This design comes from an exercise in tuning for small area on the open sky130 flow, not from production work. In this exercise RTL edits were held to simulation tests only and were not proved equivalent to the original. Some runs may be left out. An edit can pass the tests and still lose a function that they never use.

Run 1, placed cells, one colour a class:
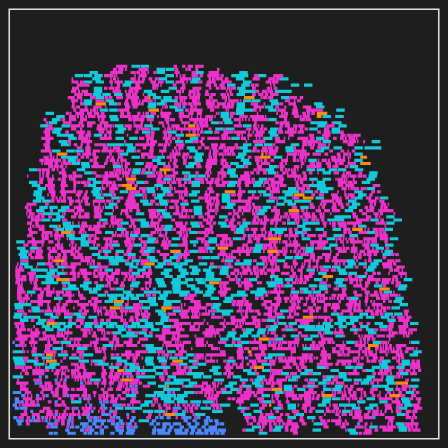
Run 1, gate-type map:
Scale bar: 100 um.
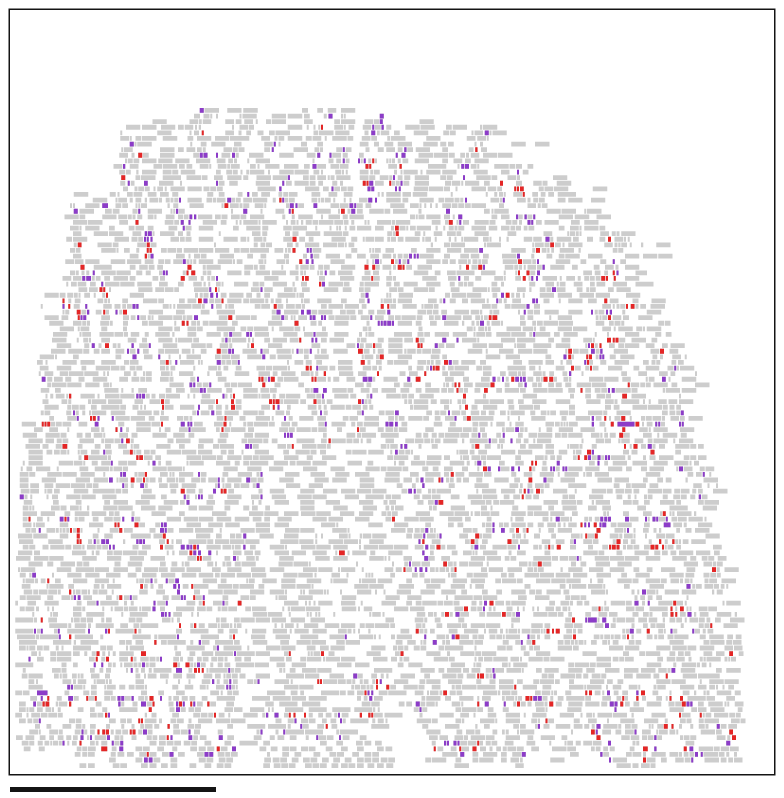
Run 1, placed standard cells:
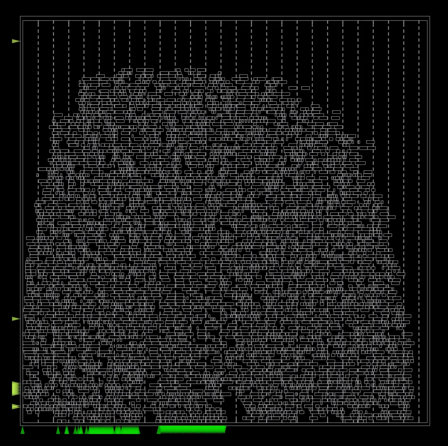
--- flow/design.v: outline only ---
// module cordic_B: 3749 lines
module cordic_B(
  input                     clk,
  input                     rst_n,
  input  signed [31:0]      x,
  input  signed [31:0]      y,
  input                     start,
  input                     start1,
  output wire signed [31:0] angle,
  output wire signed [31:0] anglef
);
  // ...
==> flow/run.sh <==
#!/bin/bash
# synth_recipe.tcl (not shown) runs the flow's synth.tcl, then flattens the netlist and writes it again
# the make line also repeats each setting of config.mk as NAME=value (left out here)
make -C /OpenROAD-flow-scripts/flow DESIGN_CONFIG=/design/flow/config.mk WORK_HOME=/design/flow/orfs CLKGATE_MAP_FILE= SYNTH_SCRIPT=/design/flow/synth_recipe.tcl finish
==> flow/config.mk <==
export PLATFORM = sky130hd
export DESIGN_NAME = cordic_B
export DESIGN_NICKNAME = cordic_B
export VERILOG_FILES = /design/flow/design.v
export SDC_FILE = /design/flow/constraint.sdc
export NUM_CORES = 4
export LEC_CHECK = 0
export CAP_MARGIN = 20
export CORE_MARGIN = 2
export CORE_UTILIZATION = 40
export CTS_BUF_LIST = sky130_fd_sc_hd__clkbuf_16
export CTS_CLUSTER_DIAMETER = 100
export CTS_CLUSTER_SIZE = 30
export PLACE_DENSITY = 0.6
export SLEW_MARGIN = 20
==> flow/constraint.sdc <==
create_clock -name core_clock -period 6.0 [get_ports {clk}]
set_input_delay 1.2000 -clock core_clock [delete_from_list [all_inputs] [get_ports {clk}]]
set_output_delay 1.2000 -clock core_clock [all_outputs]
set_load 0.01 [all_outputs]
==> flow_summary.yaml, run 1 <==
outcome:
  status: "complete, no violations"
synthesis:
  synthCells: 5508
  synth_top_family_by_area: "adder cells"
  netlist_area_mm2: 0.0539
  ys_top_cells_by_area: "dfxtp_1 (32%), ha_1 (16%), xor2_1 (9.0%)"
  synth_edf_count: 0
  avgSynthCellArea_um2: 9.79
  synth-xor-area-share_pct: 15.9
  ys_ff_latch: 929
  synth_most_common_cell: "dfxtp_1"
  yosysWarnings: 1
  synth_ff_type: "dfxtp_1"
  async_reset_ff_share_pct: 5.81
  synth_compound_area_share_pct: 11.5
  synthAdderAreaFrac_pct: 22.0
  synth_top_area_share_pct: 32.5
sta:
  finalHoldViolCount: 0
  period_share_pct: 90.0
  period_minus_slack_ns: 5.40
  maxSlewViolCount: 0
  slew_headroom_pct: 40.8
  setup_viol: 0
clock_network:
  cts-resized-gates: 0
  cts_setup_buffers: 0
  postCtsHoldBufs: 0
  htree_levels: 2
  path_clk_slew_ns: 0.11
setup_path:
  cpMaxStageDelayCell: "or4_1"
  worst_r2r_path_depth: 16
  crit_family: "simple AND/OR/NAND/NOR gates"
  crit_cells: 23
  regToRegSetupSlack_ns: 0.71
  crit_required_ns: 6.52
  arrival_ns: 5.92
  slowest_delay_ns: 0.52
drt:
  wirelength_um: 111000
  routedWlPerCell_um: 15.0
  num_vias: 35500
  firstDrtPassIters: 5
placement:
  port_buffers: 130
  dp_hpwl_um: 93500
grt:
  overflow: 0
  grt_antenna_before_repair: 1
  track_usage_pct: 16.3
  grt_max_degree: 72
die:
  start_util_pct: 40.3
  io_pins: 132
  dieArea_mm2: 0.138
  die_w_um: 371
  die_h_um: 371
cells_and_area:
  drive_above_1_share_pct: 3.57
worst_hold_path:
  whs_path_depth: 0
About 'placed cells, one colour a class':
- blue: remaining buffers and delay cells (cells 198)
- orange: clock drivers and dummy loads (cells 58)
- cyan: sequential cells (cells 929)
- magenta: combinational and other logic (cells 4467)
Core Footprint: 0.134 mm^2
design area: 0.0586 mm^2

About 'gate-type map':
- purple: nor cells (cells 542; most used nor2_1; where all over the die)
- red: nand cells (cells 377; most used nand2_1)
most common cell after layout, fill and taps aside: dfxtp_1
Final Non-Filler Cells: 7421
multi-input combinational area share: 54.7%

About 'placed standard cells':
fin util: 43.8%
TAP cells: 1768

## run 1: final cells by class
class                           count  area [um^2]
Tap cell                         1768         2210
Clock buffer                       41         1030
Sequential cell                   929        18900
Inverter                          632         2370
Timing Repair Buffer              198         1810
Clock inverter                     17          206
Multi-Input combinational cell   3835        32100
Fill cell                       12900        75100
Antenna cell                        1         2.50
## run 1: kinds of logic (layout without fill, tap and decap cells)
| kind of cell | Yosys count | count (layout) |
|---|---|---|
| xor+xnor | 978 | 978 |
| compound gates | 926 | 926 |
| buf+inv | 744 | 888 |
| other cells | 0 | 1 |
| fa+ha+maj | 853 | 853 |
| mux | 17 | 17 |
| simple gates | 1061 | 1061 |
| flops | 929 | 929 |
## run 1: routing by layer
layer / GRT usage, % / vias up / routed length, um / share of wire (%)
met4: 3.89 / 0 / 2440 / 2.2
met3: 1.55 / 111 / 2540 / 2.3
li1: - / 18600 / - / -
met1: 21.5 / 16500 / 52600 / 47
met2: 28.6 / 296 / 53900 / 48
met5: 0 / - / 0 / 0
## run 1: through the flow
stage	worst slack, ns	util [%]	hold WS [ns]	cell area [um^2]
6_report	0.600	43.8	0.312	58600
5_1_grt	0.197	43.8	0.326	58600
4_1_cts	0.629	43.8	0.319	58600
3_5_place_dp	-0.00690	42.9	0.312	57300
3_3_place_gp	-0.0307	42.9	0.310	57300
2_1_floorplan	0.0995	-	0.310	53900
## run 1: worst register-to-register path, cell delays in order, from the launching register on
cell	delay [ns]
dfxtp_1	0.50
inv_1	0.13
fa_1	0.37
inv_1	0.08
fa_1	0.45
fa_1	0.54
inv_1	0.05
fa_1	0.37
inv_1	0.07
fa_1	0.15
inv_1	0.05
fa_1	0.37
fa_1	0.39
fa_1	0.42
fa_1	0.39
fa_1	0.39
fa_1	0.42
Run 1, cell density map:
Scale bar: 100 um. The die is cut into 37 by 37 equal tiles; dark purple is low, yellow is high, 0 to 100% covered.
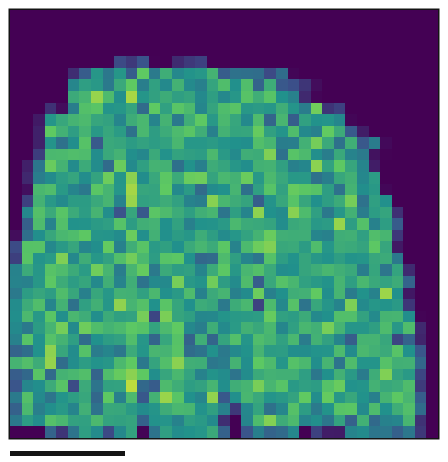

--- run 2 (diff from run 1) ---
--- a/flow/config.mk
+++ b/flow/config.mk
@@ -8,8 +8,8 @@
 export CAP_MARGIN = 20
 export CORE_MARGIN = 2
 export CORE_UTILIZATION = 40
-export CTS_BUF_LIST = sky130_fd_sc_hd__clkbuf_16
-export CTS_CLUSTER_DIAMETER = 100
-export CTS_CLUSTER_SIZE = 30
+export CTS_BUF_LIST = sky130_fd_sc_hd__clkbuf_8
+export CTS_CLUSTER_DIAMETER = 50
+export CTS_CLUSTER_SIZE = 14
 export PLACE_DENSITY = 0.6
 export SLEW_MARGIN = 20
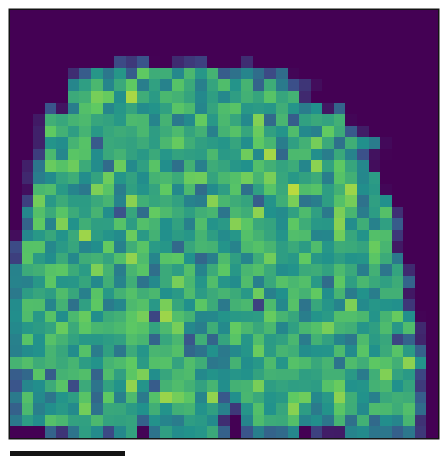
Run 2: cell density map
Scale bar: 100 um. The die is cut into 37 by 37 equal tiles; dark purple is low, yellow is high, 0 to 100% covered.
- fullest tile: 90%
- mean over tiles: 42%
- nearly empty tiles: 25%
Starting Density: 40.3%
fin util: 44.8%

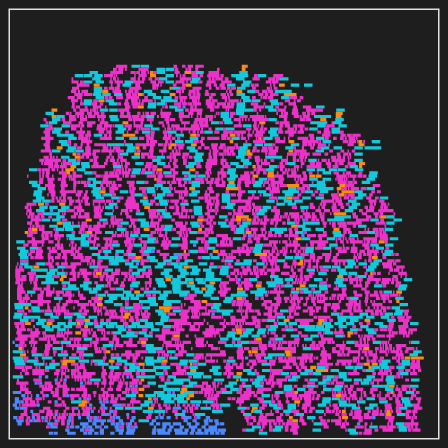
Run 2: placed cells, one colour a class
- cyan: sequential cells (cells 929)
- blue: remaining buffers and delay cells (cells 198)
- orange: clock drivers and dummy loads (cells 188)
- magenta: combinational and other logic (cells 4467)
Seq/total area: 31.5%
row cnt: 134
design area: 0.0598 mm^2

==> run 2 against run 1 <==
Net effect:
- setup slack improved by 0.12 ns
- first-iteration DRC count increased by 1.0%
- non-clock buffer count unchanged
- design area increased by 2.2%
- highest routed layer unchanged
==> flow_summary.yaml, run 2 <==
outcome:
  status: "complete, no violations"
drt:
  met2_length_um: 54300
  met1_length_um: 52700
  num_vias: 36000
  firstDrtPassIters: 5
  routedWlPerCell_um: 15.0
  dr_wl_met3_um: 3230
  top_layer: "met4"
grt:
  grt_max_degree: 72
  overflow: 0
  track_usage_pct: 16.6
  grt_antenna_before_repair: 3
sta:
  maxSlewViolCount: 0
  setup_viol: 0
  period_minus_slack_ns: 5.28
  slew_headroom_pct: 38.6
  period_share_pct: 88.0
  fin_ws_ns: 0.717
  whs_ns: 0.312
setup_path:
  arrival_ns: 5.96
  regToRegSetupSlack_ns: 0.72
  crit_required_ns: 6.67
  worst_r2r_path_depth: 14
synthesis:
  synth_ff_type: "dfxtp_1"
  avgSynthCellArea_um2: 9.79
  ys_ff_latch: 929
  netlist_area_mm2: 0.0539
  yosysWarnings: 1
  synth_most_common_cell: "dfxtp_1"
  synth_edf_count: 0
  async_reset_ff_share_pct: 5.81
  ys_top_cells_by_area: "dfxtp_1 (32%), ha_1 (16%), xor2_1 (9.0%)"
die:
  coreArea_mm2: 0.134
  die_h_um: 371
  dieArea_mm2: 0.138
  die_w_um: 371
clock_network:
  postCtsHoldBufs: 0
  cts_setup_buffers: 0
  htree_levels: 3
cells_and_area:
  layout_commonest_cell: "dfxtp_1"
  drive_above_1_share_pct: 5.79
worst_hold_path:
  whs_path_depth: 0
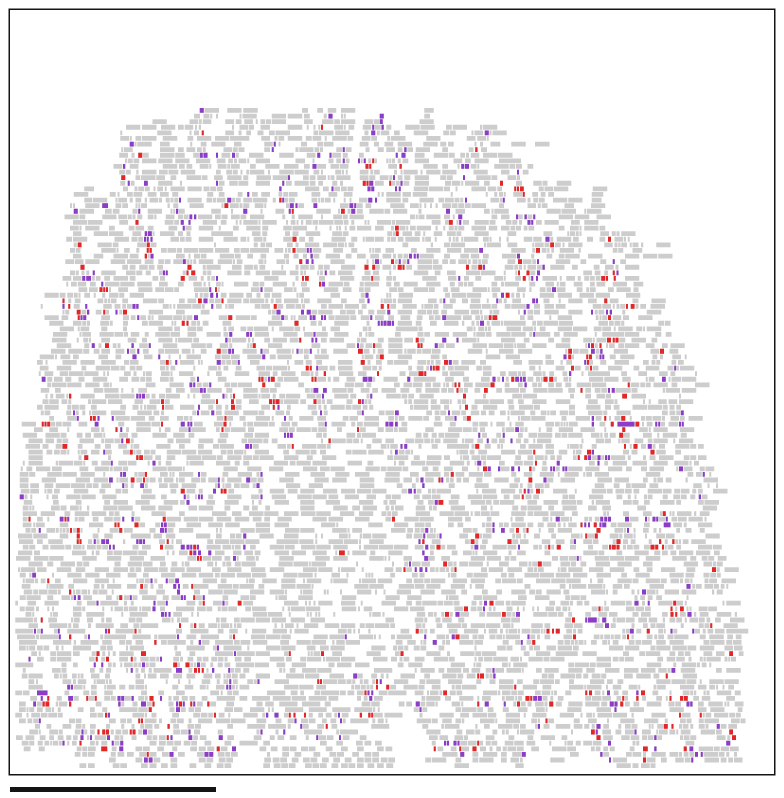
Run 2: gate-type map
Scale bar: 100 um.
- purple: nor cells (cells 542; most used nor2_1; where all over the die)
- red: nand cells (cells 377; most used nand2_1)
multi-input combinational area share: 53.6%
Final Non-Filler Cells: 7553

==> run 2: per-layer routing <==
metal / global-route usage [%] / vias up
met1: 21.4 / 16700
met2: 28.8 / 364
met4: 4.50 / 0
met3: 2.54 / 170
li1: - / 18800
met5: 0 / -
==> run 2: critical path, cell delays in order (launching register included) <==
cell and delay (ns):
dfxtp_1 0.48, fa_1 0.51, fa_1 0.54, fa_1 0.54
inv_1 0.05, fa_1 0.37, inv_1 0.07, fa_1 0.15
inv_1 0.05, fa_1 0.37, fa_1 0.39, fa_1 0.42
fa_1 0.39, fa_1 0.39, fa_1 0.42
==> run 2: through the flow <==
step	std cells	cell area [um^2]
after global placement	7362	57300
final	7553	59800
after floorplan	5508	53900
after CTS	7550	59800
after detailed placement	7362	57300
after global routing	7552	59800
==> run 2: cell type report <==
cell class / count / area, um^2
fillers: 12800 / 73800
clock buffers: 118 / 1620
multi-input cells: 3835 / 32100
inverters: 632 / 2370
well taps: 1768 / 2210
diodes: 3 / 7.51
flip-flops and latches: 929 / 18900
repair buffers: 198 / 1810
clock inverters: 70 / 868
==> run 2: cells by family after synthesis <==
kind of cell | share of synthesized area (%)
flip-flops | 35.0
multiplexers | 0.330
AND/OR/NAND/NOR | 9.76
XOR/XNOR | 15.9
adder cells (fa/ha/maj) | 22.0
AO/OA/AOI/OAI | 11.5
buffers and inverters | 5.54
Run 2, placed standard cells:
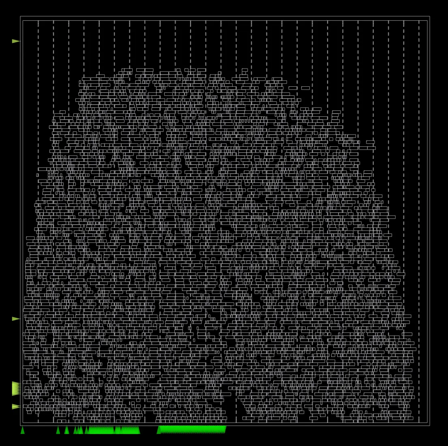

--- run 3 (diff from run 2) ---
--- a/flow/config.mk
+++ b/flow/config.mk
@@ -8,8 +8,8 @@
 export CAP_MARGIN = 20
 export CORE_MARGIN = 2
 export CORE_UTILIZATION = 40
-export CTS_BUF_LIST = sky130_fd_sc_hd__clkbuf_8
+export CTS_BUF_LIST = sky130_fd_sc_hd__clkbuf_4 sky130_fd_sc_hd__clkbuf_8
 export CTS_CLUSTER_DIAMETER = 50
-export CTS_CLUSTER_SIZE = 14
+export CTS_CLUSTER_SIZE = 12
 export PLACE_DENSITY = 0.6
 export SLEW_MARGIN = 20
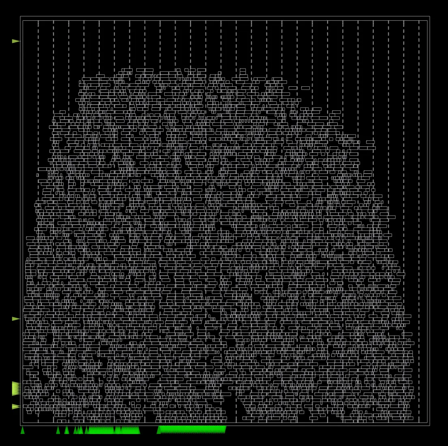
Run 3: placed standard cells
Seq/total area: 31.6%
fin util: 44.8%
seq_cells: 929

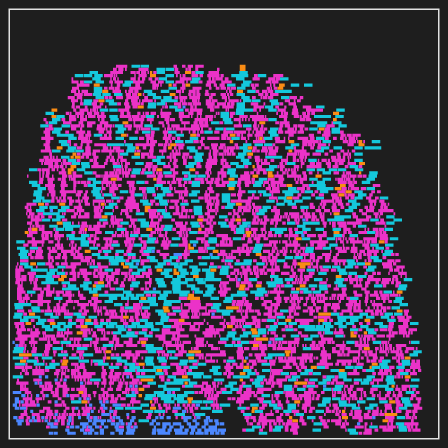
Run 3: placed cells, one colour a class
design area: 0.0598 mm^2

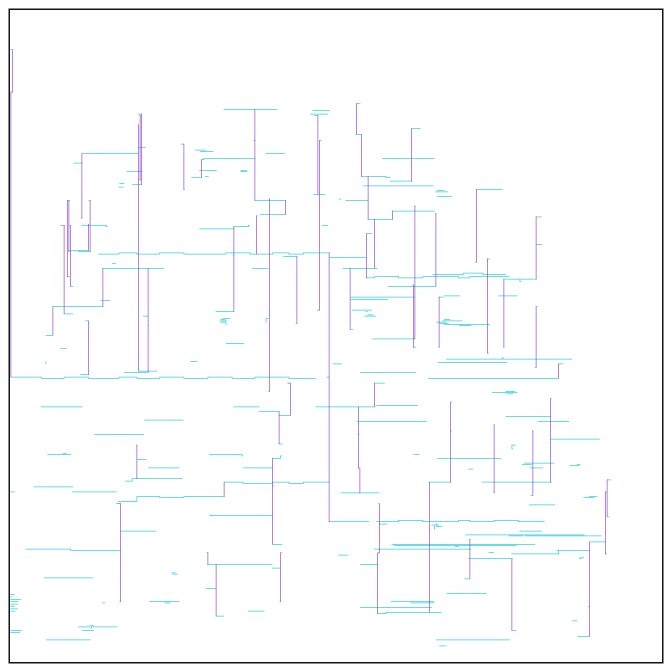
Run 3: wiring by layer
Two of the layers only.
- cyan: metal 3 (wire length 3540 um)
- purple: metal 4 (wire length 2740 um)
Routed Wire Length: 113000 um
Total GRT Usage: 16.6%
DR vias: 36000
routed length per placed instance: 15.0 um

==> run 3 against run 2 <==
Net effect:
- still clean on timing, DRC and antenna
- setup slack better by 0.0041 ns
- flip-flop and latch count unchanged
- worst hold slack worse by 0.0010 ns
- non-clock buffer count unchanged
- via count up 0.13%
- sequential share of layout area about the same
- die area unchanged
- synthesized cell count unchanged
- critical path type unchanged
- largest cell class unchanged
- highest routed layer unchanged
==> flow_summary.yaml, run 3 <==
outcome:
  status: "complete, no violations"
synthesis:
  synth_ff_type: "dfxtp_1"
  ys_ff_latch: 929
  synth_edf_count: 0
  ys_top_cells_by_area: "dfxtp_1 (32%), ha_1 (16%), xor2_1 (9.0%)"
  synth_top_area_share_pct: 32.5
  avgSynthCellArea_um2: 9.79
  netlist_area_mm2: 0.0539
  synth_top_area_cell: "dfxtp_1"
  syn_nets: 6429
  async_reset_ff_share_pct: 5.81
  yosysWarnings: 1
  synth_most_common_cell: "dfxtp_1"
  synthCells: 5508
sta:
  slew_headroom_pct: 40.5
  period_share_pct: 88.0
  setup_viol: 0
  finalHoldViolCount: 0
  fin_tns_setup_ns: 0
  period_minus_slack_ns: 5.28
  whs_ns: 0.311
  maxSlewViolCount: 0
  clock_skew_ns: 0.0370
setup_path:
  slowest_delay_ns: 0.54
  cp_common_cell: "fa_1"
  cpMaxStageDelayCell: "fa_1"
  worstPathCellList: "inv_1 > fa_1 > inv_1 > fa_1 > fa_1 > inv_1 > fa_1 > inv_1 > fa_1 > inv_1 > fa_1 > fa_1 > fa_1 > fa_1 > fa_1 > fa_1"
  crit_required_ns: 6.67
  arrival_ns: 5.95
  regToRegSetupSlack_ns: 0.72
  worst_r2r_path_depth: 16
cells_and_area:
  fill_cells: 12800
  area_delta_synth_final_pct: 10.9
  drive_above_1_share_pct: 5.86
  layout_commonest_cell: "dfxtp_1"
die:
  io_pins: 132
  rows: 134
  dieArea_mm2: 0.138
  start_util_pct: 40.3
  die_w_um: 371
  die_h_um: 371
  coreArea_mm2: 0.134
clock_network:
  cts_setup_buffers: 0
  path_clk_slew_ns: 0.07
  htree_levels: 3
  cts-resized-gates: 0
  postCtsHoldBufs: 0
grt:
  grt_antenna_before_repair: 3
  overflow: 0
  grt_pass1_vias: 36500
  grt_max_degree: 72
worst_hold_path:
  whs_path_depth: 0
drt:
  firstDrtPassIters: 5
placement:
  placed_cell_area_mm2: 0.0573
  dp_hpwl_um: 93500
  port_buffers: 130
-- run 3: metrics by stage --
| step | utilization (%) | worst slack, ns | cells |
|---|---|---|---|
| after detailed placement | 42.9 | -0.00690 | 7362 |
| after floorplan | - | 0.0995 | 5508 |
| final | 44.8 | 0.721 | 7553 |
| after CTS | 44.8 | 0.695 | 7550 |
| after global routing | 44.8 | 0.393 | 7552 |
| after global placement | 42.9 | -0.0307 | 7362 |
-- run 3: logic make-up after synthesis --
family                     count (synthesis)  synth area share (%)
DFF                                      929                  35.0
adders and majority gates                853                  22.0
AOI/OAI and AO/OA                        926                  11.5
muxes                                     17                 0.330
buffers and inverters                    744                  5.54
xor gates and xnor gates                 978                  15.9
and+or+nand+nor                         1061                  9.76
-- run 3: area by class of cell --
type | instances | area, um^2 | area share [%]
diodes | 3 | 7.51 | 0.0126
clock inverters | 47 | 607 | 1.01
flip-flops and latches | 929 | 18900 | 31.6
repair buffers | 198 | 1810 | 3.03
inverters | 632 | 2370 | 3.97
clock buffers | 141 | 1860 | 3.11
multi-input cells | 3835 | 32100 | 53.6
well taps | 1768 | 2210 | 3.70
-- run 3: worst max-delay path: cells and delay by family, from the launching register on --
kind / cells / cell delay (ns)
adders and majority gates: 11 / 4.26
buffers and inverters: 5 / 0.38
DFF: 1 / 0.49
-- run 3: routing by layer --
metal  wire length, um  share of wire (%)  GRT usage [%]  vias up
met3              3540                3.1           2.48      164
met1             52400                 46           21.4    16700
met2             54400                 48           28.8      416
li1                  -                  -              -    18800
met5                 0                  0              0        -
met4              2740                2.4           4.55        0
Run 3, gate-type map:
Scale bar: 100 um.
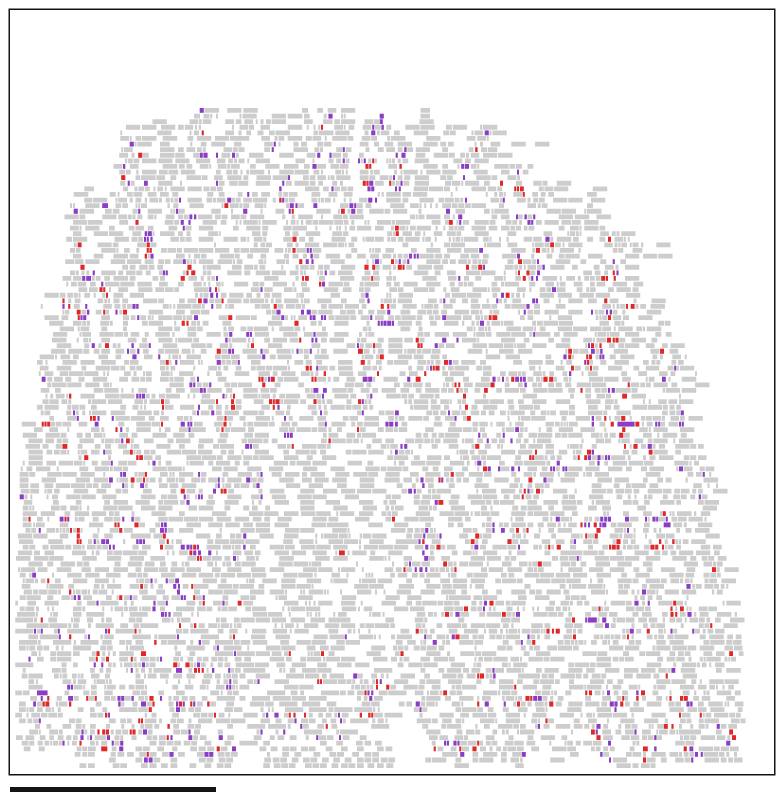

--- run 4 (diff from run 3) ---
--- a/flow/config.mk
+++ b/flow/config.mk
@@ -8,8 +8,8 @@
 export CAP_MARGIN = 20
 export CORE_MARGIN = 2
 export CORE_UTILIZATION = 40
-export CTS_BUF_LIST = sky130_fd_sc_hd__clkbuf_4 sky130_fd_sc_hd__clkbuf_8
-export CTS_CLUSTER_DIAMETER = 50
-export CTS_CLUSTER_SIZE = 12
+export CTS_BUF_LIST = sky130_fd_sc_hd__clkbuf_16
+export CTS_CLUSTER_DIAMETER = 80
+export CTS_CLUSTER_SIZE = 24
 export PLACE_DENSITY = 0.6
 export SLEW_MARGIN = 20
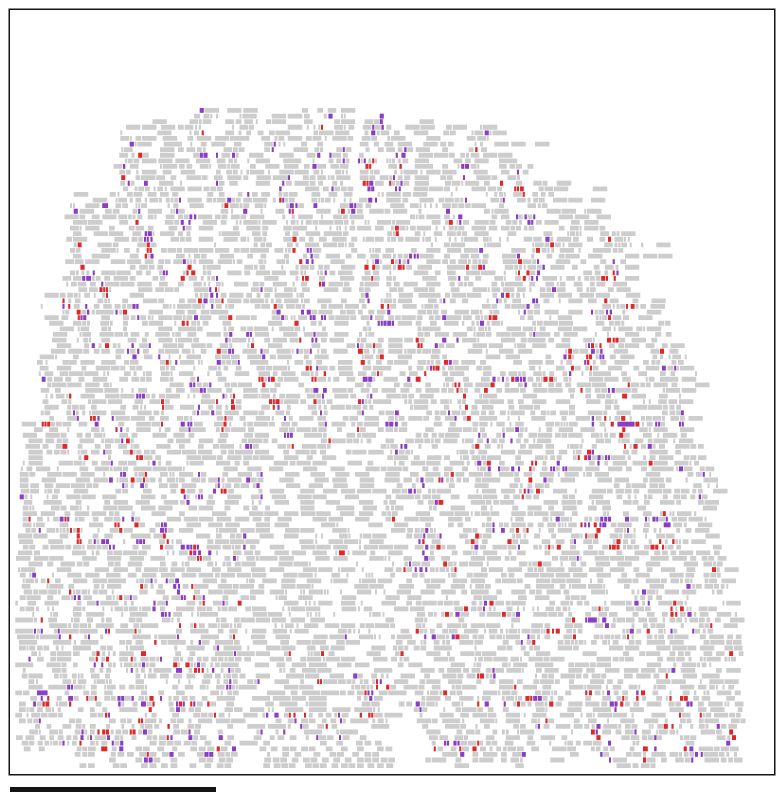
Run 4: gate-type map
Scale bar: 100 um.
multi-input combinational area share: 54.4%
Final Non-Filler Cells: 7441

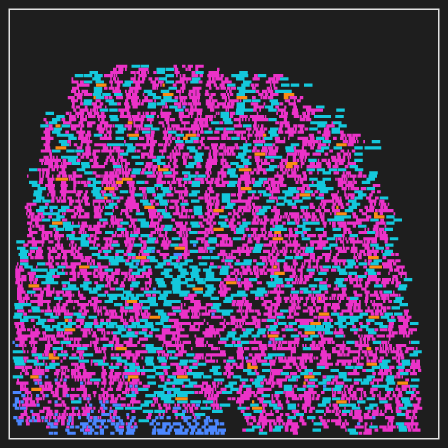
Run 4: placed cells, one colour a class
- blue: remaining buffers and delay cells (cells 198)
- cyan: sequential cells (cells 929)
- magenta: combinational and other logic (cells 4467)
- orange: clock drivers and dummy loads (cells 79)
Seq/total area: 32.0%
fin util: 44.1%
design area: 0.0589 mm^2

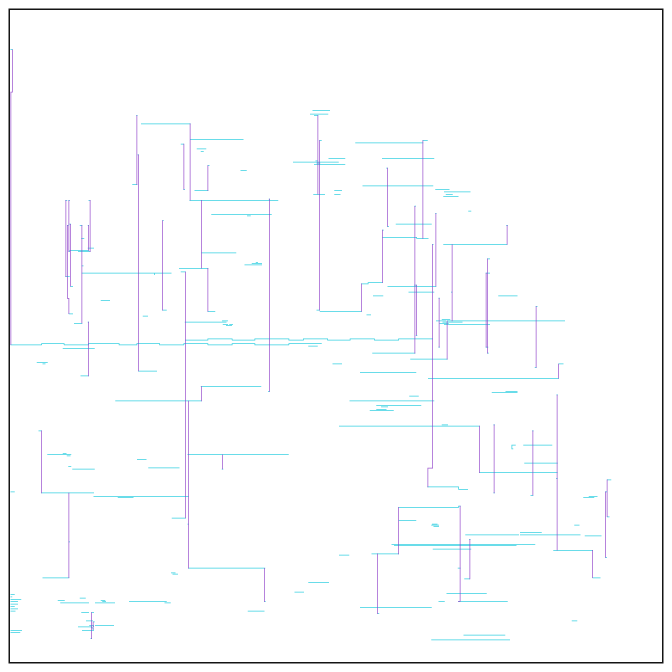
Run 4: wiring by layer
Two of the layers only.
- purple: metal 4 (wire length 2520 um)
- cyan: metal 3 (wire length 2830 um)
DR vias: 35700
Routed Wire Length: 112000 um
Total GRT Usage: 16.4%
routed length per placed instance: 15.0 um

==> run 4 against run 3 <==
Net effect:
- non-clock buffer count stayed put
- routed wire length shrank 1.1%
- setup slack got worse by 0.059 ns
- synthesized cell count unchanged
- critical path type is now input pin to flop
- clock skew down 0.0064 ns
==> flow_summary.yaml, run 4 <==
outcome:
  status: "complete, no violations"
synthesis:
  synth_most_common_cell: "dfxtp_1"
  synth_edf_count: 0
  ys_ff_latch: 929
  netlist_area_mm2: 0.0539
cells_and_area:
  layout_commonest_cell: "dfxtp_1"
  fill_cells: 12900
  diodes: 0
die:
  die_w_um: 371
  rows: 134
  coreArea_mm2: 0.134
  start_util_pct: 40.3
  dieArea_mm2: 0.138
grt:
  grt_max_degree: 72
  grt_antenna_before_repair: 0
setup_path:
  crit_required_ns: 6.56
  crit_family: "simple AND/OR/NAND/NOR gates"
worst_hold_path:
  whs_path_depth: 0
sta:
  period_minus_slack_ns: 5.34
  maxSlewViolCount: 0
  setup_viol: 0
  fin_tns_setup_ns: 0
  slew_headroom_pct: 40.4
  clock_skew_ns: 0.0306
  fin_ws_ns: 0.662
drt:
  met1_length_um: 52400
  met2_length_um: 54100
  top_layer: "met4"
  firstDrtPassIters: 5
clock_network:
  cts-resized-gates: 0
  cts_setup_buffers: 0
  postCtsHoldBufs: 0
placement:
  pre_cts_ws_ns: -0.00690
  dp_hpwl_um: 93500
[run 4: cell types whose count changed in the layout (fill, tap and decap cells not counted), moves of 2 or more]
cell        delta
clkinvlp_4     -8
clkinv_8       +2
clkbuf_16     +51
clkinv_2       -4
inv_6         -10
diode_2        -3
clkinv_1       +4
bufinv_16      -8
inv_1          +3
clkbuf_4      -13
clkbuf_8     -128
[run 4: metal layers]
layer | track usage, % | vias to the layer above
li1 | - | 18600
met1 | 21.4 | 16600
met2 | 28.8 | 357
met3 | 1.61 | 128
met4 | 4.06 | 0
met5 | 0 | -
[run 4: metrics by stage]
stage | hold WS (ns) | util [%] | cells
6_report | 0.327 | 44.1 | 7441
3_5_place_dp | 0.312 | 42.9 | 7362
3_3_place_gp | 0.310 | 42.9 | 7362
4_1_cts | 0.330 | 44.1 | 7441
2_1_floorplan | 0.310 | - | 5508
5_1_grt | 0.336 | 44.1 | 7441
[run 4: layout make-up]
type                       count  area [um^2]  area share (%)
clock buffer                  51         1280            2.17
clock inverter                28          289           0.491
inverter                     632         2370            4.03
multi-input combinational   3835        32100            54.4
sequential                   929        18900            32.0
tap                         1768         2210            3.76
timing repair buffer         198         1810            3.08
[run 4: cells by family (layout without fill, tap and decap cells)]
group	Yosys count	after routing	synth area share [%]
adder cells (fa/ha/maj)	853	853	22.0
AND/OR/NAND/NOR	1061	1061	9.76
flip-flops	929	929	35.0
buffers and inverters	744	909	5.54
multiplexers	17	17	0.330
AO/OA/AOI/OAI	926	926	11.5
XOR/XNOR	978	978	15.9
Run 4, cell density map:
Scale bar: 100 um. The die is cut into 37 by 37 equal tiles; dark purple is low, yellow is high, 0 to 100% covered.
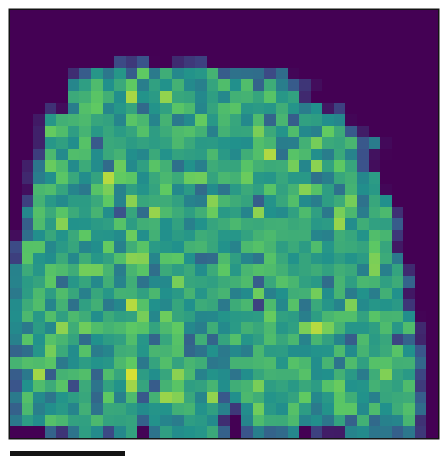

--- run 5 (diff from run 4) ---
--- a/flow/config.mk
+++ b/flow/config.mk
@@ -8,8 +8,8 @@
 export CAP_MARGIN = 20
 export CORE_MARGIN = 2
 export CORE_UTILIZATION = 40
-export CTS_BUF_LIST = sky130_fd_sc_hd__clkbuf_16
-export CTS_CLUSTER_DIAMETER = 80
-export CTS_CLUSTER_SIZE = 24
+export CTS_BUF_LIST = sky130_fd_sc_hd__clkbuf_8
+export CTS_CLUSTER_DIAMETER = 60
+export CTS_CLUSTER_SIZE = 18
 export PLACE_DENSITY = 0.6
 export SLEW_MARGIN = 20
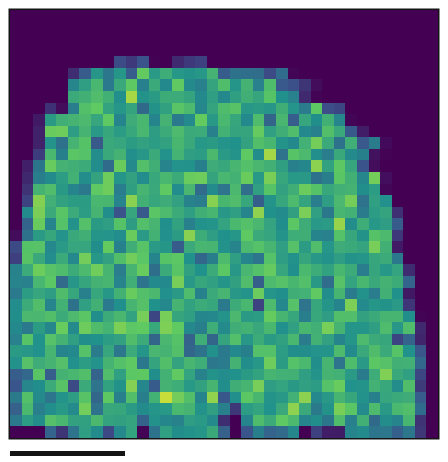
Run 5: cell density map
Scale bar: 100 um. The die is cut into 37 by 37 equal tiles; dark purple is low, yellow is high, 0 to 100% covered.
- nearly empty tiles: 25%
- fullest tile: 91%
- mean over tiles: 41%
- emptiest ninth of the die: top right
fin util: 44.4%

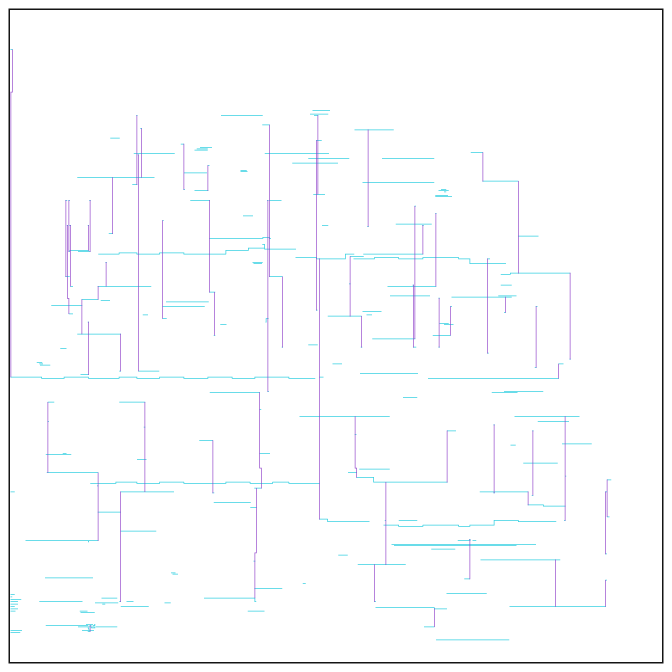
Run 5: wiring by layer
Two of the layers only.
- cyan: metal 3 (wire length 3100 um)
- purple: metal 4 (wire length 2690 um)
Routed Wire Length: 113000 um
DR vias: 35800
Total GRT Usage: 16.6%
routed length per placed instance: 15.0 um

==> run 5 against run 4 <==
Net effect:
- non-clock buffer count is the same
- design area grew 0.68%
- routed wire length is 0.97% higher
- flip-flop and latch count unchanged
- register-to-register slack about the same
- synthesized area unchanged
- setup slack gained 0.065 ns
- largest cell class unchanged
==> flow_summary.yaml, run 5 <==
outcome:
  status: "complete, no violations"
die:
  start_util_pct: 40.3
  die_h_um: 371
  io_pins: 132
synthesis:
  synthAdderAreaFrac_pct: 22.0
  yosysWarnings: 1
  synthCells: 5508
  syn_nets: 6429
  muxShareOfSynthArea_pct: 0.330
  netlist_area_mm2: 0.0539
  ys_ff_latch: 929
  synth_edf_count: 0
  async_reset_ff_share_pct: 5.81
  synth_compound_area_share_pct: 11.5
  ys_top_cells_by_area: "dfxtp_1 (32%), ha_1 (16%), xor2_1 (9.0%)"
sta:
  finalHoldViolCount: 0
  setup_viol: 0
  clock_skew_ns: 0.0449
setup_path:
  cpMaxStageDelayCell: "fa_1"
  cp_num_buf_inv: 3
  crit_required_ns: 6.66
  crit_cells: 14
  crit_family: "adder cells"
  arrival_ns: 5.93
clock_network:
  htree_levels: 3
  cts-resized-gates: 0
  cts_setup_buffers: 0
grt:
  grt_antenna_before_repair: 3
worst_hold_path:
  whs_path_depth: 0
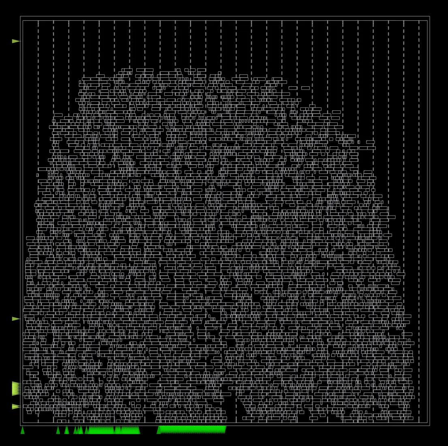
Run 5: placed standard cells
Filler Cell Count: 12900
Final Non-Filler Cells: 7524
Seq/total area: 31.8%

[run 5: cell count changes in the layout (fill, tap and decap cells not counted), sizes merged]
cell and change:
clkbuf +42, clkinv +7, clkinvlp +10, diode +4, inv +20
[run 5: area by class of cell]
class | count | area [um^2]
fillers | 12900 | 74300
inverters | 632 | 2370
diodes | 4 | 10.0
flip-flops and latches | 929 | 18900
clock inverters | 65 | 678
well taps | 1768 | 2210
repair buffers | 198 | 1810
multi-input cells | 3835 | 32100
clock buffers | 93 | 1280
[run 5: stage by stage]
step                cells  util, %  TNS [ns]  cell area (um^2)  setup WS (ns)
floorplan            5508        -         0             53900         0.0995
global placement     7362     42.9   -0.0307             57300        -0.0307
detailed placement   7362     42.9  -0.00690             57300       -0.00690
CTS                  7520     44.4         0             59300          0.691
global route         7523     44.4         0             59300          0.375
finish               7524     44.4         0             59300          0.727
[run 5: kinds of logic (layout without fill, tap and decap cells)]
group / after synthesis / count (layout)
adders and majority gates: 853 / 853
xor gates and xnor gates: 978 / 978
buffers and inverters: 744 / 988
other: 0 / 4
DFF: 929 / 929
AOI/OAI and AO/OA: 926 / 926
and+or+nand+nor: 1061 / 1061
muxes: 17 / 17
[run 5: routing by layer]
layer / GRT usage, % / vias to the layer above / part of all wire, %
met3: 2.38 / 155 / 2.7
met2: 29.0 / 352 / 48
met1: 21.5 / 16600 / 47
met5: 0 / - / 0
met4: 4.20 / 0 / 2.4
li1: - / 18700 / -
Run 5, placed cells, one colour a class:
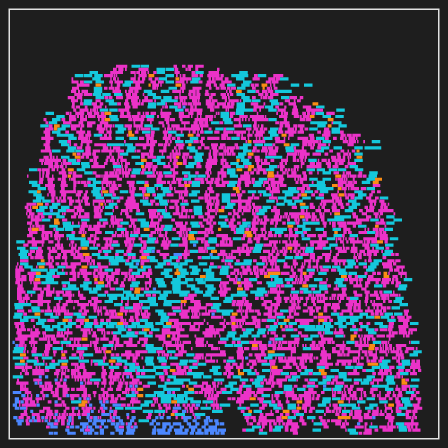

--- run 6 (diff from run 5) ---
==> flow/flow/run.sh (new file) <==
#!/bin/bash
# Own layout flow: the standard ORFS flow (standard.sh), with two changes:
#  - ABC maps the logic with an area-oriented script (flow/abc.script) in
#    place of ORFS's abc_speed.script; Yosys's synthesis script and every
#    register it makes are unchanged;
#  - port buffers use the platform's smallest buffer.
set -euo pipefail
here=$(pwd)
rm -rf "$here/scripts"
cp -r "$FLOW_HOME/scripts" "$here/scripts"
cp "$here/flow/abc.script" "$here/scripts/abc_speed.script"
export SCRIPTS_DIR="$here/scripts"
export BUFFER_PORTS_ARGS="-buffer_cell sky130_fd_sc_hd__buf_1"
bash standard.sh > "$here/standard_flow.log" 2>&1
==> flow/flow/abc.script (new file) <==
&get -n
&st
&dch -f
&nf -a -R 1000
&put
buffer -c
topo
stime -c
upsize -c
dnsize -c
==> flow/standard.sh (new file) <==
#!/bin/bash
# synth_recipe.tcl (not shown) runs the flow's synth.tcl, then flattens the netlist and writes it again
# the make line also repeats each setting of config.mk as NAME=value (left out here)
make -C /OpenROAD-flow-scripts/flow DESIGN_CONFIG=/design/flow/config.mk WORK_HOME=/design/flow/orfs CLKGATE_MAP_FILE= SYNTH_SCRIPT=/design/flow/synth_recipe.tcl "${@:-finish}"
--- a/flow/config.mk
+++ b/flow/config.mk
@@ -8,8 +8,8 @@
 export CAP_MARGIN = 20
 export CORE_MARGIN = 2
 export CORE_UTILIZATION = 40
-export CTS_BUF_LIST = sky130_fd_sc_hd__clkbuf_8
-export CTS_CLUSTER_DIAMETER = 60
-export CTS_CLUSTER_SIZE = 18
+export CTS_BUF_LIST = sky130_fd_sc_hd__clkbuf_16
+export CTS_CLUSTER_DIAMETER = 80
+export CTS_CLUSTER_SIZE = 24
 export PLACE_DENSITY = 0.6
 export SLEW_MARGIN = 20
removed: flow/run.sh
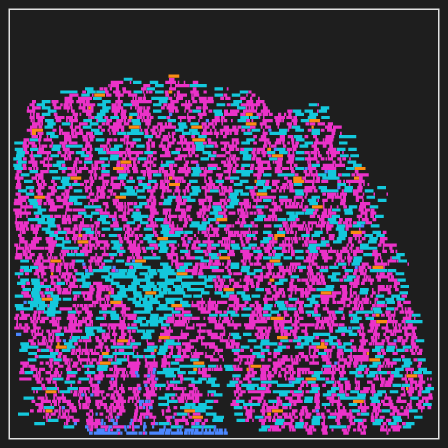
Run 6: placed cells, one colour a class
- orange: clock drivers and dummy loads (cells 81)
- blue: remaining buffers and delay cells (cells 177)
- cyan: sequential cells (cells 929)
- magenta: combinational and other logic (cells 4188)
Core Footprint: 0.129 mm^2
design area: 0.0561 mm^2
fin util: 43.4%

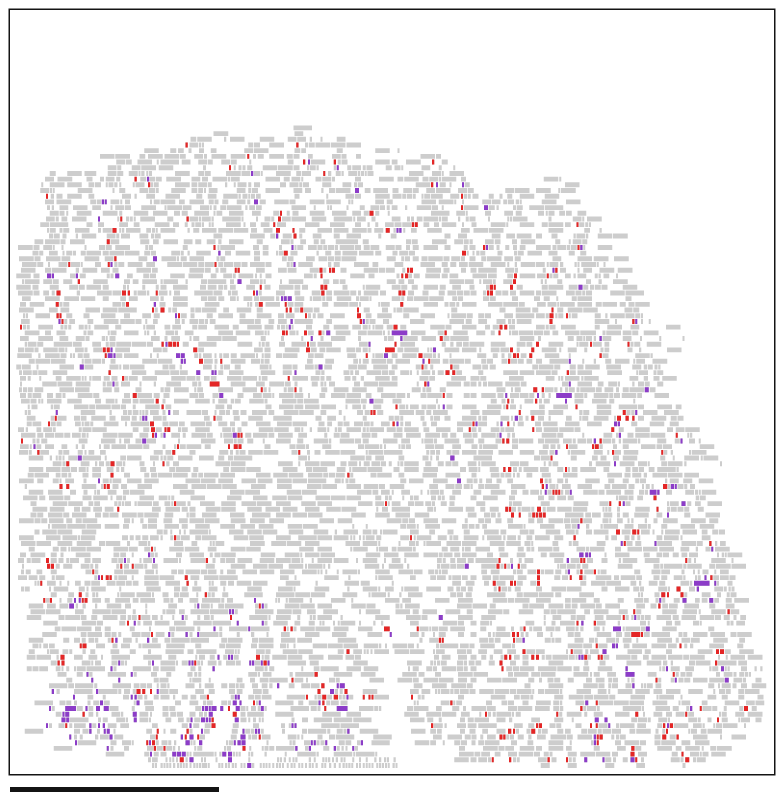
Run 6: gate-type map
Scale bar: 100 um.
Final Non-Filler Cells: 7117
multi-input combinational area share: 54.0%

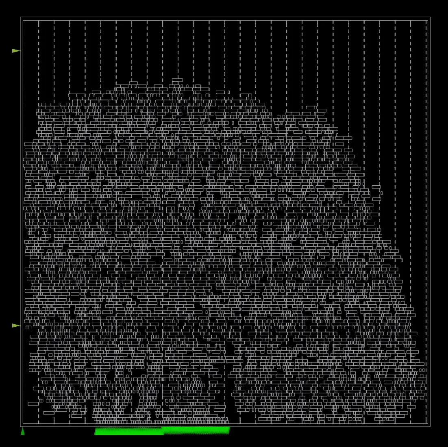
Run 6: placed standard cells
Seq/total area: 33.6%
TAP cells: 1742
Filler Cell Count: 12600
row cnt: 132

==> run 6 against run 5 <==
Net effect:
- critical path type unchanged
- fmax down 1.6%
- still clean
- synthesized area shrank 3.3%
- count of clock-buffer cells in the layout shrank 41
- core utilization down 1.0 points
- setup slack got worse by 0.088 ns
==> flow_summary.yaml, run 6 <==
outcome:
  status: "complete, no violations"
placement:
  dp_hpwl_um: 88100
  port_buffers: 130
  placed_cell_area_mm2: 0.0546
  pre_cts_ws_ns: 0.255
grt:
  overflow: 0
  track_usage_pct: 16.0
  grt_max_degree: 82
  grt_pass1_vias: 33700
cells_and_area:
  diodes: 0
  drive_above_1_share_pct: 3.22
  layout_commonest_cell: "dfxtp_1"
drt:
  wirelength_um: 106000
synthesis:
  netlist_area_mm2: 0.0521
  synth_ff_type: "dfxtp_1"
  syn_nets: 6158
  async_reset_ff_share_pct: 5.81
  yosysWarnings: 1
  avgSynthCellArea_um2: 9.96
sta:
  setup_viol: 0
  fin_ws_ns: 0.640
  fin_tns_setup_ns: 0
  clock_skew_ns: 0.0425
  period_share_pct: 89.3
  slew_headroom_pct: 29.5
  maxSlewViolCount: 0
setup_path:
  worst_r2r_path_depth: 14
  cp_common_cell: "fa_1"
  slowest_delay_ns: 0.61
  crit_cells: 14
  cpMaxStageDelayCell: "dfxtp_1"
  cp_num_buf_inv: 3
worst_hold_path:
  whs_path_depth: 0
die:
  die_h_um: 365
  io_pins: 132
clock_network:
  cts-resized-gates: 0
  postCtsHoldBufs: 0
  htree_levels: 2
[run 6: kinds of logic (layout without fill, tap and decap cells)]
| family | after synthesis | after routing | share of synthesized area, % |
|---|---|---|---|
| xor+xnor | 1054 | 1054 | 17.7 |
| flops | 929 | 929 | 36.2 |
| buf+inv | 740 | 878 | 5.69 |
| compound gates | 883 | 883 | 10.5 |
| fa+ha+maj | 853 | 853 | 22.7 |
| mux | 3 | 3 | 0.0744 |
| simple gates | 775 | 775 | 7.16 |
[run 6: layout make-up]
cell class,instances,area [um^2],area share (%)
Clock buffer,52,1300,2.32
Tap cell,1742,2180,3.88
Multi-Input combinational cell,3568,30300,54.0
Inverter,620,2330,4.15
Clock inverter,29,285,0.508
Sequential cell,929,18900,33.6
Timing Repair Buffer,177,843,1.50
[run 6: layer usage]
layer | vias up | part of all wire, % | global-route usage, %
li1 | 17600 | - | -
met1 | 15900 | 47 | 20.6
met2 | 320 | 49 | 28.4
met3 | 138 | 2.1 | 1.46
met4 | 0 | 2.6 | 4.62
met5 | - | 0 | 0
Run 6, wiring by layer:
Two of the layers only.
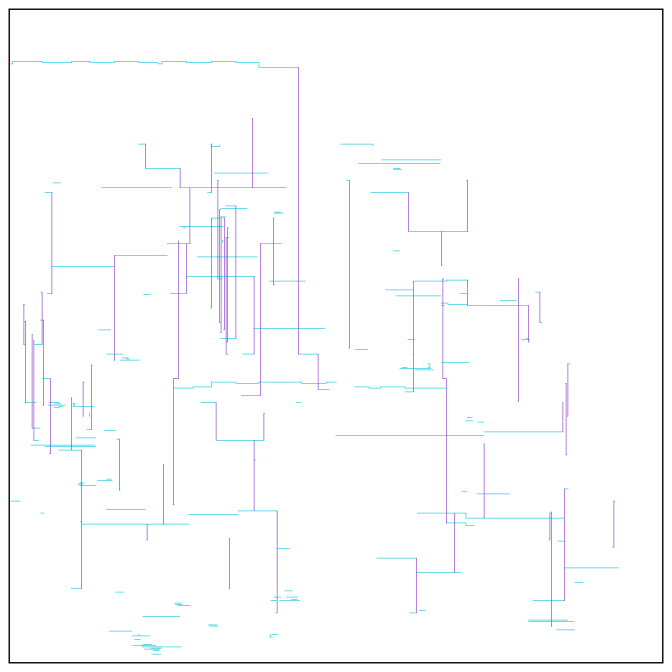

--- run 7 (diff from run 6) ---
==> flow/flow/abc.script (replaced) <==
&get -n
&st
&syn2
&dch -f
&nf -R 1000
&put
buffer -c
topo
stime -c
upsize -c
dnsize -c
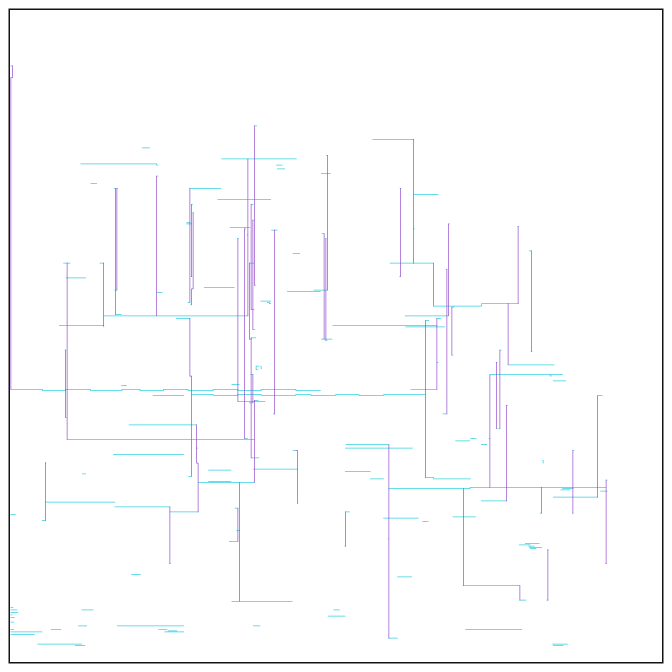
Run 7: wiring by layer
Two of the layers only.
- cyan: metal 3 (wire length 2110 um)
- purple: metal 4 (wire length 3110 um)
DR vias: 32800
Routed Wire Length: 99600 um
Total GRT Usage: 15.3%

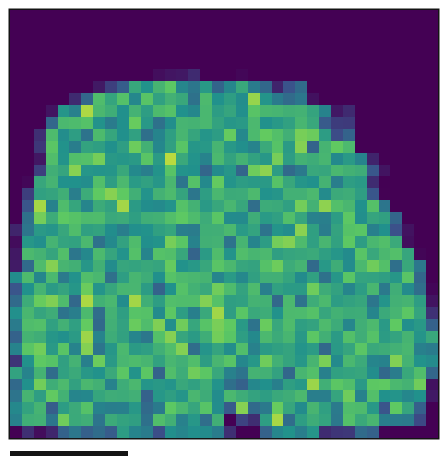
Run 7: cell density map
Scale bar: 100 um. The die is cut into 36 by 36 equal tiles; dark purple is low, yellow is high, 0 to 100% covered.
- emptiest ninth of the die: top right
- fullest tile: 89%
- nearly empty tiles: 26%
- mean over tiles: 41%
- tiles over 75% full: 5.1%
Starting Density: 40.2%
fin util: 43.7%
Core Footprint: 0.127 mm^2

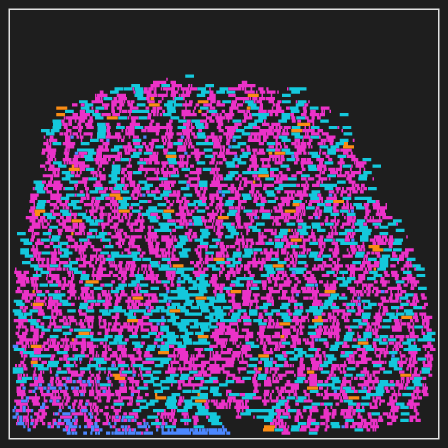
Run 7: placed cells, one colour a class
Seq/total area: 33.9%
row cnt: 131
design area: 0.0557 mm^2

==> run 7 against run 6 <==
Net effect:
- critical endpoint is now c0_v[15]
- core utilization is 0.39 points higher
- synthesized cell count is 1.4% lower
- the layout now fails its checks (negative setup slack)
- count of clock-buffer cells in the layout is 2 lower
- critical path depth is 19 higher
- final cell count is 1.1% lower
- clock skew is 0.013 ns lower
- worst hold slack worse by 0.0017 ns
- register-to-register slack worse by 0.13 ns
- fmax is 11% lower
==> flow_summary.yaml, run 7 <==
sta:
  finalHoldViolCount: 0
  fin_ws_ns: -0.0416
  maxSlewViolCount: 0
  clock_skew_ns: 0.0291
  setup_viol: 1
  slew_headroom_pct: 42.3
  period_share_pct: 101
  period_minus_slack_ns: 6.04
cells_and_area:
  fill_cells: 12200
  layout_commonest_cell: "dfxtp_1"
  diodes: 0
die:
  io_pins: 132
  dieArea_mm2: 0.131
  die_w_um: 362
synthesis:
  synthCells: 5166
  synth_edf_count: 0
  avgSynthCellArea_um2: 9.91
  synth_ff_type: "dfxtp_1"
  synth_top_area_cell: "dfxtp_1"
  async_reset_ff_share_pct: 5.81
  synth_top_area_share_pct: 34.2
  ys_top_cells_by_area: "dfxtp_1 (34%), ha_1 (17%), xor2_1 (9.6%)"
  ys_ff_latch: 929
  syn_nets: 6087
placement:
  dp_hpwl_um: 83600
  placed_cell_area_mm2: 0.0541
  pre_cts_ws_ns: -0.714
grt:
  overflow: 0
  grt_antenna_before_repair: 6
  met3_usage_pct: 1.50
  grt_use_met1_pct: 19.0
  grt_pass1_vias: 32900
  grt_max_degree: 55
setup_path:
  worst_r2r_path_depth: 27
  regToRegSetupSlack_ns: 0.51
  cpMaxStageDelayCell: "or4_4"
  crit_required_ns: 6.49
clock_network:
  htree_levels: 2
  postCtsHoldBufs: 0
  path_clk_slew_ns: 0.09
drt:
  routedWlPerCell_um: 14.1
outcome:
  so.violations: "negative setup slack"
  status: "failed layout checks"
run 7: cell types whose count changed after synthesis, moves of 50 or more:
cell / delta
a21oi_1: -91
nand2_1: -50
nor3_1: +66
nor2b_1: +51
xnor2_1: -52
o21a_1: +53
nor2_1: +109
run 7: kinds of logic after synthesis:
family	synth area share, %
adder cells (fa/ha/maj)	23.1
multiplexers	0.0220
AND/OR/NAND/NOR	8.93
AO/OA/AOI/OAI	8.89
flip-flops	36.8
buffers and inverters	5.50
XOR/XNOR	16.7
run 7: per-stage QoR:
step / TNS, ns / cells / util, % / hold WS [ns]
2_1_floorplan: -1.75 / 5166 / - / 0.310
3_3_place_gp: -3.61 / 6957 / 42.5 / 0.311
3_5_place_dp: -3.27 / 6957 / 42.5 / 0.312
4_1_cts: 0 / 7033 / 43.6 / 0.315
5_1_grt: -0.900 / 7039 / 43.7 / 0.336
6_report: -0.0416 / 7039 / 43.7 / 0.315
run 7: per-layer routing:
layer,share of wire (%),vias to the layer above
met1,45,15200
met2,50,264
met5,0,-
met4,3.1,0
met3,2.1,130
li1,-,17200
run 7: worst max-delay path: cells and delay by family:
| family | cells | cell delay (ns) |
|---|---|---|
| buf+inv | 2 | 0.25 |
| simple gates | 20 | 3.09 |
| compound gates | 7 | 1.27 |
| xor+xnor | 3 | 0.50 |
| fa+ha+maj | 1 | 0.20 |
run 7: layout make-up:
cell class | instances | area [um^2] | share of cell area [%]
Tap cell | 1662 | 2080 | 3.73
Inverter | 590 | 2210 | 3.98
Clock buffer | 50 | 1250 | 2.25
Sequential cell | 929 | 18900 | 33.9
Timing Repair Buffer | 247 | 1390 | 2.50
Multi-Input combinational cell | 3535 | 29600 | 53.2
Clock inverter | 26 | 250 | 0.449
run 7: repair_timing:
| item | CTS | global route |
|---|---|---|
| endpoints found under the setup margin | 1 | 9 |
| resized for setup | 0 | 20 |
| setup buffers | 0 | 7 |
| pin swaps | 1 | 13 |
Run 7, gate-type map:
Scale bar: 100 um.
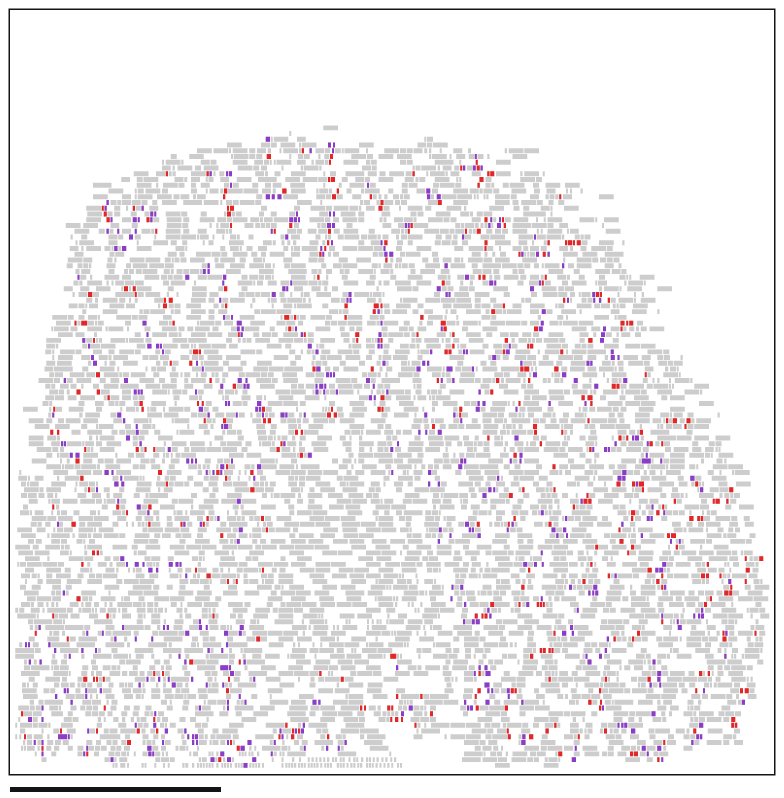

--- run 8: outline of the changes from run 7 ---
flow/design.v: 3749 -> 3741 lines; modules unchanged: 0
  cordic_B: edited, 3749 -> 3741 lines
==> flow/flow/abc.script (replaced) <==
&get -n
&st
&dch -f
&nf -a -R 1000
&put
buffer -c
topo
stime -c
upsize -c
dnsize -c
--- a/flow/config.mk
+++ b/flow/config.mk
@@ -8,8 +8,8 @@
 export CAP_MARGIN = 20
 export CORE_MARGIN = 2
-export CORE_UTILIZATION = 40
+export CORE_UTILIZATION = 55
 export CTS_BUF_LIST = sky130_fd_sc_hd__clkbuf_16
 export CTS_CLUSTER_DIAMETER = 80
 export CTS_CLUSTER_SIZE = 24
-export PLACE_DENSITY = 0.6
+export PLACE_DENSITY = 0.75
 export SLEW_MARGIN = 20
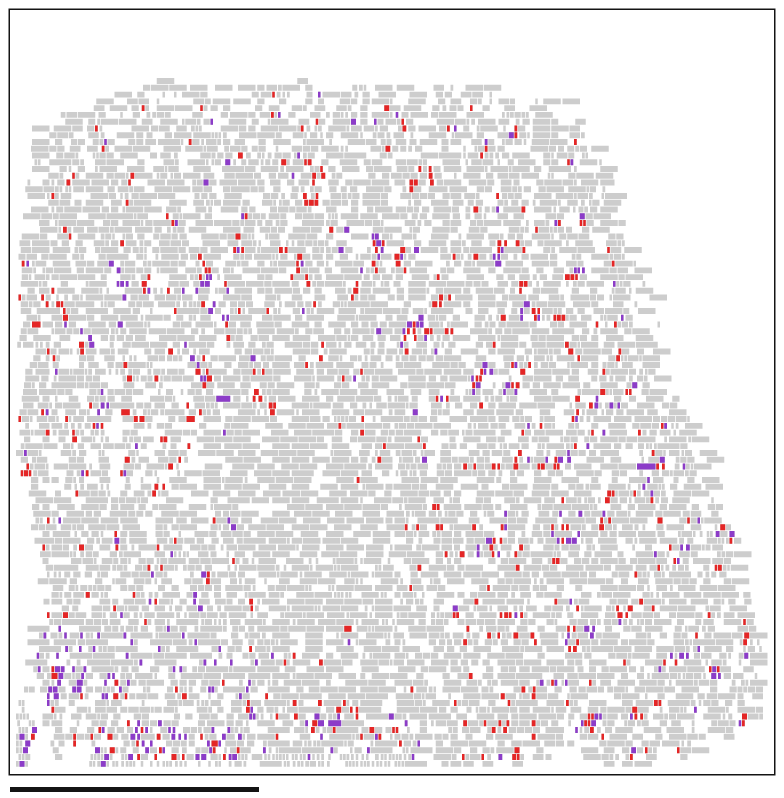
Run 8: gate-type map
Scale bar: 100 um.
- purple: nor cells (cells 306; most used nor2_1; where all over the die)
- red: nand cells (cells 464; most used nand2_1; where all over the die)
multi-input combinational area share: 56.2%
Final Non-Filler Cells: 6519

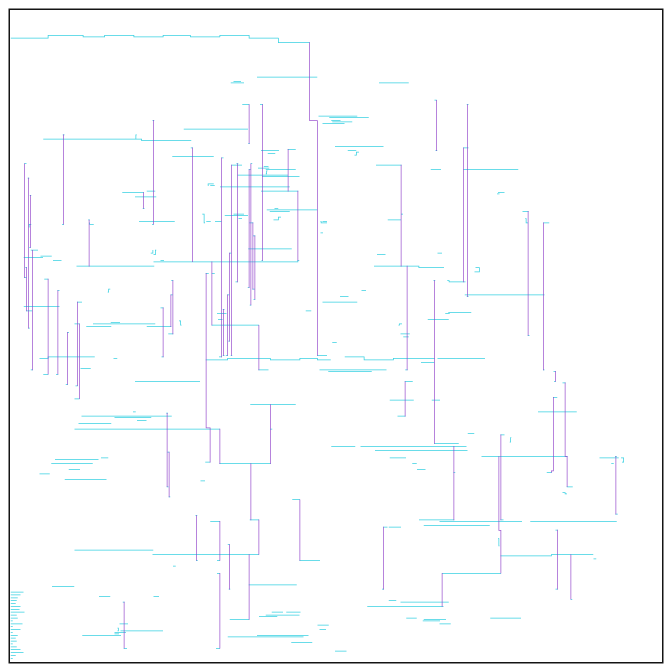
Run 8: wiring by layer
Two of the layers only.
- cyan: metal 3 (wire length 2670 um)
- purple: metal 4 (wire length 2760 um)
Total GRT Usage: 21.5%
DR vias: 34200
routed length per placed instance: 15.6 um

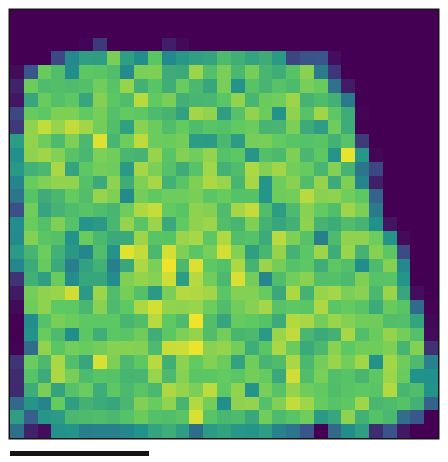
Run 8: cell density map
Scale bar: 100 um. The die is cut into 31 by 31 equal tiles; dark purple is low, yellow is high, 0 to 100% covered.
Core Footprint: 0.0914 mm^2
Starting Density: 55.4%
fin util: 59.1%

==> run 8 against run 7 <==
Net effect:
- the run now finishes clean
- clock skew is 0.011 ns higher
- largest cell class unchanged
- highest routed layer unchanged
==> flow_summary.yaml, run 8 <==
drt:
  firstDrtPassIters: 7
  wirelength_um: 102000
synthesis:
  avgSynthCellArea_um2: 9.77
  ys_ff_latch: 861
  ys_top_cells_by_area: "dfxtp_1 (32%), ha_1 (17%), xor2_1 (10%)"
  synth_top_area_cell: "dfxtp_1"
  yosysWarnings: 1
  synth_ff_type: "dfxtp_1"
  synth_most_common_cell: "dfxtp_1"
  synth_top_area_share_pct: 31.9
  synthCells: 5183
  syn_nets: 6103
  async_reset_ff_share_pct: 6.27
sta:
  period_minus_slack_ns: 5.79
  period_share_pct: 96.4
  whs_ns: 0.312
  slew_headroom_pct: 27.8
  maxSlewViolCount: 0
  setup_viol: 0
  fin_ws_ns: 0.214
setup_path:
  crit_family: "compound AO/OA/AOI/OAI gates"
  crit_required_ns: 6.48
  slowest_delay_ns: 0.47
  crit_cells: 29
  cp_num_buf_inv: 3
  cp_common_cell: "a21oi_1"
  arrival_ns: 6.26
placement:
  pre_cts_ws_ns: -0.105
  port_buffers: 130
  dp_hpwl_um: 84300
cells_and_area:
  drive_above_1_share_pct: 3.86
  multi_input_area_mm2: 0.0303
  fill_cells: 7726
  nets: 6237
  diodes: 0
clock_network:
  htree_levels: 2
  path_clk_slew_ns: 0.09
grt:
  grt_pass1_vias: 34200
  overflow: 0
  grt_max_degree: 81
  grt_antenna_before_repair: 1
die:
  rows: 111
  dieArea_mm2: 0.0945
  die_h_um: 307
  io_pins: 132
outcome:
  status: "complete, no violations"
worst_hold_path:
  whs_path_depth: 0
==> run 8: cell types whose count changed after synthesis, moves of 23 or more <==
cell,before,now
a21o_1,147,93
a21oi_1,325,409
nor3_1,88,32
dfxtp_1,875,807
o21a_1,61,8
nand2_1,204,298
xor2_1,562,585
and3_1,21,45
xnor2_1,412,461
a211oi_1,10,50
nor2b_1,85,37
nor2_1,305,208
==> run 8: worst register-to-register path: cells and delay by family, from the launching register on <==
kind	cells	cell delay, ns
compound gates	16	2.88
flops	1	0.47
fa+ha+maj	3	0.92
buf+inv	3	0.40
simple gates	3	0.33
xor+xnor	4	0.68
==> run 8: metrics by stage <==
step                instance area (um^2)  TNS, ns  instances
CTS                                53900        0       6519
floorplan                          50600        0       5183
global route                       54000   -0.357       6519
finish                             54000        0       6519
detailed placement                 52500   -0.340       6456
global placement                   52500        0       6456
==> run 8: logic make-up after synthesis <==
| group | after synthesis | synth area share, % |
|---|---|---|
| buf+inv | 727 | 5.77 |
| mux | 4 | 0.0840 |
| fa+ha+maj | 852 | 23.4 |
| flops | 861 | 34.6 |
| simple gates | 848 | 7.79 |
| xor+xnor | 1052 | 18.3 |
| compound gates | 839 | 10.1 |
==> run 8: layout make-up <==
cell class	instances	area share (%)
clock buffers	46	2.13
inverters	612	4.25
multi-input cells	3595	56.2
repair buffers	202	1.93
well taps	1186	2.75
clock inverters	17	0.377
flip-flops and latches	861	32.4
==> run 8: what timing repair did <==
item / 4_1_cts / 5_1_grt
setup buffers: 0 / 0
endpoints found under the setup margin: 4 / 24
pin swaps: 2 / 6
resized for setup: 5 / 23
hold buffers: 0 / 0
==> run 8: metal layers <==
layer | vias up | wire length (um) | global-route usage, %
li1 | 17400 | - | -
met1 | 16200 | 45000 | 27.0
met2 | 475 | 51600 | 39.5
met3 | 148 | 2670 | 1.79
met4 | 0 | 2760 | 6.06
met5 | - | 0 | 0
Run 8, placed standard cells:
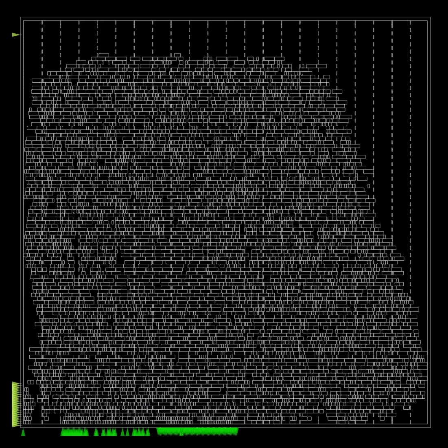

--- run 9 (diff from run 8) ---
--- a/flow/config.mk
+++ b/flow/config.mk
@@ -7,9 +7,9 @@
 export LEC_CHECK = 0
 export CAP_MARGIN = 20
 export CORE_MARGIN = 2
-export CORE_UTILIZATION = 55
+export CORE_UTILIZATION = 40
 export CTS_BUF_LIST = sky130_fd_sc_hd__clkbuf_16
 export CTS_CLUSTER_DIAMETER = 80
 export CTS_CLUSTER_SIZE = 24
-export PLACE_DENSITY = 0.75
+export PLACE_DENSITY = 0.6
 export SLEW_MARGIN = 20
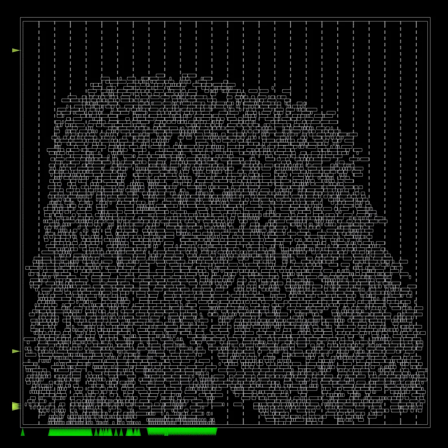
Run 9: placed standard cells
row cnt: 130
TAP cells: 1650
fin util: 43.7%

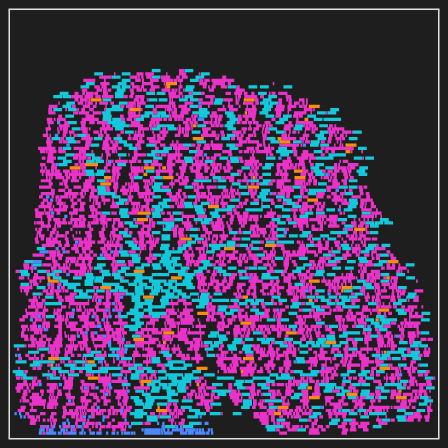
Run 9: placed cells, one colour a class
design area: 0.0549 mm^2
Seq/total area: 31.9%
Core Footprint: 0.126 mm^2

==> run 9 against run 8 <==
Net effect:
- synthesized area stayed put
- clock skew shrank 0.012 ns
- still clean
- core utilization fell by 15 points
- routed wire length rose by 1.6%
- non-clock buffer count is 24 higher
- critical path depth fell by 5
- die area is 37% higher
- flip-flop and latch count unchanged
==> flow_summary.yaml, run 9 <==
setup_path:
  worstPathCellList: "buf_12 > xor2_1 > ha_1 > a21oi_1 > o21ai_1 > a21oi_1 > o41ai_4 > nand4_1 > nand3_2 > xnor2_4 > buf_12 > xor2_1 > ha_1 > a21oi_1 > o21ai_1 > a21o_1 > a21oi_1 > o31ai_2 > a311o_1 > a2111oi_1 > buf_4 > inv_2 > a21oi_1 > xnor2_1"
  cp_num_buf_inv: 4
  slowest_delay_ns: 0.44
  cpMaxStageDelayCell: "a311o_1"
  arrival_ns: 6.14
  crit_cells: 24
  crit_required_ns: 6.58
cells_and_area:
  instances_no_fill: 7021
  nets: 6263
  fill_cells: 12100
  seq_area_mm2: 0.0175
  area_delta_synth_final_pct: 8.47
  diodes: 0
  drive_above_1_share_pct: 4.47
sta:
  period_minus_slack_ns: 5.56
  setup_viol: 0
  period_share_pct: 92.7
  finalHoldViolCount: 0
  fin_ws_ns: 0.438
  slew_headroom_pct: 41.0
synthesis:
  syn_nets: 6103
  ys_top_cells_by_area: "dfxtp_1 (32%), ha_1 (17%), xor2_1 (10%)"
  synth_top_area_cell: "dfxtp_1"
  avgSynthCellArea_um2: 9.77
  ys_ff_latch: 861
  yosysWarnings: 1
  async_reset_ff_share_pct: 6.27
die:
  io_pins: 132
  die_h_um: 360
  start_util_pct: 40.3
  dieArea_mm2: 0.129
  die_w_um: 360
outcome:
  status: "complete, no violations"
grt:
  grt_max_degree: 81
  track_usage_pct: 15.9
  grt_antenna_before_repair: 0
  grt_pass1_vias: 33400
placement:
  placed_cells: 6940
  pre_cts_ws_ns: 0.0434
  dp_hpwl_um: 86600
  port_buffers: 130
drt:
  top_layer: "met4"
  routedWlPerCell_um: 14.8
  firstDrtPassIters: 5
  dr_wl_met3_um: 2260
clock_network:
  path_clk_slew_ns: 0.10
  postCtsHoldBufs: 0
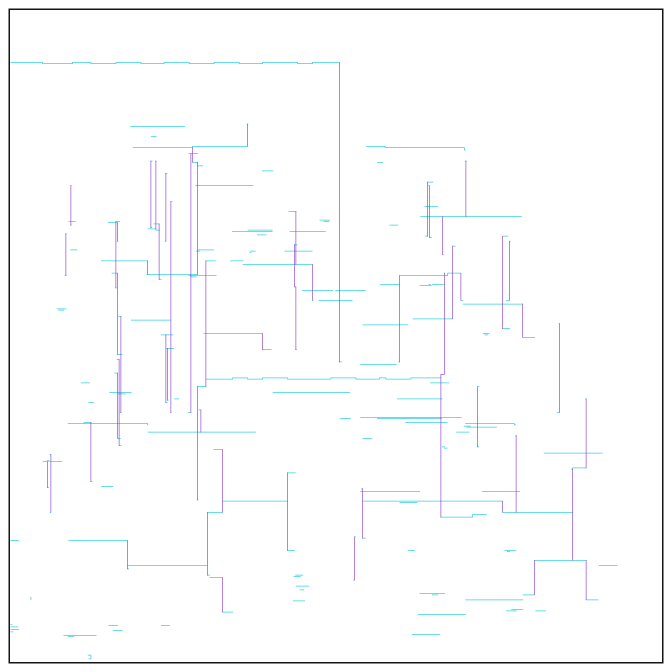
Run 9: wiring by layer
Two of the layers only.
- purple: metal 4 (wire length 2240 um)
- cyan: metal 3 (wire length 2260 um)
DR vias: 33500
Routed Wire Length: 104000 um

## run 9: cell counts after synthesis
No cell type changed its count.
## run 9: area by class of cell
class / count / share of cell area [%]
Timing Repair Buffer: 226 / 2.26
Clock buffer: 47 / 2.14
Multi-Input combinational cell: 3595 / 55.2
Inverter: 612 / 4.18
Sequential cell: 861 / 31.9
Clock inverter: 30 / 0.526
Tap cell: 1650 / 3.76
## run 9: per-layer routing
metal  GRT usage (%)  up-vias
met2            28.3      297
li1                -    17400
met4            4.13        0
met1            20.7    15600
met3            1.42      124
met5               0        -
## run 9: worst register-to-register path: stages, from the launching register on
cell and delay [ns]:
dfxtp_1 0.36, buf_12 0.18, xor2_1 0.35, ha_1 0.35, a21oi_1 0.20, o21ai_1 0.12
a21oi_1 0.24, o41ai_4 0.13, nand4_1 0.12, nand3_2 0.12, xnor2_4 0.25, buf_12 0.24
xor2_1 0.31, ha_1 0.32, a21oi_1 0.15, o21ai_1 0.10, a21o_1 0.22, a21oi_1 0.24
o31ai_2 0.17, a311o_1 0.44, a2111oi_1 0.37, buf_4 0.19, inv_2 0.03, a21oi_1 0.16
xnor2_1 0.13
## run 9: repair_timing
action / 4_1_cts / 5_1_grt
gates cloned: 0 / 0
resized for setup: 2 / 24
setup buffers: 1 / 2
pin swaps: 2 / 5
setup endpoints to repair: 2 / 20
## run 9: per-stage QoR
step	utilization (%)	cell area, um^2
2_1_floorplan	-	50600
3_3_place_gp	42.4	53300
3_5_place_dp	42.4	53300
4_1_cts	43.6	54800
5_1_grt	43.7	54900
6_report	43.7	54900
## run 9: logic make-up (layout without fill, tap and decap cells)
kind of cell	Yosys count	in the layout	share of synthesized area, %
AOI/OAI and AO/OA	839	839	10.1
and+or+nand+nor	848	848	7.79
DFF	861	861	34.6
xor gates and xnor gates	1052	1052	18.3
muxes	4	4	0.0840
buffers and inverters	727	915	5.77
adders and majority gates	852	852	23.4
Run 9, gate-type map:
Scale bar: 100 um.
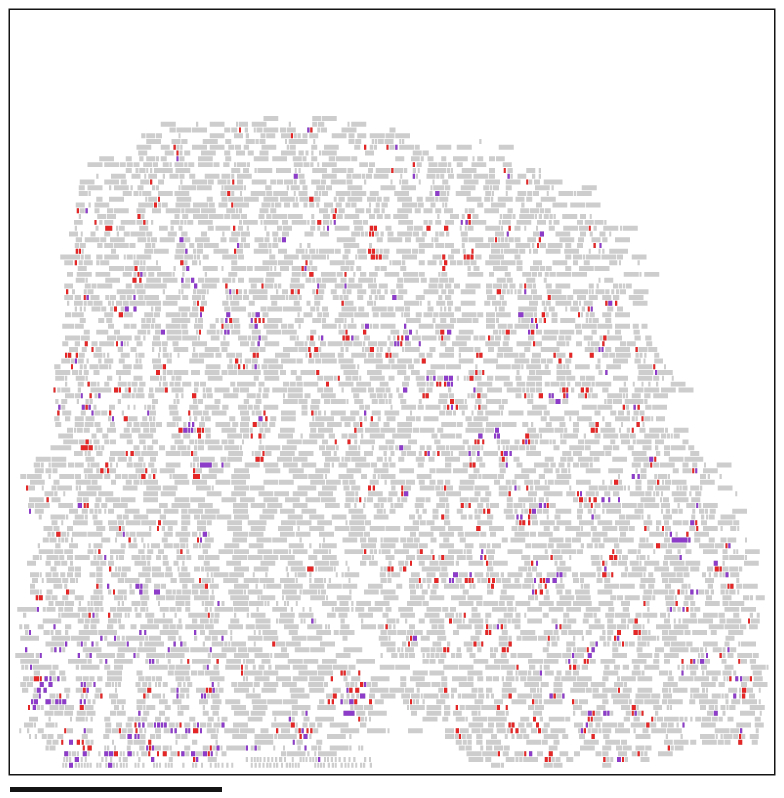

## Run 10: large edit since run 9, in outline
flow/design.v: 3741 -> 3737 lines; modules unchanged: 0
  cordic_B: edited, 3741 -> 3737 lines
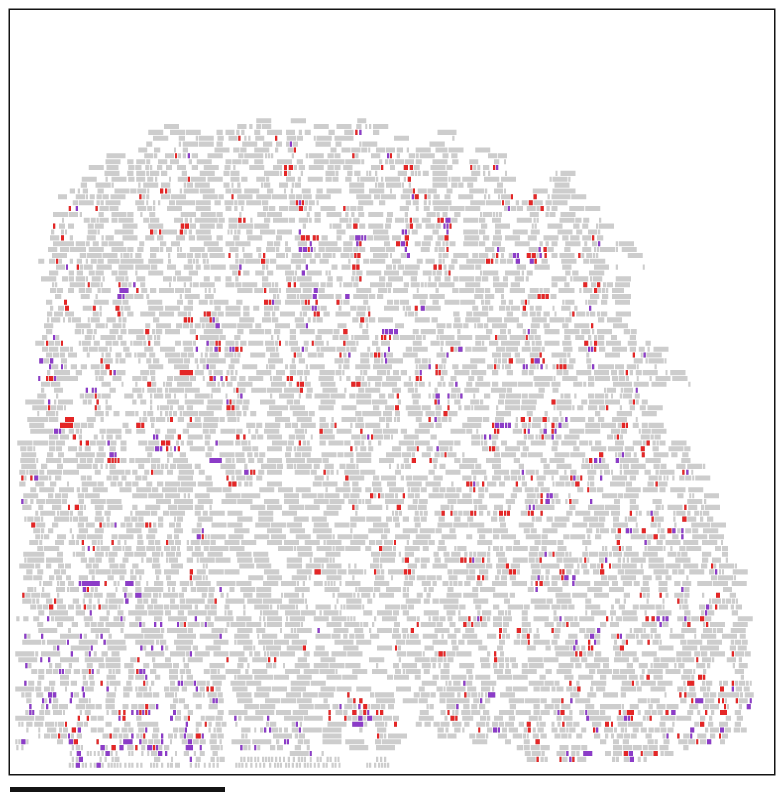
Run 10: gate-type map
Scale bar: 100 um.
- red: nand cells (cells 480; most used nand2_1; where all over the die)
- purple: nor cells (cells 329; most used nor2_1; where all over the die)
multi-input combinational area share: 55.8%
Final Non-Filler Cells: 6969

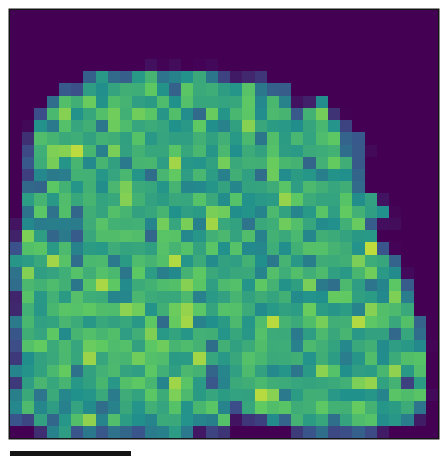
Run 10: cell density map
Scale bar: 100 um. The die is cut into 35 by 35 equal tiles; dark purple is low, yellow is high, 0 to 100% covered.
Core Footprint: 0.122 mm^2
Starting Density: 40.4%
fin util: 44.6%

==> run 10 against run 9 <==
Net effect:
- still clean on timing, DRC and antenna
- routed wire length fell by 1.1%
- fmax fell by 2.1%
- critical path depth rose by 1
- core utilization rose by 0.83 points
- first-iteration DRC count rose by 3.4%
- non-clock buffer count rose by 71
- clock skew rose by 0.0072 ns
- critical path type unchanged
- critical endpoint is now c11_s[15]
- highest routed layer unchanged
==> flow_summary.yaml, run 10 <==
synthesis:
  synth_top_family_by_area: "adder cells"
  synth-simple-area-share_pct: 8.13
  avgSynthCellArea_um2: 9.68
  syn_nets: 6001
  synth-xor-area-share_pct: 18.8
  muxShareOfSynthArea_pct: 0.0636
  netlist_area_mm2: 0.0492
  async_reset_ff_share_pct: 6.71
worst_hold_path:
  whs_path_depth: 0
placement:
  placed_cells: 6881
  dp_hpwl_um: 85600
  placed_cell_area_mm2: 0.0524
sta:
  fin_tns_setup_ns: 0
  setup_viol: 0
grt:
  overflow: 0
  grt_max_degree: 82
setup_path:
  crit_required_ns: 6.57
  regToRegSetupSlack_ns: 0.32
  worst_r2r_path_depth: 25
cells_and_area:
  diodes: 0
  area_delta_synth_final_pct: 10.4
  fin_area_mm2: 0.0543
  drive_above_1_share_pct: 6.25
die:
  io_pins: 132
drt:
  num_vias: 33100
outcome:
  status: "complete, no violations"
clock_network:
  path_clk_slew_ns: 0.10
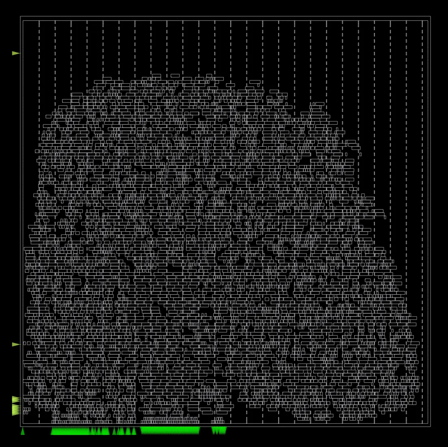
Run 10: placed standard cells
Seq/total area: 30.2%
Filler Cell Count: 11700
TAP cells: 1625
seq_cells: 805
row cnt: 128

run 10: per-stage QoR:
| step | setup WS, ns |
|---|---|
| final | 0.319 |
| after global routing | -0.0512 |
| after CTS | 0.00696 |
| after detailed placement | -0.218 |
| after global placement | -0.171 |
| after floorplan | -0.0457 |
run 10: repair_timing:
item                                    4_1_cts  5_1_grt
endpoints found under the setup margin        5       25
resized for setup                             5       50
pin swaps                                     0       32
setup buffers                                 0       10
hold buffers                                  0        0
run 10: area by class of cell:
cell class	count	area share (%)
multi-input combinational	3576	55.8
sequential	805	30.2
clock buffer	48	2.21
tap	1625	3.74
timing repair buffer	297	3.31
inverter	588	4.06
clock inverter	30	0.728
run 10: logic make-up (layout without fill, tap and decap cells):
logic type | Yosys count | after routing
buf+inv | 700 | 963
compound gates | 808 | 808
flops | 805 | 805
mux | 3 | 3
fa+ha+maj | 852 | 852
xor+xnor | 1049 | 1049
simple gates | 864 | 864
run 10: routing by layer:
metal,part of all wire (%),vias up,routed length [um],track usage (%)
met5,0,-,0,0
met1,46,15400,47600,20.9
li1,-,17300,-,-
met3,2.1,97,2120,1.37
met2,50,284,50900,28.9
met4,1.8,0,1860,3.26
run 10: critical path: stages, from the launching register on:
cell and delay [ns]:
dfxtp_2 0.37, buf_12 0.16, xor2_1 0.16, ha_1 0.33, a21o_1 0.13, a31oi_1 0.07, o31a_2 0.48, o41ai_4 0.52
a311oi_2 0.25, xnor2_4 0.21, buf_12 0.16, buf_4 0.16, xnor2_1 0.12, ha_1 0.30, o211ai_2 0.07, a21oi_1 0.10
a2111oi_2 0.37, buf_4 0.21, nor4_1 0.06, a2111oi_1 0.36, buf_4 0.18, nor4_1 0.06, nor4_2 0.29, xor2_1 0.18
buf_4 0.17, xnor2_1 0.12
Run 10, placed cells, one colour a class:
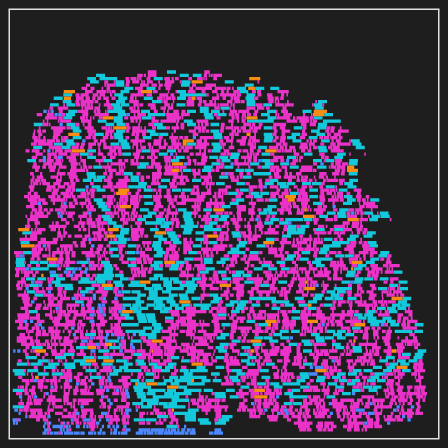

--- run 11 (diff from run 10) ---
==> flow/flow/run.sh (replaced) <==
#!/bin/bash
# Own layout flow: the standard ORFS flow (standard.sh), with two changes:
#  - ABC maps the logic with an area-oriented script (flow/abc.script) in
#    place of ORFS's abc_speed.script; Yosys's synthesis script and every
#    register it makes are unchanged;
#  - port buffers use the platform's smallest buffer;
#  - clock tree synthesis inserts no dummy loads.
set -euo pipefail
here=$(pwd)
rm -rf "$here/scripts"
cp -r "$FLOW_HOME/scripts" "$here/scripts"
cp "$here/flow/abc.script" "$here/scripts/abc_speed.script"
export SCRIPTS_DIR="$here/scripts"
export BUFFER_PORTS_ARGS="-buffer_cell sky130_fd_sc_hd__buf_1"
export CTS_ARGS="-sink_clustering_enable -repair_clock_nets -sink_clustering_size 24 -sink_clustering_max_diameter 80 -buf_list sky130_fd_sc_hd__clkbuf_16 -dont_use_dummy_load"
bash standard.sh > "$here/standard_flow.log" 2>&1
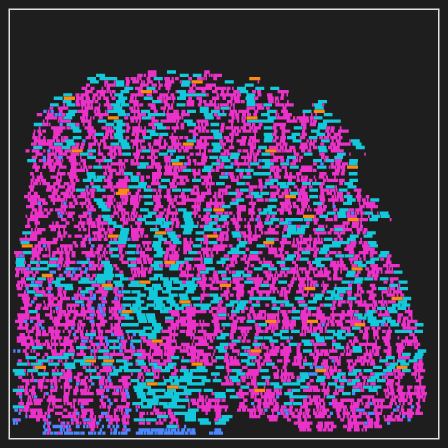
Run 11: placed cells, one colour a class
- blue: remaining buffers and delay cells (cells 298)
- orange: clock drivers (cells 47)
- cyan: sequential cells (cells 805)
- magenta: combinational and other logic (cells 4164)
fin util: 44.2%
design area: 0.0539 mm^2

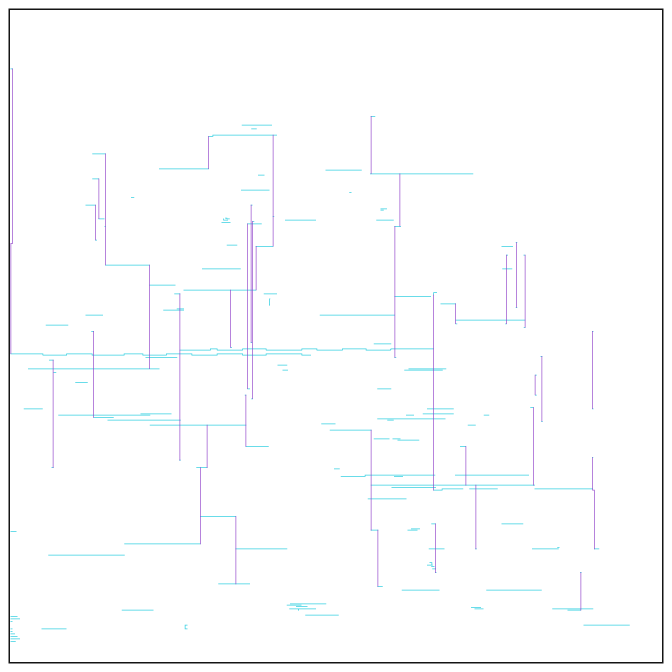
Run 11: wiring by layer
Two of the layers only.
- cyan: metal 3 (wire length 2110 um)
- purple: metal 4 (wire length 1760 um)
Routed Wire Length: 102000 um
Total GRT Usage: 16.1%
DR vias: 33000
routed length per placed instance: 14.7 um

==> run 11 against run 10 <==
Net effect:
- still clean on timing, DRC and antenna
- critical path depth rose by 8
- core utilization fell by 0.34 points
- die area did not move
- worst hold slack got worse by 0.027 ns
- synthesized cell count did not move
- routed wire length fell by 0.44%
- global-route usage barely moved
- design area fell by 0.76%
- via count fell by 0.34%
- sequential share of layout area rose by 0.23 points
- critical endpoint is now c1_v[18]
==> flow_summary.yaml, run 11 <==
synthesis:
  avgSynthCellArea_um2: 9.68
  synth_top_area_share_pct: 30.6
  synthCells: 5081
  async_reset_ff_share_pct: 6.71
  synth_most_common_cell: "dfxtp_1"
  yosysWarnings: 1
  synth_ff_type: "dfxtp_1"
  netlist_area_mm2: 0.0492
  syn_nets: 6001
  synth_edf_count: 0
sta:
  whs_ns: 0.294
  clock_skew_ns: 0.0700
  fin_tns_setup_ns: 0
  finalHoldViolCount: 0
  maxSlewViolCount: 0
  period_minus_slack_ns: 5.68
  fin_ws_ns: 0.321
  setup_viol: 0
  slew_headroom_pct: 47.9
grt:
  met3_usage_pct: 1.38
  grt_use_met1_pct: 20.9
  grt_max_degree: 82
  top_usage_layer: "met2"
  grt_pass1_vias: 32300
die:
  start_util_pct: 40.4
  die_w_um: 355
  io_pins: 132
  dieArea_mm2: 0.126
  die_h_um: 355
  rows: 128
setup_path:
  slowest_delay_ns: 0.41
  cp_common_cell: "a21oi_2"
  worst_r2r_path_depth: 33
  arrival_ns: 6.18
clock_network:
  postCtsHoldBufs: 0
  htree_levels: 2
  path_clk_slew_ns: 0.09
cells_and_area:
  area_delta_synth_final_pct: 9.59
  layout_commonest_cell: "dfxtp_1"
  diodes: 0
  drive_above_1_share_pct: 5.89
drt:
  firstDrtPassIters: 5
outcome:
  status: "complete, no violations"
placement:
  port_buffers: 130
worst_hold_path:
  whs_path_depth: 0
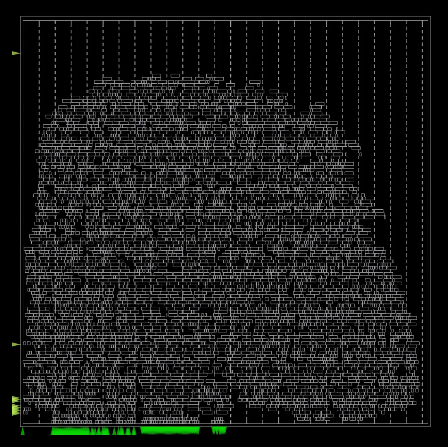
Run 11: placed standard cells
Seq/total area: 30.4%
Final Non-Filler Cells: 6939
Filler Cell Count: 11800

==> run 11: cell counts after synthesis <==
Identical to the previous run, type by type.
==> run 11: logic make-up (layout without fill, tap and decap cells) <==
group / after synthesis / after routing / synth area share, %
xor gates and xnor gates: 1049 / 1049 / 18.8
adders and majority gates: 852 / 852 / 24.1
DFF: 805 / 805 / 33.3
AOI/OAI and AO/OA: 808 / 808 / 9.90
and+or+nand+nor: 864 / 864 / 8.13
buffers and inverters: 700 / 933 / 5.73
muxes: 3 / 3 / 0.0636
==> run 11: layout make-up <==
class	instances	area [um^2]
clock buffers	47	1180
fillers	11800	68000
inverters	588	2210
multi-input cells	3576	30300
flip-flops and latches	805	16400
well taps	1625	2030
repair buffers	298	1800
==> run 11: routing by layer <==
layer	wire [um]	share of wire (%)
met1	47400	47
met2	50700	50
met3	2110	2.1
met4	1760	1.7
met5	0	0
==> run 11: what timing repair did <==
action	CTS	global route
buffers inserted	0	11
pin swaps	0	33
endpoints found under the setup margin	4	25
gates resized for setup	5	50
==> run 11: metrics by stage <==
stage / cells / cell area [um^2]
2_1_floorplan: 5081 / 49300
3_3_place_gp: 6881 / 52400
4_1_cts: 6928 / 53600
5_1_grt: 6939 / 53900
3_5_place_dp: 6881 / 52400
6_report: 6939 / 53900
==> run 11: critical path: cells and delay by family (launching register included) <==
kind            cells  cell delay (ns)
xor+xnor            4             0.77
fa+ha+maj           3             0.98
flops               1             0.41
simple gates        9             0.83
compound gates     16             2.48
buf+inv             1             0.08
Run 11, cell density map:
Scale bar: 100 um. The die is cut into 35 by 35 equal tiles; dark purple is low, yellow is high, 0 to 100% covered.
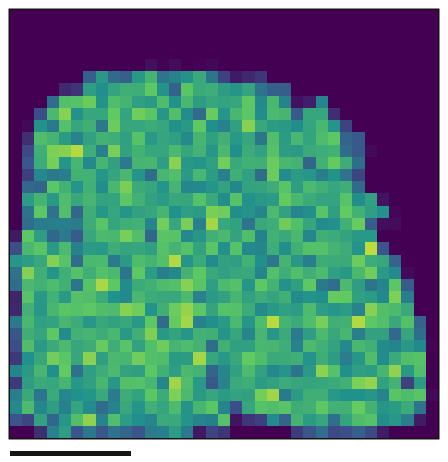

--- run 12 (diff from run 11) ---
--- a/flow/config.mk
+++ b/flow/config.mk
@@ -8,8 +8,6 @@
 export CAP_MARGIN = 20
 export CORE_MARGIN = 2
 export CORE_UTILIZATION = 40
-export CTS_BUF_LIST = sky130_fd_sc_hd__clkbuf_16
-export CTS_CLUSTER_DIAMETER = 80
-export CTS_CLUSTER_SIZE = 24
+export GPL_TIMING_DRIVEN = 0
 export PLACE_DENSITY = 0.6
 export SLEW_MARGIN = 20
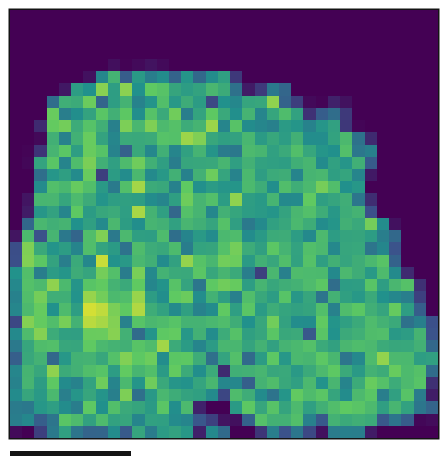
Run 12: cell density map
Scale bar: 100 um. The die is cut into 35 by 35 equal tiles; dark purple is low, yellow is high, 0 to 100% covered.
fin util: 44.8%

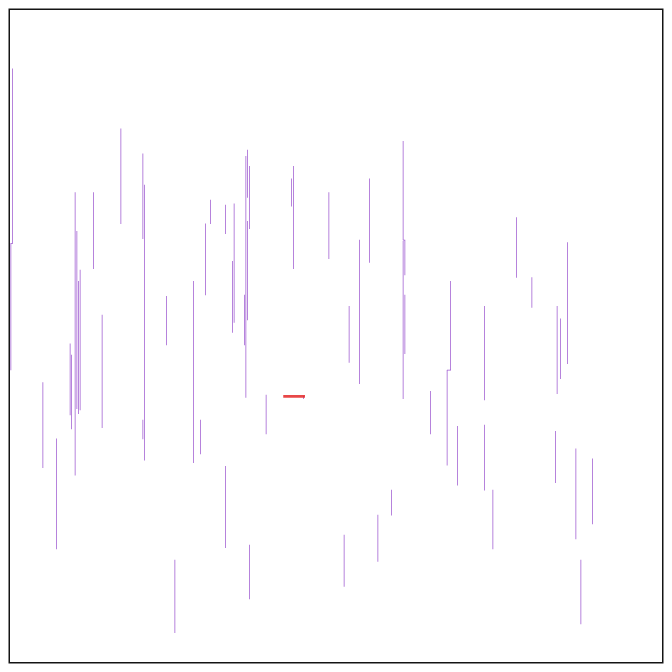
Run 12: wiring by layer
Two of the layers only.
routed length per placed instance: 15.1 um
Total GRT Usage: 16.5%
DR vias: 33200
Routed Wire Length: 105000 um

==> run 12 against run 11 <==
Net effect:
- via count grew 0.69%
- synthesized cell count is the same
- non-clock buffer count grew 8
- register-to-register slack lost 0.15 ns
- flip-flop and latch count is the same
- critical path depth is the same
- design area grew 1.3%
- highest routed layer is now met5
==> flow_summary.yaml, run 12 <==
outcome:
  status: "complete, no violations"
die:
  coreArea_mm2: 0.122
  start_util_pct: 40.4
  dieArea_mm2: 0.126
  die_h_um: 355
  rows: 128
  io_pins: 132
synthesis:
  synth_ff_type: "dfxtp_1"
  synth_edf_count: 0
  synth_top_area_cell: "dfxtp_1"
  synthCells: 5081
  synth_top_area_share_pct: 30.6
  synth_most_common_cell: "dfxtp_1"
  syn_nets: 6001
  ys_ff_latch: 805
  async_reset_ff_share_pct: 6.71
  ys_top_cells_by_area: "dfxtp_1 (31%), ha_1 (18%), xor2_1 (10%)"
cells_and_area:
  nets: 6243
  layout_commonest_cell: "dfxtp_1"
  diodes: 0
  area_delta_synth_final_pct: 11.0
grt:
  overflow: 0
  grt_antenna_before_repair: 2
  grt_pass1_vias: 32900
setup_path:
  crit_required_ns: 6.54
  cp_common_cell: "a21oi_2"
  slowest_delay_ns: 0.58
  regToRegSetupSlack_ns: 0.17
sta:
  fin_ws_ns: 0.173
  whs_ns: 0.319
  setup_viol: 0
  maxSlewViolCount: 0
  period_minus_slack_ns: 5.83
  finalHoldViolCount: 0
worst_hold_path:
  whs_path_depth: 0
clock_network:
  htree_levels: 2
placement:
  placed_cell_area_mm2: 0.0518
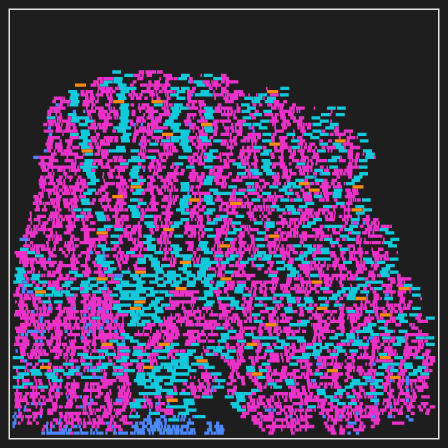
Run 12: placed cells, one colour a class
- orange: clock drivers (cells 46)
- cyan: sequential cells (cells 805)
- magenta: combinational and other logic (cells 4164)
- blue: remaining buffers and delay cells (cells 306)
Seq/total area: 30.0%
design area: 0.0546 mm^2

-- run 12: cell counts after synthesis --
No cell type changed its count.
-- run 12: stage by stage --
step | TNS [ns] | std cells | util, %
3_3_place_gp | -36.81 | 6835 | 42.5
3_5_place_dp | -42.67 | 6837 | 42.5
6_report | 0 | 6946 | 44.8
2_1_floorplan | -0.123 | 5081 | -
5_1_grt | -0.803 | 6946 | 44.8
4_1_cts | -0.117 | 6908 | 44.1
-- run 12: critical path: cells and delay by family, from the launching register on --
| family | cells | cell delay (ns) |
|---|---|---|
| adders and majority gates | 4 | 1.31 |
| AOI/OAI and AO/OA | 15 | 2.25 |
| buffers and inverters | 4 | 0.40 |
| DFF | 1 | 0.58 |
| and+or+nand+nor | 7 | 0.72 |
| xor gates and xnor gates | 3 | 0.45 |
-- run 12: cell families after synthesis --
| group | count (synthesis) | share of synthesized area (%) |
|---|---|---|
| xor+xnor | 1049 | 18.8 |
| simple gates | 864 | 8.13 |
| fa+ha+maj | 852 | 24.1 |
| compound gates | 808 | 9.90 |
| flops | 805 | 33.3 |
| buf+inv | 700 | 5.73 |
| mux | 3 | 0.0636 |
-- run 12: final cells by class --
| type | count | area, um^2 |
|---|---|---|
| plain buffers | 110 | 722 |
| clock buffers | 46 | 1150 |
| fillers | 11700 | 67300 |
| inverters | 588 | 2210 |
| multi-input cells | 3576 | 31000 |
| flip-flops and latches | 805 | 16400 |
| well taps | 1625 | 2030 |
| repair buffers | 196 | 1050 |
-- run 12: metal layers --
metal / vias up / GRT usage, % / routed length, um
li1: 17200 / - / -
met1: 15500 / 21.5 / 48800
met2: 333 / 28.9 / 50800
met3: 135 / 1.72 / 2620
met4: 2 / 4.81 / 2970
met5: - / 0 / 10
-- run 12: what timing repair did --
action | 4_1_cts | 5_1_grt
setup endpoints to repair | 82 | 64
pin swaps | 27 | 66
endpoints found under the hold margin | 0 | 0
hold buffers | 0 | 0
setup buffers | 27 | 39
gates resized for setup | 111 | 107
Run 12, placed standard cells:
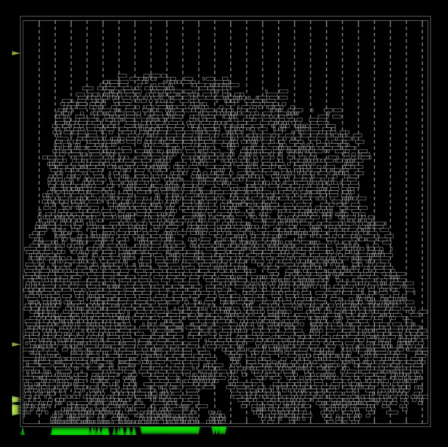

--- run 13 (diff from run 12) ---
--- a/flow/flow/run.sh
+++ b/flow/flow/run.sh
@@ -1,5 +1,5 @@
 #!/bin/bash
-# Own layout flow: the standard ORFS flow (standard.sh), with two changes:
+# Own layout flow: the standard ORFS flow (standard.sh), with these changes:
 #  - ABC maps the logic with an area-oriented script (flow/abc.script) in
 #    place of ORFS's abc_speed.script; Yosys's synthesis script and every
 #    register it makes are unchanged;
==> flow/flow/abc.script (replaced) <==
&get -n
&st
&dch
&nf -R 1000
&put
buffer -c
topo
stime -c
upsize -c
dnsize -c
--- a/flow/config.mk
+++ b/flow/config.mk
@@ -8,6 +8,5 @@
 export CAP_MARGIN = 20
 export CORE_MARGIN = 2
 export CORE_UTILIZATION = 40
-export GPL_TIMING_DRIVEN = 0
 export PLACE_DENSITY = 0.6
 export SLEW_MARGIN = 20
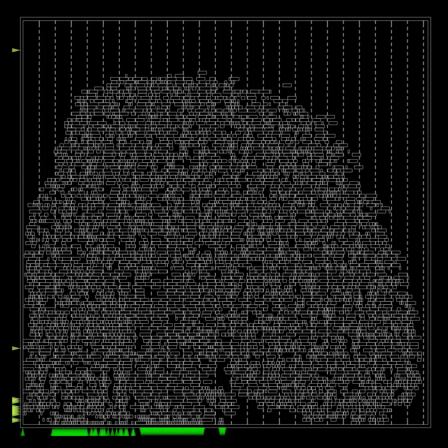
Run 13: placed standard cells
Final Non-Filler Cells: 6901
Filler Cell Count: 11700
Seq/total area: 30.5%
Core Footprint: 0.122 mm^2
fin util: 44.2%

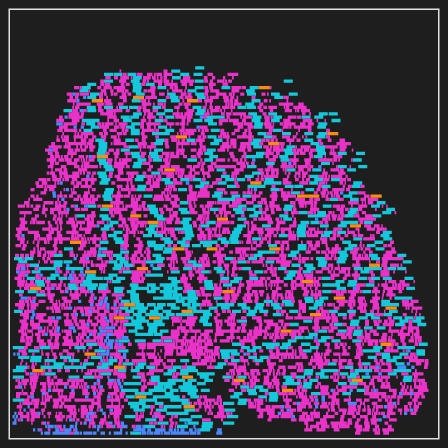
Run 13: placed cells, one colour a class
design area: 0.0537 mm^2

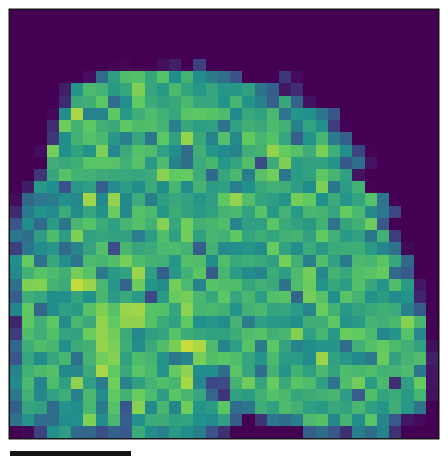
Run 13: cell density map
Scale bar: 100 um. The die is cut into 35 by 35 equal tiles; dark purple is low, yellow is high, 0 to 100% covered.
- nearly empty tiles: 26%
- mean over tiles: 41%
- tiles over 75% full: 7.3%
- emptiest ninth of the die: top right
- fullest tile: 92%
Starting Density: 40.3%

==> run 13 against run 12 <==
Net effect:
- global-route usage decreased by 0.55 points
- clock skew fell by 0.029 ns
- register-to-register slack improved by 0.04 ns
- design area fell by 1.7%
- critical path depth unchanged
- critical endpoint is now c1_x[16]
- still clean
==> flow_summary.yaml, run 13 <==
outcome:
  status: "complete, no violations"
synthesis:
  synth_most_common_cell: "dfxtp_1"
  yosysWarnings: 1
  synth_edf_count: 0
  async_reset_ff_share_pct: 6.71
  avgSynthCellArea_um2: 9.73
  ys_ff_latch: 805
  synth_top_area_cell: "dfxtp_1"
  synth_top_area_share_pct: 30.7
  netlist_area_mm2: 0.0490
  ys_top_cells_by_area: "dfxtp_1 (31%), ha_1 (18%), xor2_1 (10%)"
  syn_nets: 5951
  synth_ff_type: "dfxtp_1"
  synthCells: 5031
cells_and_area:
  area_delta_synth_final_pct: 9.65
  multi_input_area_mm2: 0.0300
  layout_commonest_cell: "dfxtp_1"
  nets: 6198
  seq_area_mm2: 0.0164
setup_path:
  arrival_ns: 6.26
  worst_r2r_path_depth: 33
  regToRegSetupSlack_ns: 0.22
  crit_family: "buffers and inverters"
  cp_common_cell: "buf_4"
  cp_num_buf_inv: 16
  crit_required_ns: 6.48
  crit_cells: 33
sta:
  maxSlewViolCount: 0
  whs_ns: 0.314
  period_minus_slack_ns: 5.78
  setup_viol: 0
  period_share_pct: 96.4
clock_network:
  path_clk_slew_ns: 0.09
  htree_levels: 2
grt:
  grt_pass1_vias: 32300
  grt_antenna_before_repair: 1
  grt_max_degree: 82
  overflow: 0
die:
  die_h_um: 354
  dieArea_mm2: 0.125
  io_pins: 132
  rows: 128
drt:
  num_vias: 32500
  wirelength_um: 101000
placement:
  dp_hpwl_um: 84900
  port_buffers: 130
  placed_cells: 6829
worst_hold_path:
  whs_path_depth: 0
[run 13: cell types whose count changed after synthesis, sizes merged, moves of 9 or more]
cell	change
and4	+9
nand2b	+14
o41ai	+9
and3	-12
nor2b	-9
a21o	+25
inv	+10
nor2	-25
a211oi	-20
o31ai	-21
nand2	-23
a21oi	+22
[run 13: cell type report]
type	instances	area share (%)
Timing Repair Buffer	311	3.51
Multi-Input combinational cell	3516	55.8
Sequential cell	805	30.5
Tap cell	1625	3.79
Clock buffer	46	2.14
Inverter	598	4.18
[run 13: through the flow]
step | TNS [ns] | setup slack [ns] | area (um^2) | utilization (%)
floorplan | -0.0140 | -0.0140 | 49000 | -
global placement | -0.0413 | -0.0413 | 52100 | 42.9
detailed placement | -0.133 | -0.0635 | 52100 | 42.9
CTS | 0 | 0.00371 | 53400 | 44.0
global route | -1.20 | -0.225 | 53700 | 44.2
finish | 0 | 0.217 | 53700 | 44.2
[run 13: metal layers]
| layer | GRT usage (%) | up-vias | part of all wire [%] | wire (um) |
|---|---|---|---|---|
| met5 | 0 | - | 0 | 0 |
| met4 | 4.38 | 0 | 2.6 | 2630 |
| met2 | 28.8 | 286 | 49 | 50000 |
| met3 | 1.45 | 114 | 2.0 | 2010 |
| li1 | - | 17000 | - | - |
| met1 | 20.3 | 15100 | 46 | 46500 |
[run 13: logic make-up after synthesis]
logic type | share of synthesized area (%)
multiplexers | 0.0639
buffers and inverters | 5.83
adder cells (fa/ha/maj) | 24.2
AO/OA/AOI/OAI | 10.1
flip-flops | 33.5
XOR/XNOR | 18.9
AND/OR/NAND/NOR | 7.49
[run 13: repair_timing]
item,in CTS,in global routing
pin swaps,12,47
buffers inserted,19,8
endpoints found under the setup margin,5,20
hold buffers,0,0
resized for setup,5,38
Run 13, wiring by layer:
Two of the layers only.
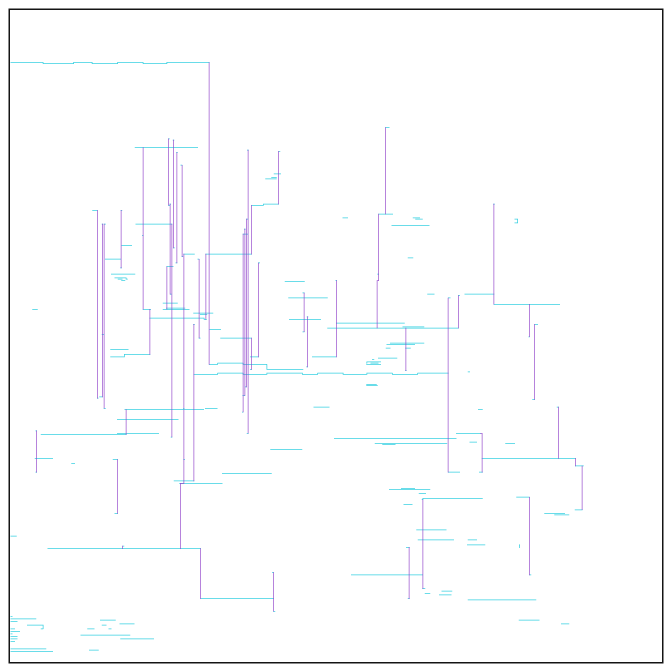

--- run 14 (diff from run 13) ---
==> flow/flow/abc.script (replaced) <==
&get -n
&st
&dch -f
&nf -a -R 1000
&put
buffer -c
topo
stime -c
upsize -c
dnsize -c
--- a/flow/config.mk
+++ b/flow/config.mk
@@ -7,6 +7,6 @@
 export LEC_CHECK = 0
 export CAP_MARGIN = 20
 export CORE_MARGIN = 2
-export CORE_UTILIZATION = 40
-export PLACE_DENSITY = 0.6
+export CORE_UTILIZATION = 55
+export PLACE_DENSITY = 0.75
 export SLEW_MARGIN = 20
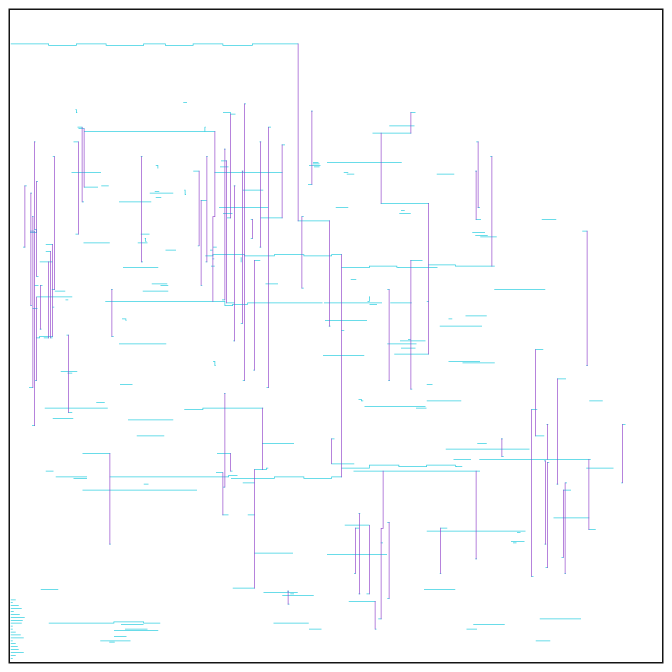
Run 14: wiring by layer
Two of the layers only.
DR vias: 33400
Routed Wire Length: 101000 um
Total GRT Usage: 22.0%
routed length per placed instance: 15.6 um

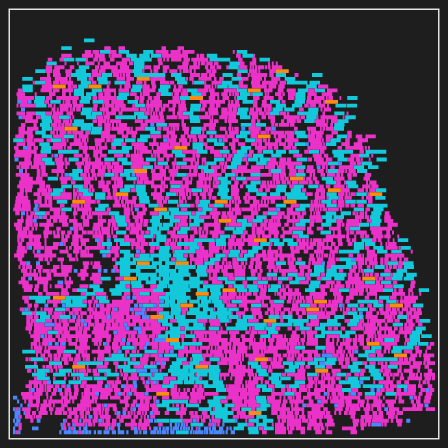
Run 14: placed cells, one colour a class
design area: 0.0532 mm^2
Core Footprint: 0.0885 mm^2
fin util: 60.1%

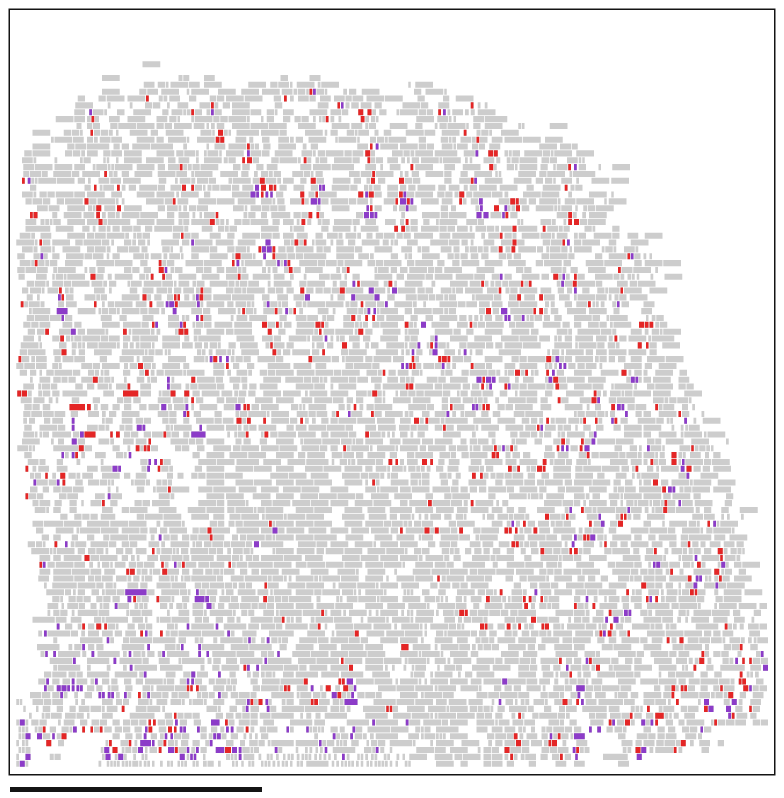
Run 14: gate-type map
Scale bar: 100 um.
- purple: nor cells (cells 329; most used nor2_1; where all over the die)
- red: nand cells (cells 480; most used nand2_1; where all over the die)
Final Non-Filler Cells: 6447
multi-input combinational area share: 57.3%

==> run 14 against run 13 <==
Net effect:
- still clean on timing, DRC and antenna
- core utilization rose by 16 points
- global-route usage rose by 6.0 points
- final cell count shrank 6.6%
- flip-flop and latch count is the same
- largest cell class unchanged
- highest routed layer unchanged
==> flow_summary.yaml, run 14 <==
setup_path:
  crit_family: "compound AO/OA/AOI/OAI gates"
  cp_num_buf_inv: 4
  crit_required_ns: 6.45
  slowest_delay_ns: 0.49
  cp_common_cell: "a21oi_2"
  regToRegSetupSlack_ns: 0.18
grt:
  grt_max_degree: 82
  overflow: 0
  grt_pass1_vias: 33500
placement:
  placed_cells: 6395
  dp_hpwl_um: 83600
  port_buffers: 130
sta:
  period_share_pct: 97.0
  setup_viol: 0
  clock_skew_ns: 0.0561
  maxSlewViolCount: 0
  finalHoldViolCount: 0
cells_and_area:
  diodes: 0
  layout_commonest_cell: "dfxtp_1"
  area_delta_synth_final_pct: 8.24
  drive_above_1_share_pct: 5.70
  nets: 6204
die:
  dieArea_mm2: 0.0918
  die_w_um: 303
  start_util_pct: 55.6
  die_h_um: 303
  io_pins: 132
  rows: 109
synthesis:
  synthCells: 5081
  synth_ff_type: "dfxtp_1"
  synth_most_common_cell: "dfxtp_1"
  avgSynthCellArea_um2: 9.68
  synth_top_area_cell: "dfxtp_1"
  syn_nets: 6001
  synth_edf_count: 0
  synth_top_area_share_pct: 30.6
  async_reset_ff_share_pct: 6.71
  netlist_area_mm2: 0.0492
  ys_ff_latch: 805
  ys_top_cells_by_area: "dfxtp_1 (31%), ha_1 (18%), xor2_1 (10%)"
  yosysWarnings: 1
outcome:
  status: "complete, no violations"
clock_network:
  postCtsHoldBufs: 0
  htree_levels: 2
  path_clk_slew_ns: 0.09
worst_hold_path:
  whs_path_depth: 0
==> run 14: per-layer routing <==
metal	vias up	part of all wire, %	global-route usage, %
met5	-	0	0
met4	0	3.3	6.84
met3	167	2.3	1.90
met2	432	50	40.1
met1	15700	44	27.3
li1	17200	-	-
==> run 14: final cells by class <==
class | count | area, um^2
clock buffers | 43 | 1080
well taps | 1165 | 1460
multi-input cells | 3576 | 30500
fillers | 7278 | 35300
inverters | 588 | 2210
flip-flops and latches | 805 | 16400
repair buffers | 270 | 1610
==> run 14: cells by family (layout without fill, tap and decap cells) <==
group,count (synthesis),after routing,share of synthesized area (%)
AO/OA/AOI/OAI,808,808,9.90
multiplexers,3,3,0.0636
buffers and inverters,700,901,5.73
adder cells (fa/ha/maj),852,852,24.1
AND/OR/NAND/NOR,864,864,8.13
XOR/XNOR,1049,1049,18.8
flip-flops,805,805,33.3
==> run 14: stage by stage <==
stage	setup TNS [ns]	worst slack, ns	instance area, um^2	hold WS [ns]	utilization (%)
after floorplan	-0.123	-0.0457	49300	0.310	-
after global placement	-0.0896	-0.0852	51600	0.311	58.3
after detailed placement	-0.935	-0.203	51600	0.312	58.3
after CTS	0	0.0122	52700	0.326	59.6
after global routing	-0.951	-0.251	53200	0.326	60.1
final	0	0.178	53200	0.323	60.1
==> run 14: timing repair <==
action                                  in CTS  in global routing
resized for setup                           13                 72
buffers inserted                             0                  9
endpoints found under the setup margin      11                 29
cloned                                       0                  0
pin swaps                                    6                 42

==> screenshots <==
Wiring by layer.
Two of the layers only.
image #1
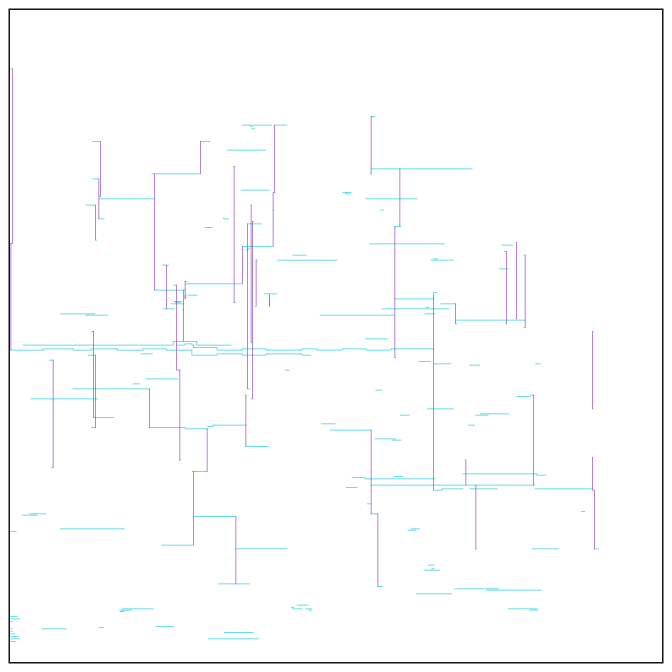
image #2
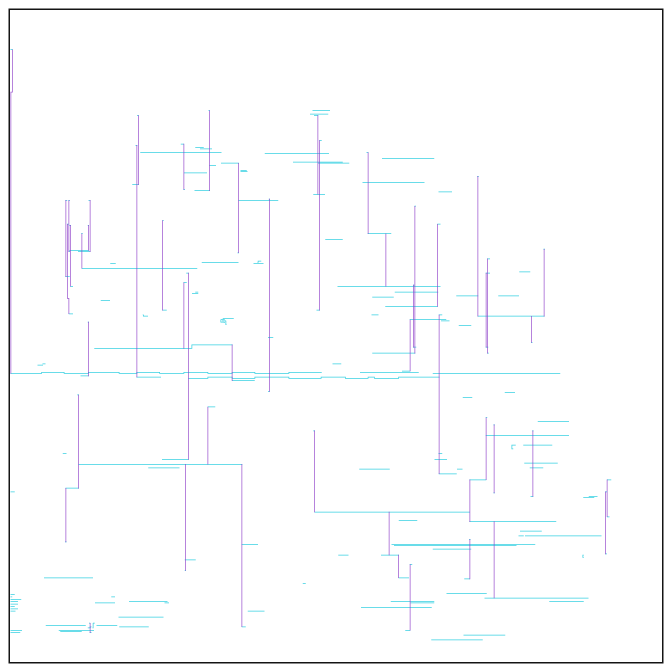
For run 1, see image #2.
For run 10, see image #1.

Key to image #1:
- cyan: metal 3 (wire length 2120 um)
- purple: metal 4 (wire length 1860 um)

==> what the ideal ports hide <==
The results above use ideal ports. As a check the final layouts listed here were re-extracted and re-timed, cells and wires unchanged. Step 1: set_driving_cell puts a clkbuf_16 on clk and a buf_2 on each other input, an assumption about the parent block. Step 2 also shifts input and output timing later by t, the mid clock arrival at the registers, as if the neighbouring blocks saw the same clock. Slacks: no drivers / after step 1 / after step 2; pairs: no drivers / after step 1.
run	t (ns)	setup WS [ns]	worst hold slack (ns)	worst setup path after step 2	slew at the worst register clock pin (ns)
run 1	0.696	0.600 / 0.648 / -0.048	0.312 / 0.312 / 0.312	input to register	0.12 / 0.12
run 2	0.855	0.717 / 0.717 / -0.029	0.312 / 0.312 / 0.312	input to register	0.09 / 0.09
run 3	0.862	0.721 / 0.721 / -0.031	0.311 / 0.311 / 0.311	input to register	0.09 / 0.09
run 4	0.725	0.662 / 0.709 / -0.016	0.327 / 0.327 / 0.327	input to register	0.10 / 0.10
run 5	0.830	0.727 / 0.727 / -0.028	0.321 / 0.321 / 0.321	input to register	0.12 / 0.12
run 6	0.733	0.640 / 0.640 / 0.246	0.316 / 0.316 / 0.316	input to register	0.10 / 0.10
run 7	0.707	-0.042 / -0.012 / -0.719	0.315 / 0.315 / 0.315	input to register	0.10 / 0.10
run 8	0.668	0.214 / 0.214 / 0.037	0.312 / 0.312 / 0.312	input to register	0.10 / 0.10
run 9	0.717	0.438 / 0.438 / 0.131	0.320 / 0.320 / 0.320	input to register	0.10 / 0.10
run 10	0.693	0.319 / 0.319 / 0.037	0.320 / 0.320 / 0.320	input to register	0.10 / 0.10
run 11	0.667	0.321 / 0.321 / 0.020	0.294 / 0.294 / 0.294	input to register	0.10 / 0.10
run 12	0.647	0.173 / 0.173 / -0.137	0.319 / 0.319 / 0.319	input to register	0.10 / 0.10
run 13	0.664	0.217 / 0.217 / -0.078	0.314 / 0.314 / 0.314	input to register	0.10 / 0.10
run 14	0.645	0.178 / 0.178 / -0.030	0.323 / 0.323 / 0.323	input to register	0.10 / 0.10
Met with ideal ports but missed after step 2: setup timing in 8 of these runs. The setup slack of run 5, which loses most, moves by 0.000 ns with the drivers and by -0.755 ns with both steps.
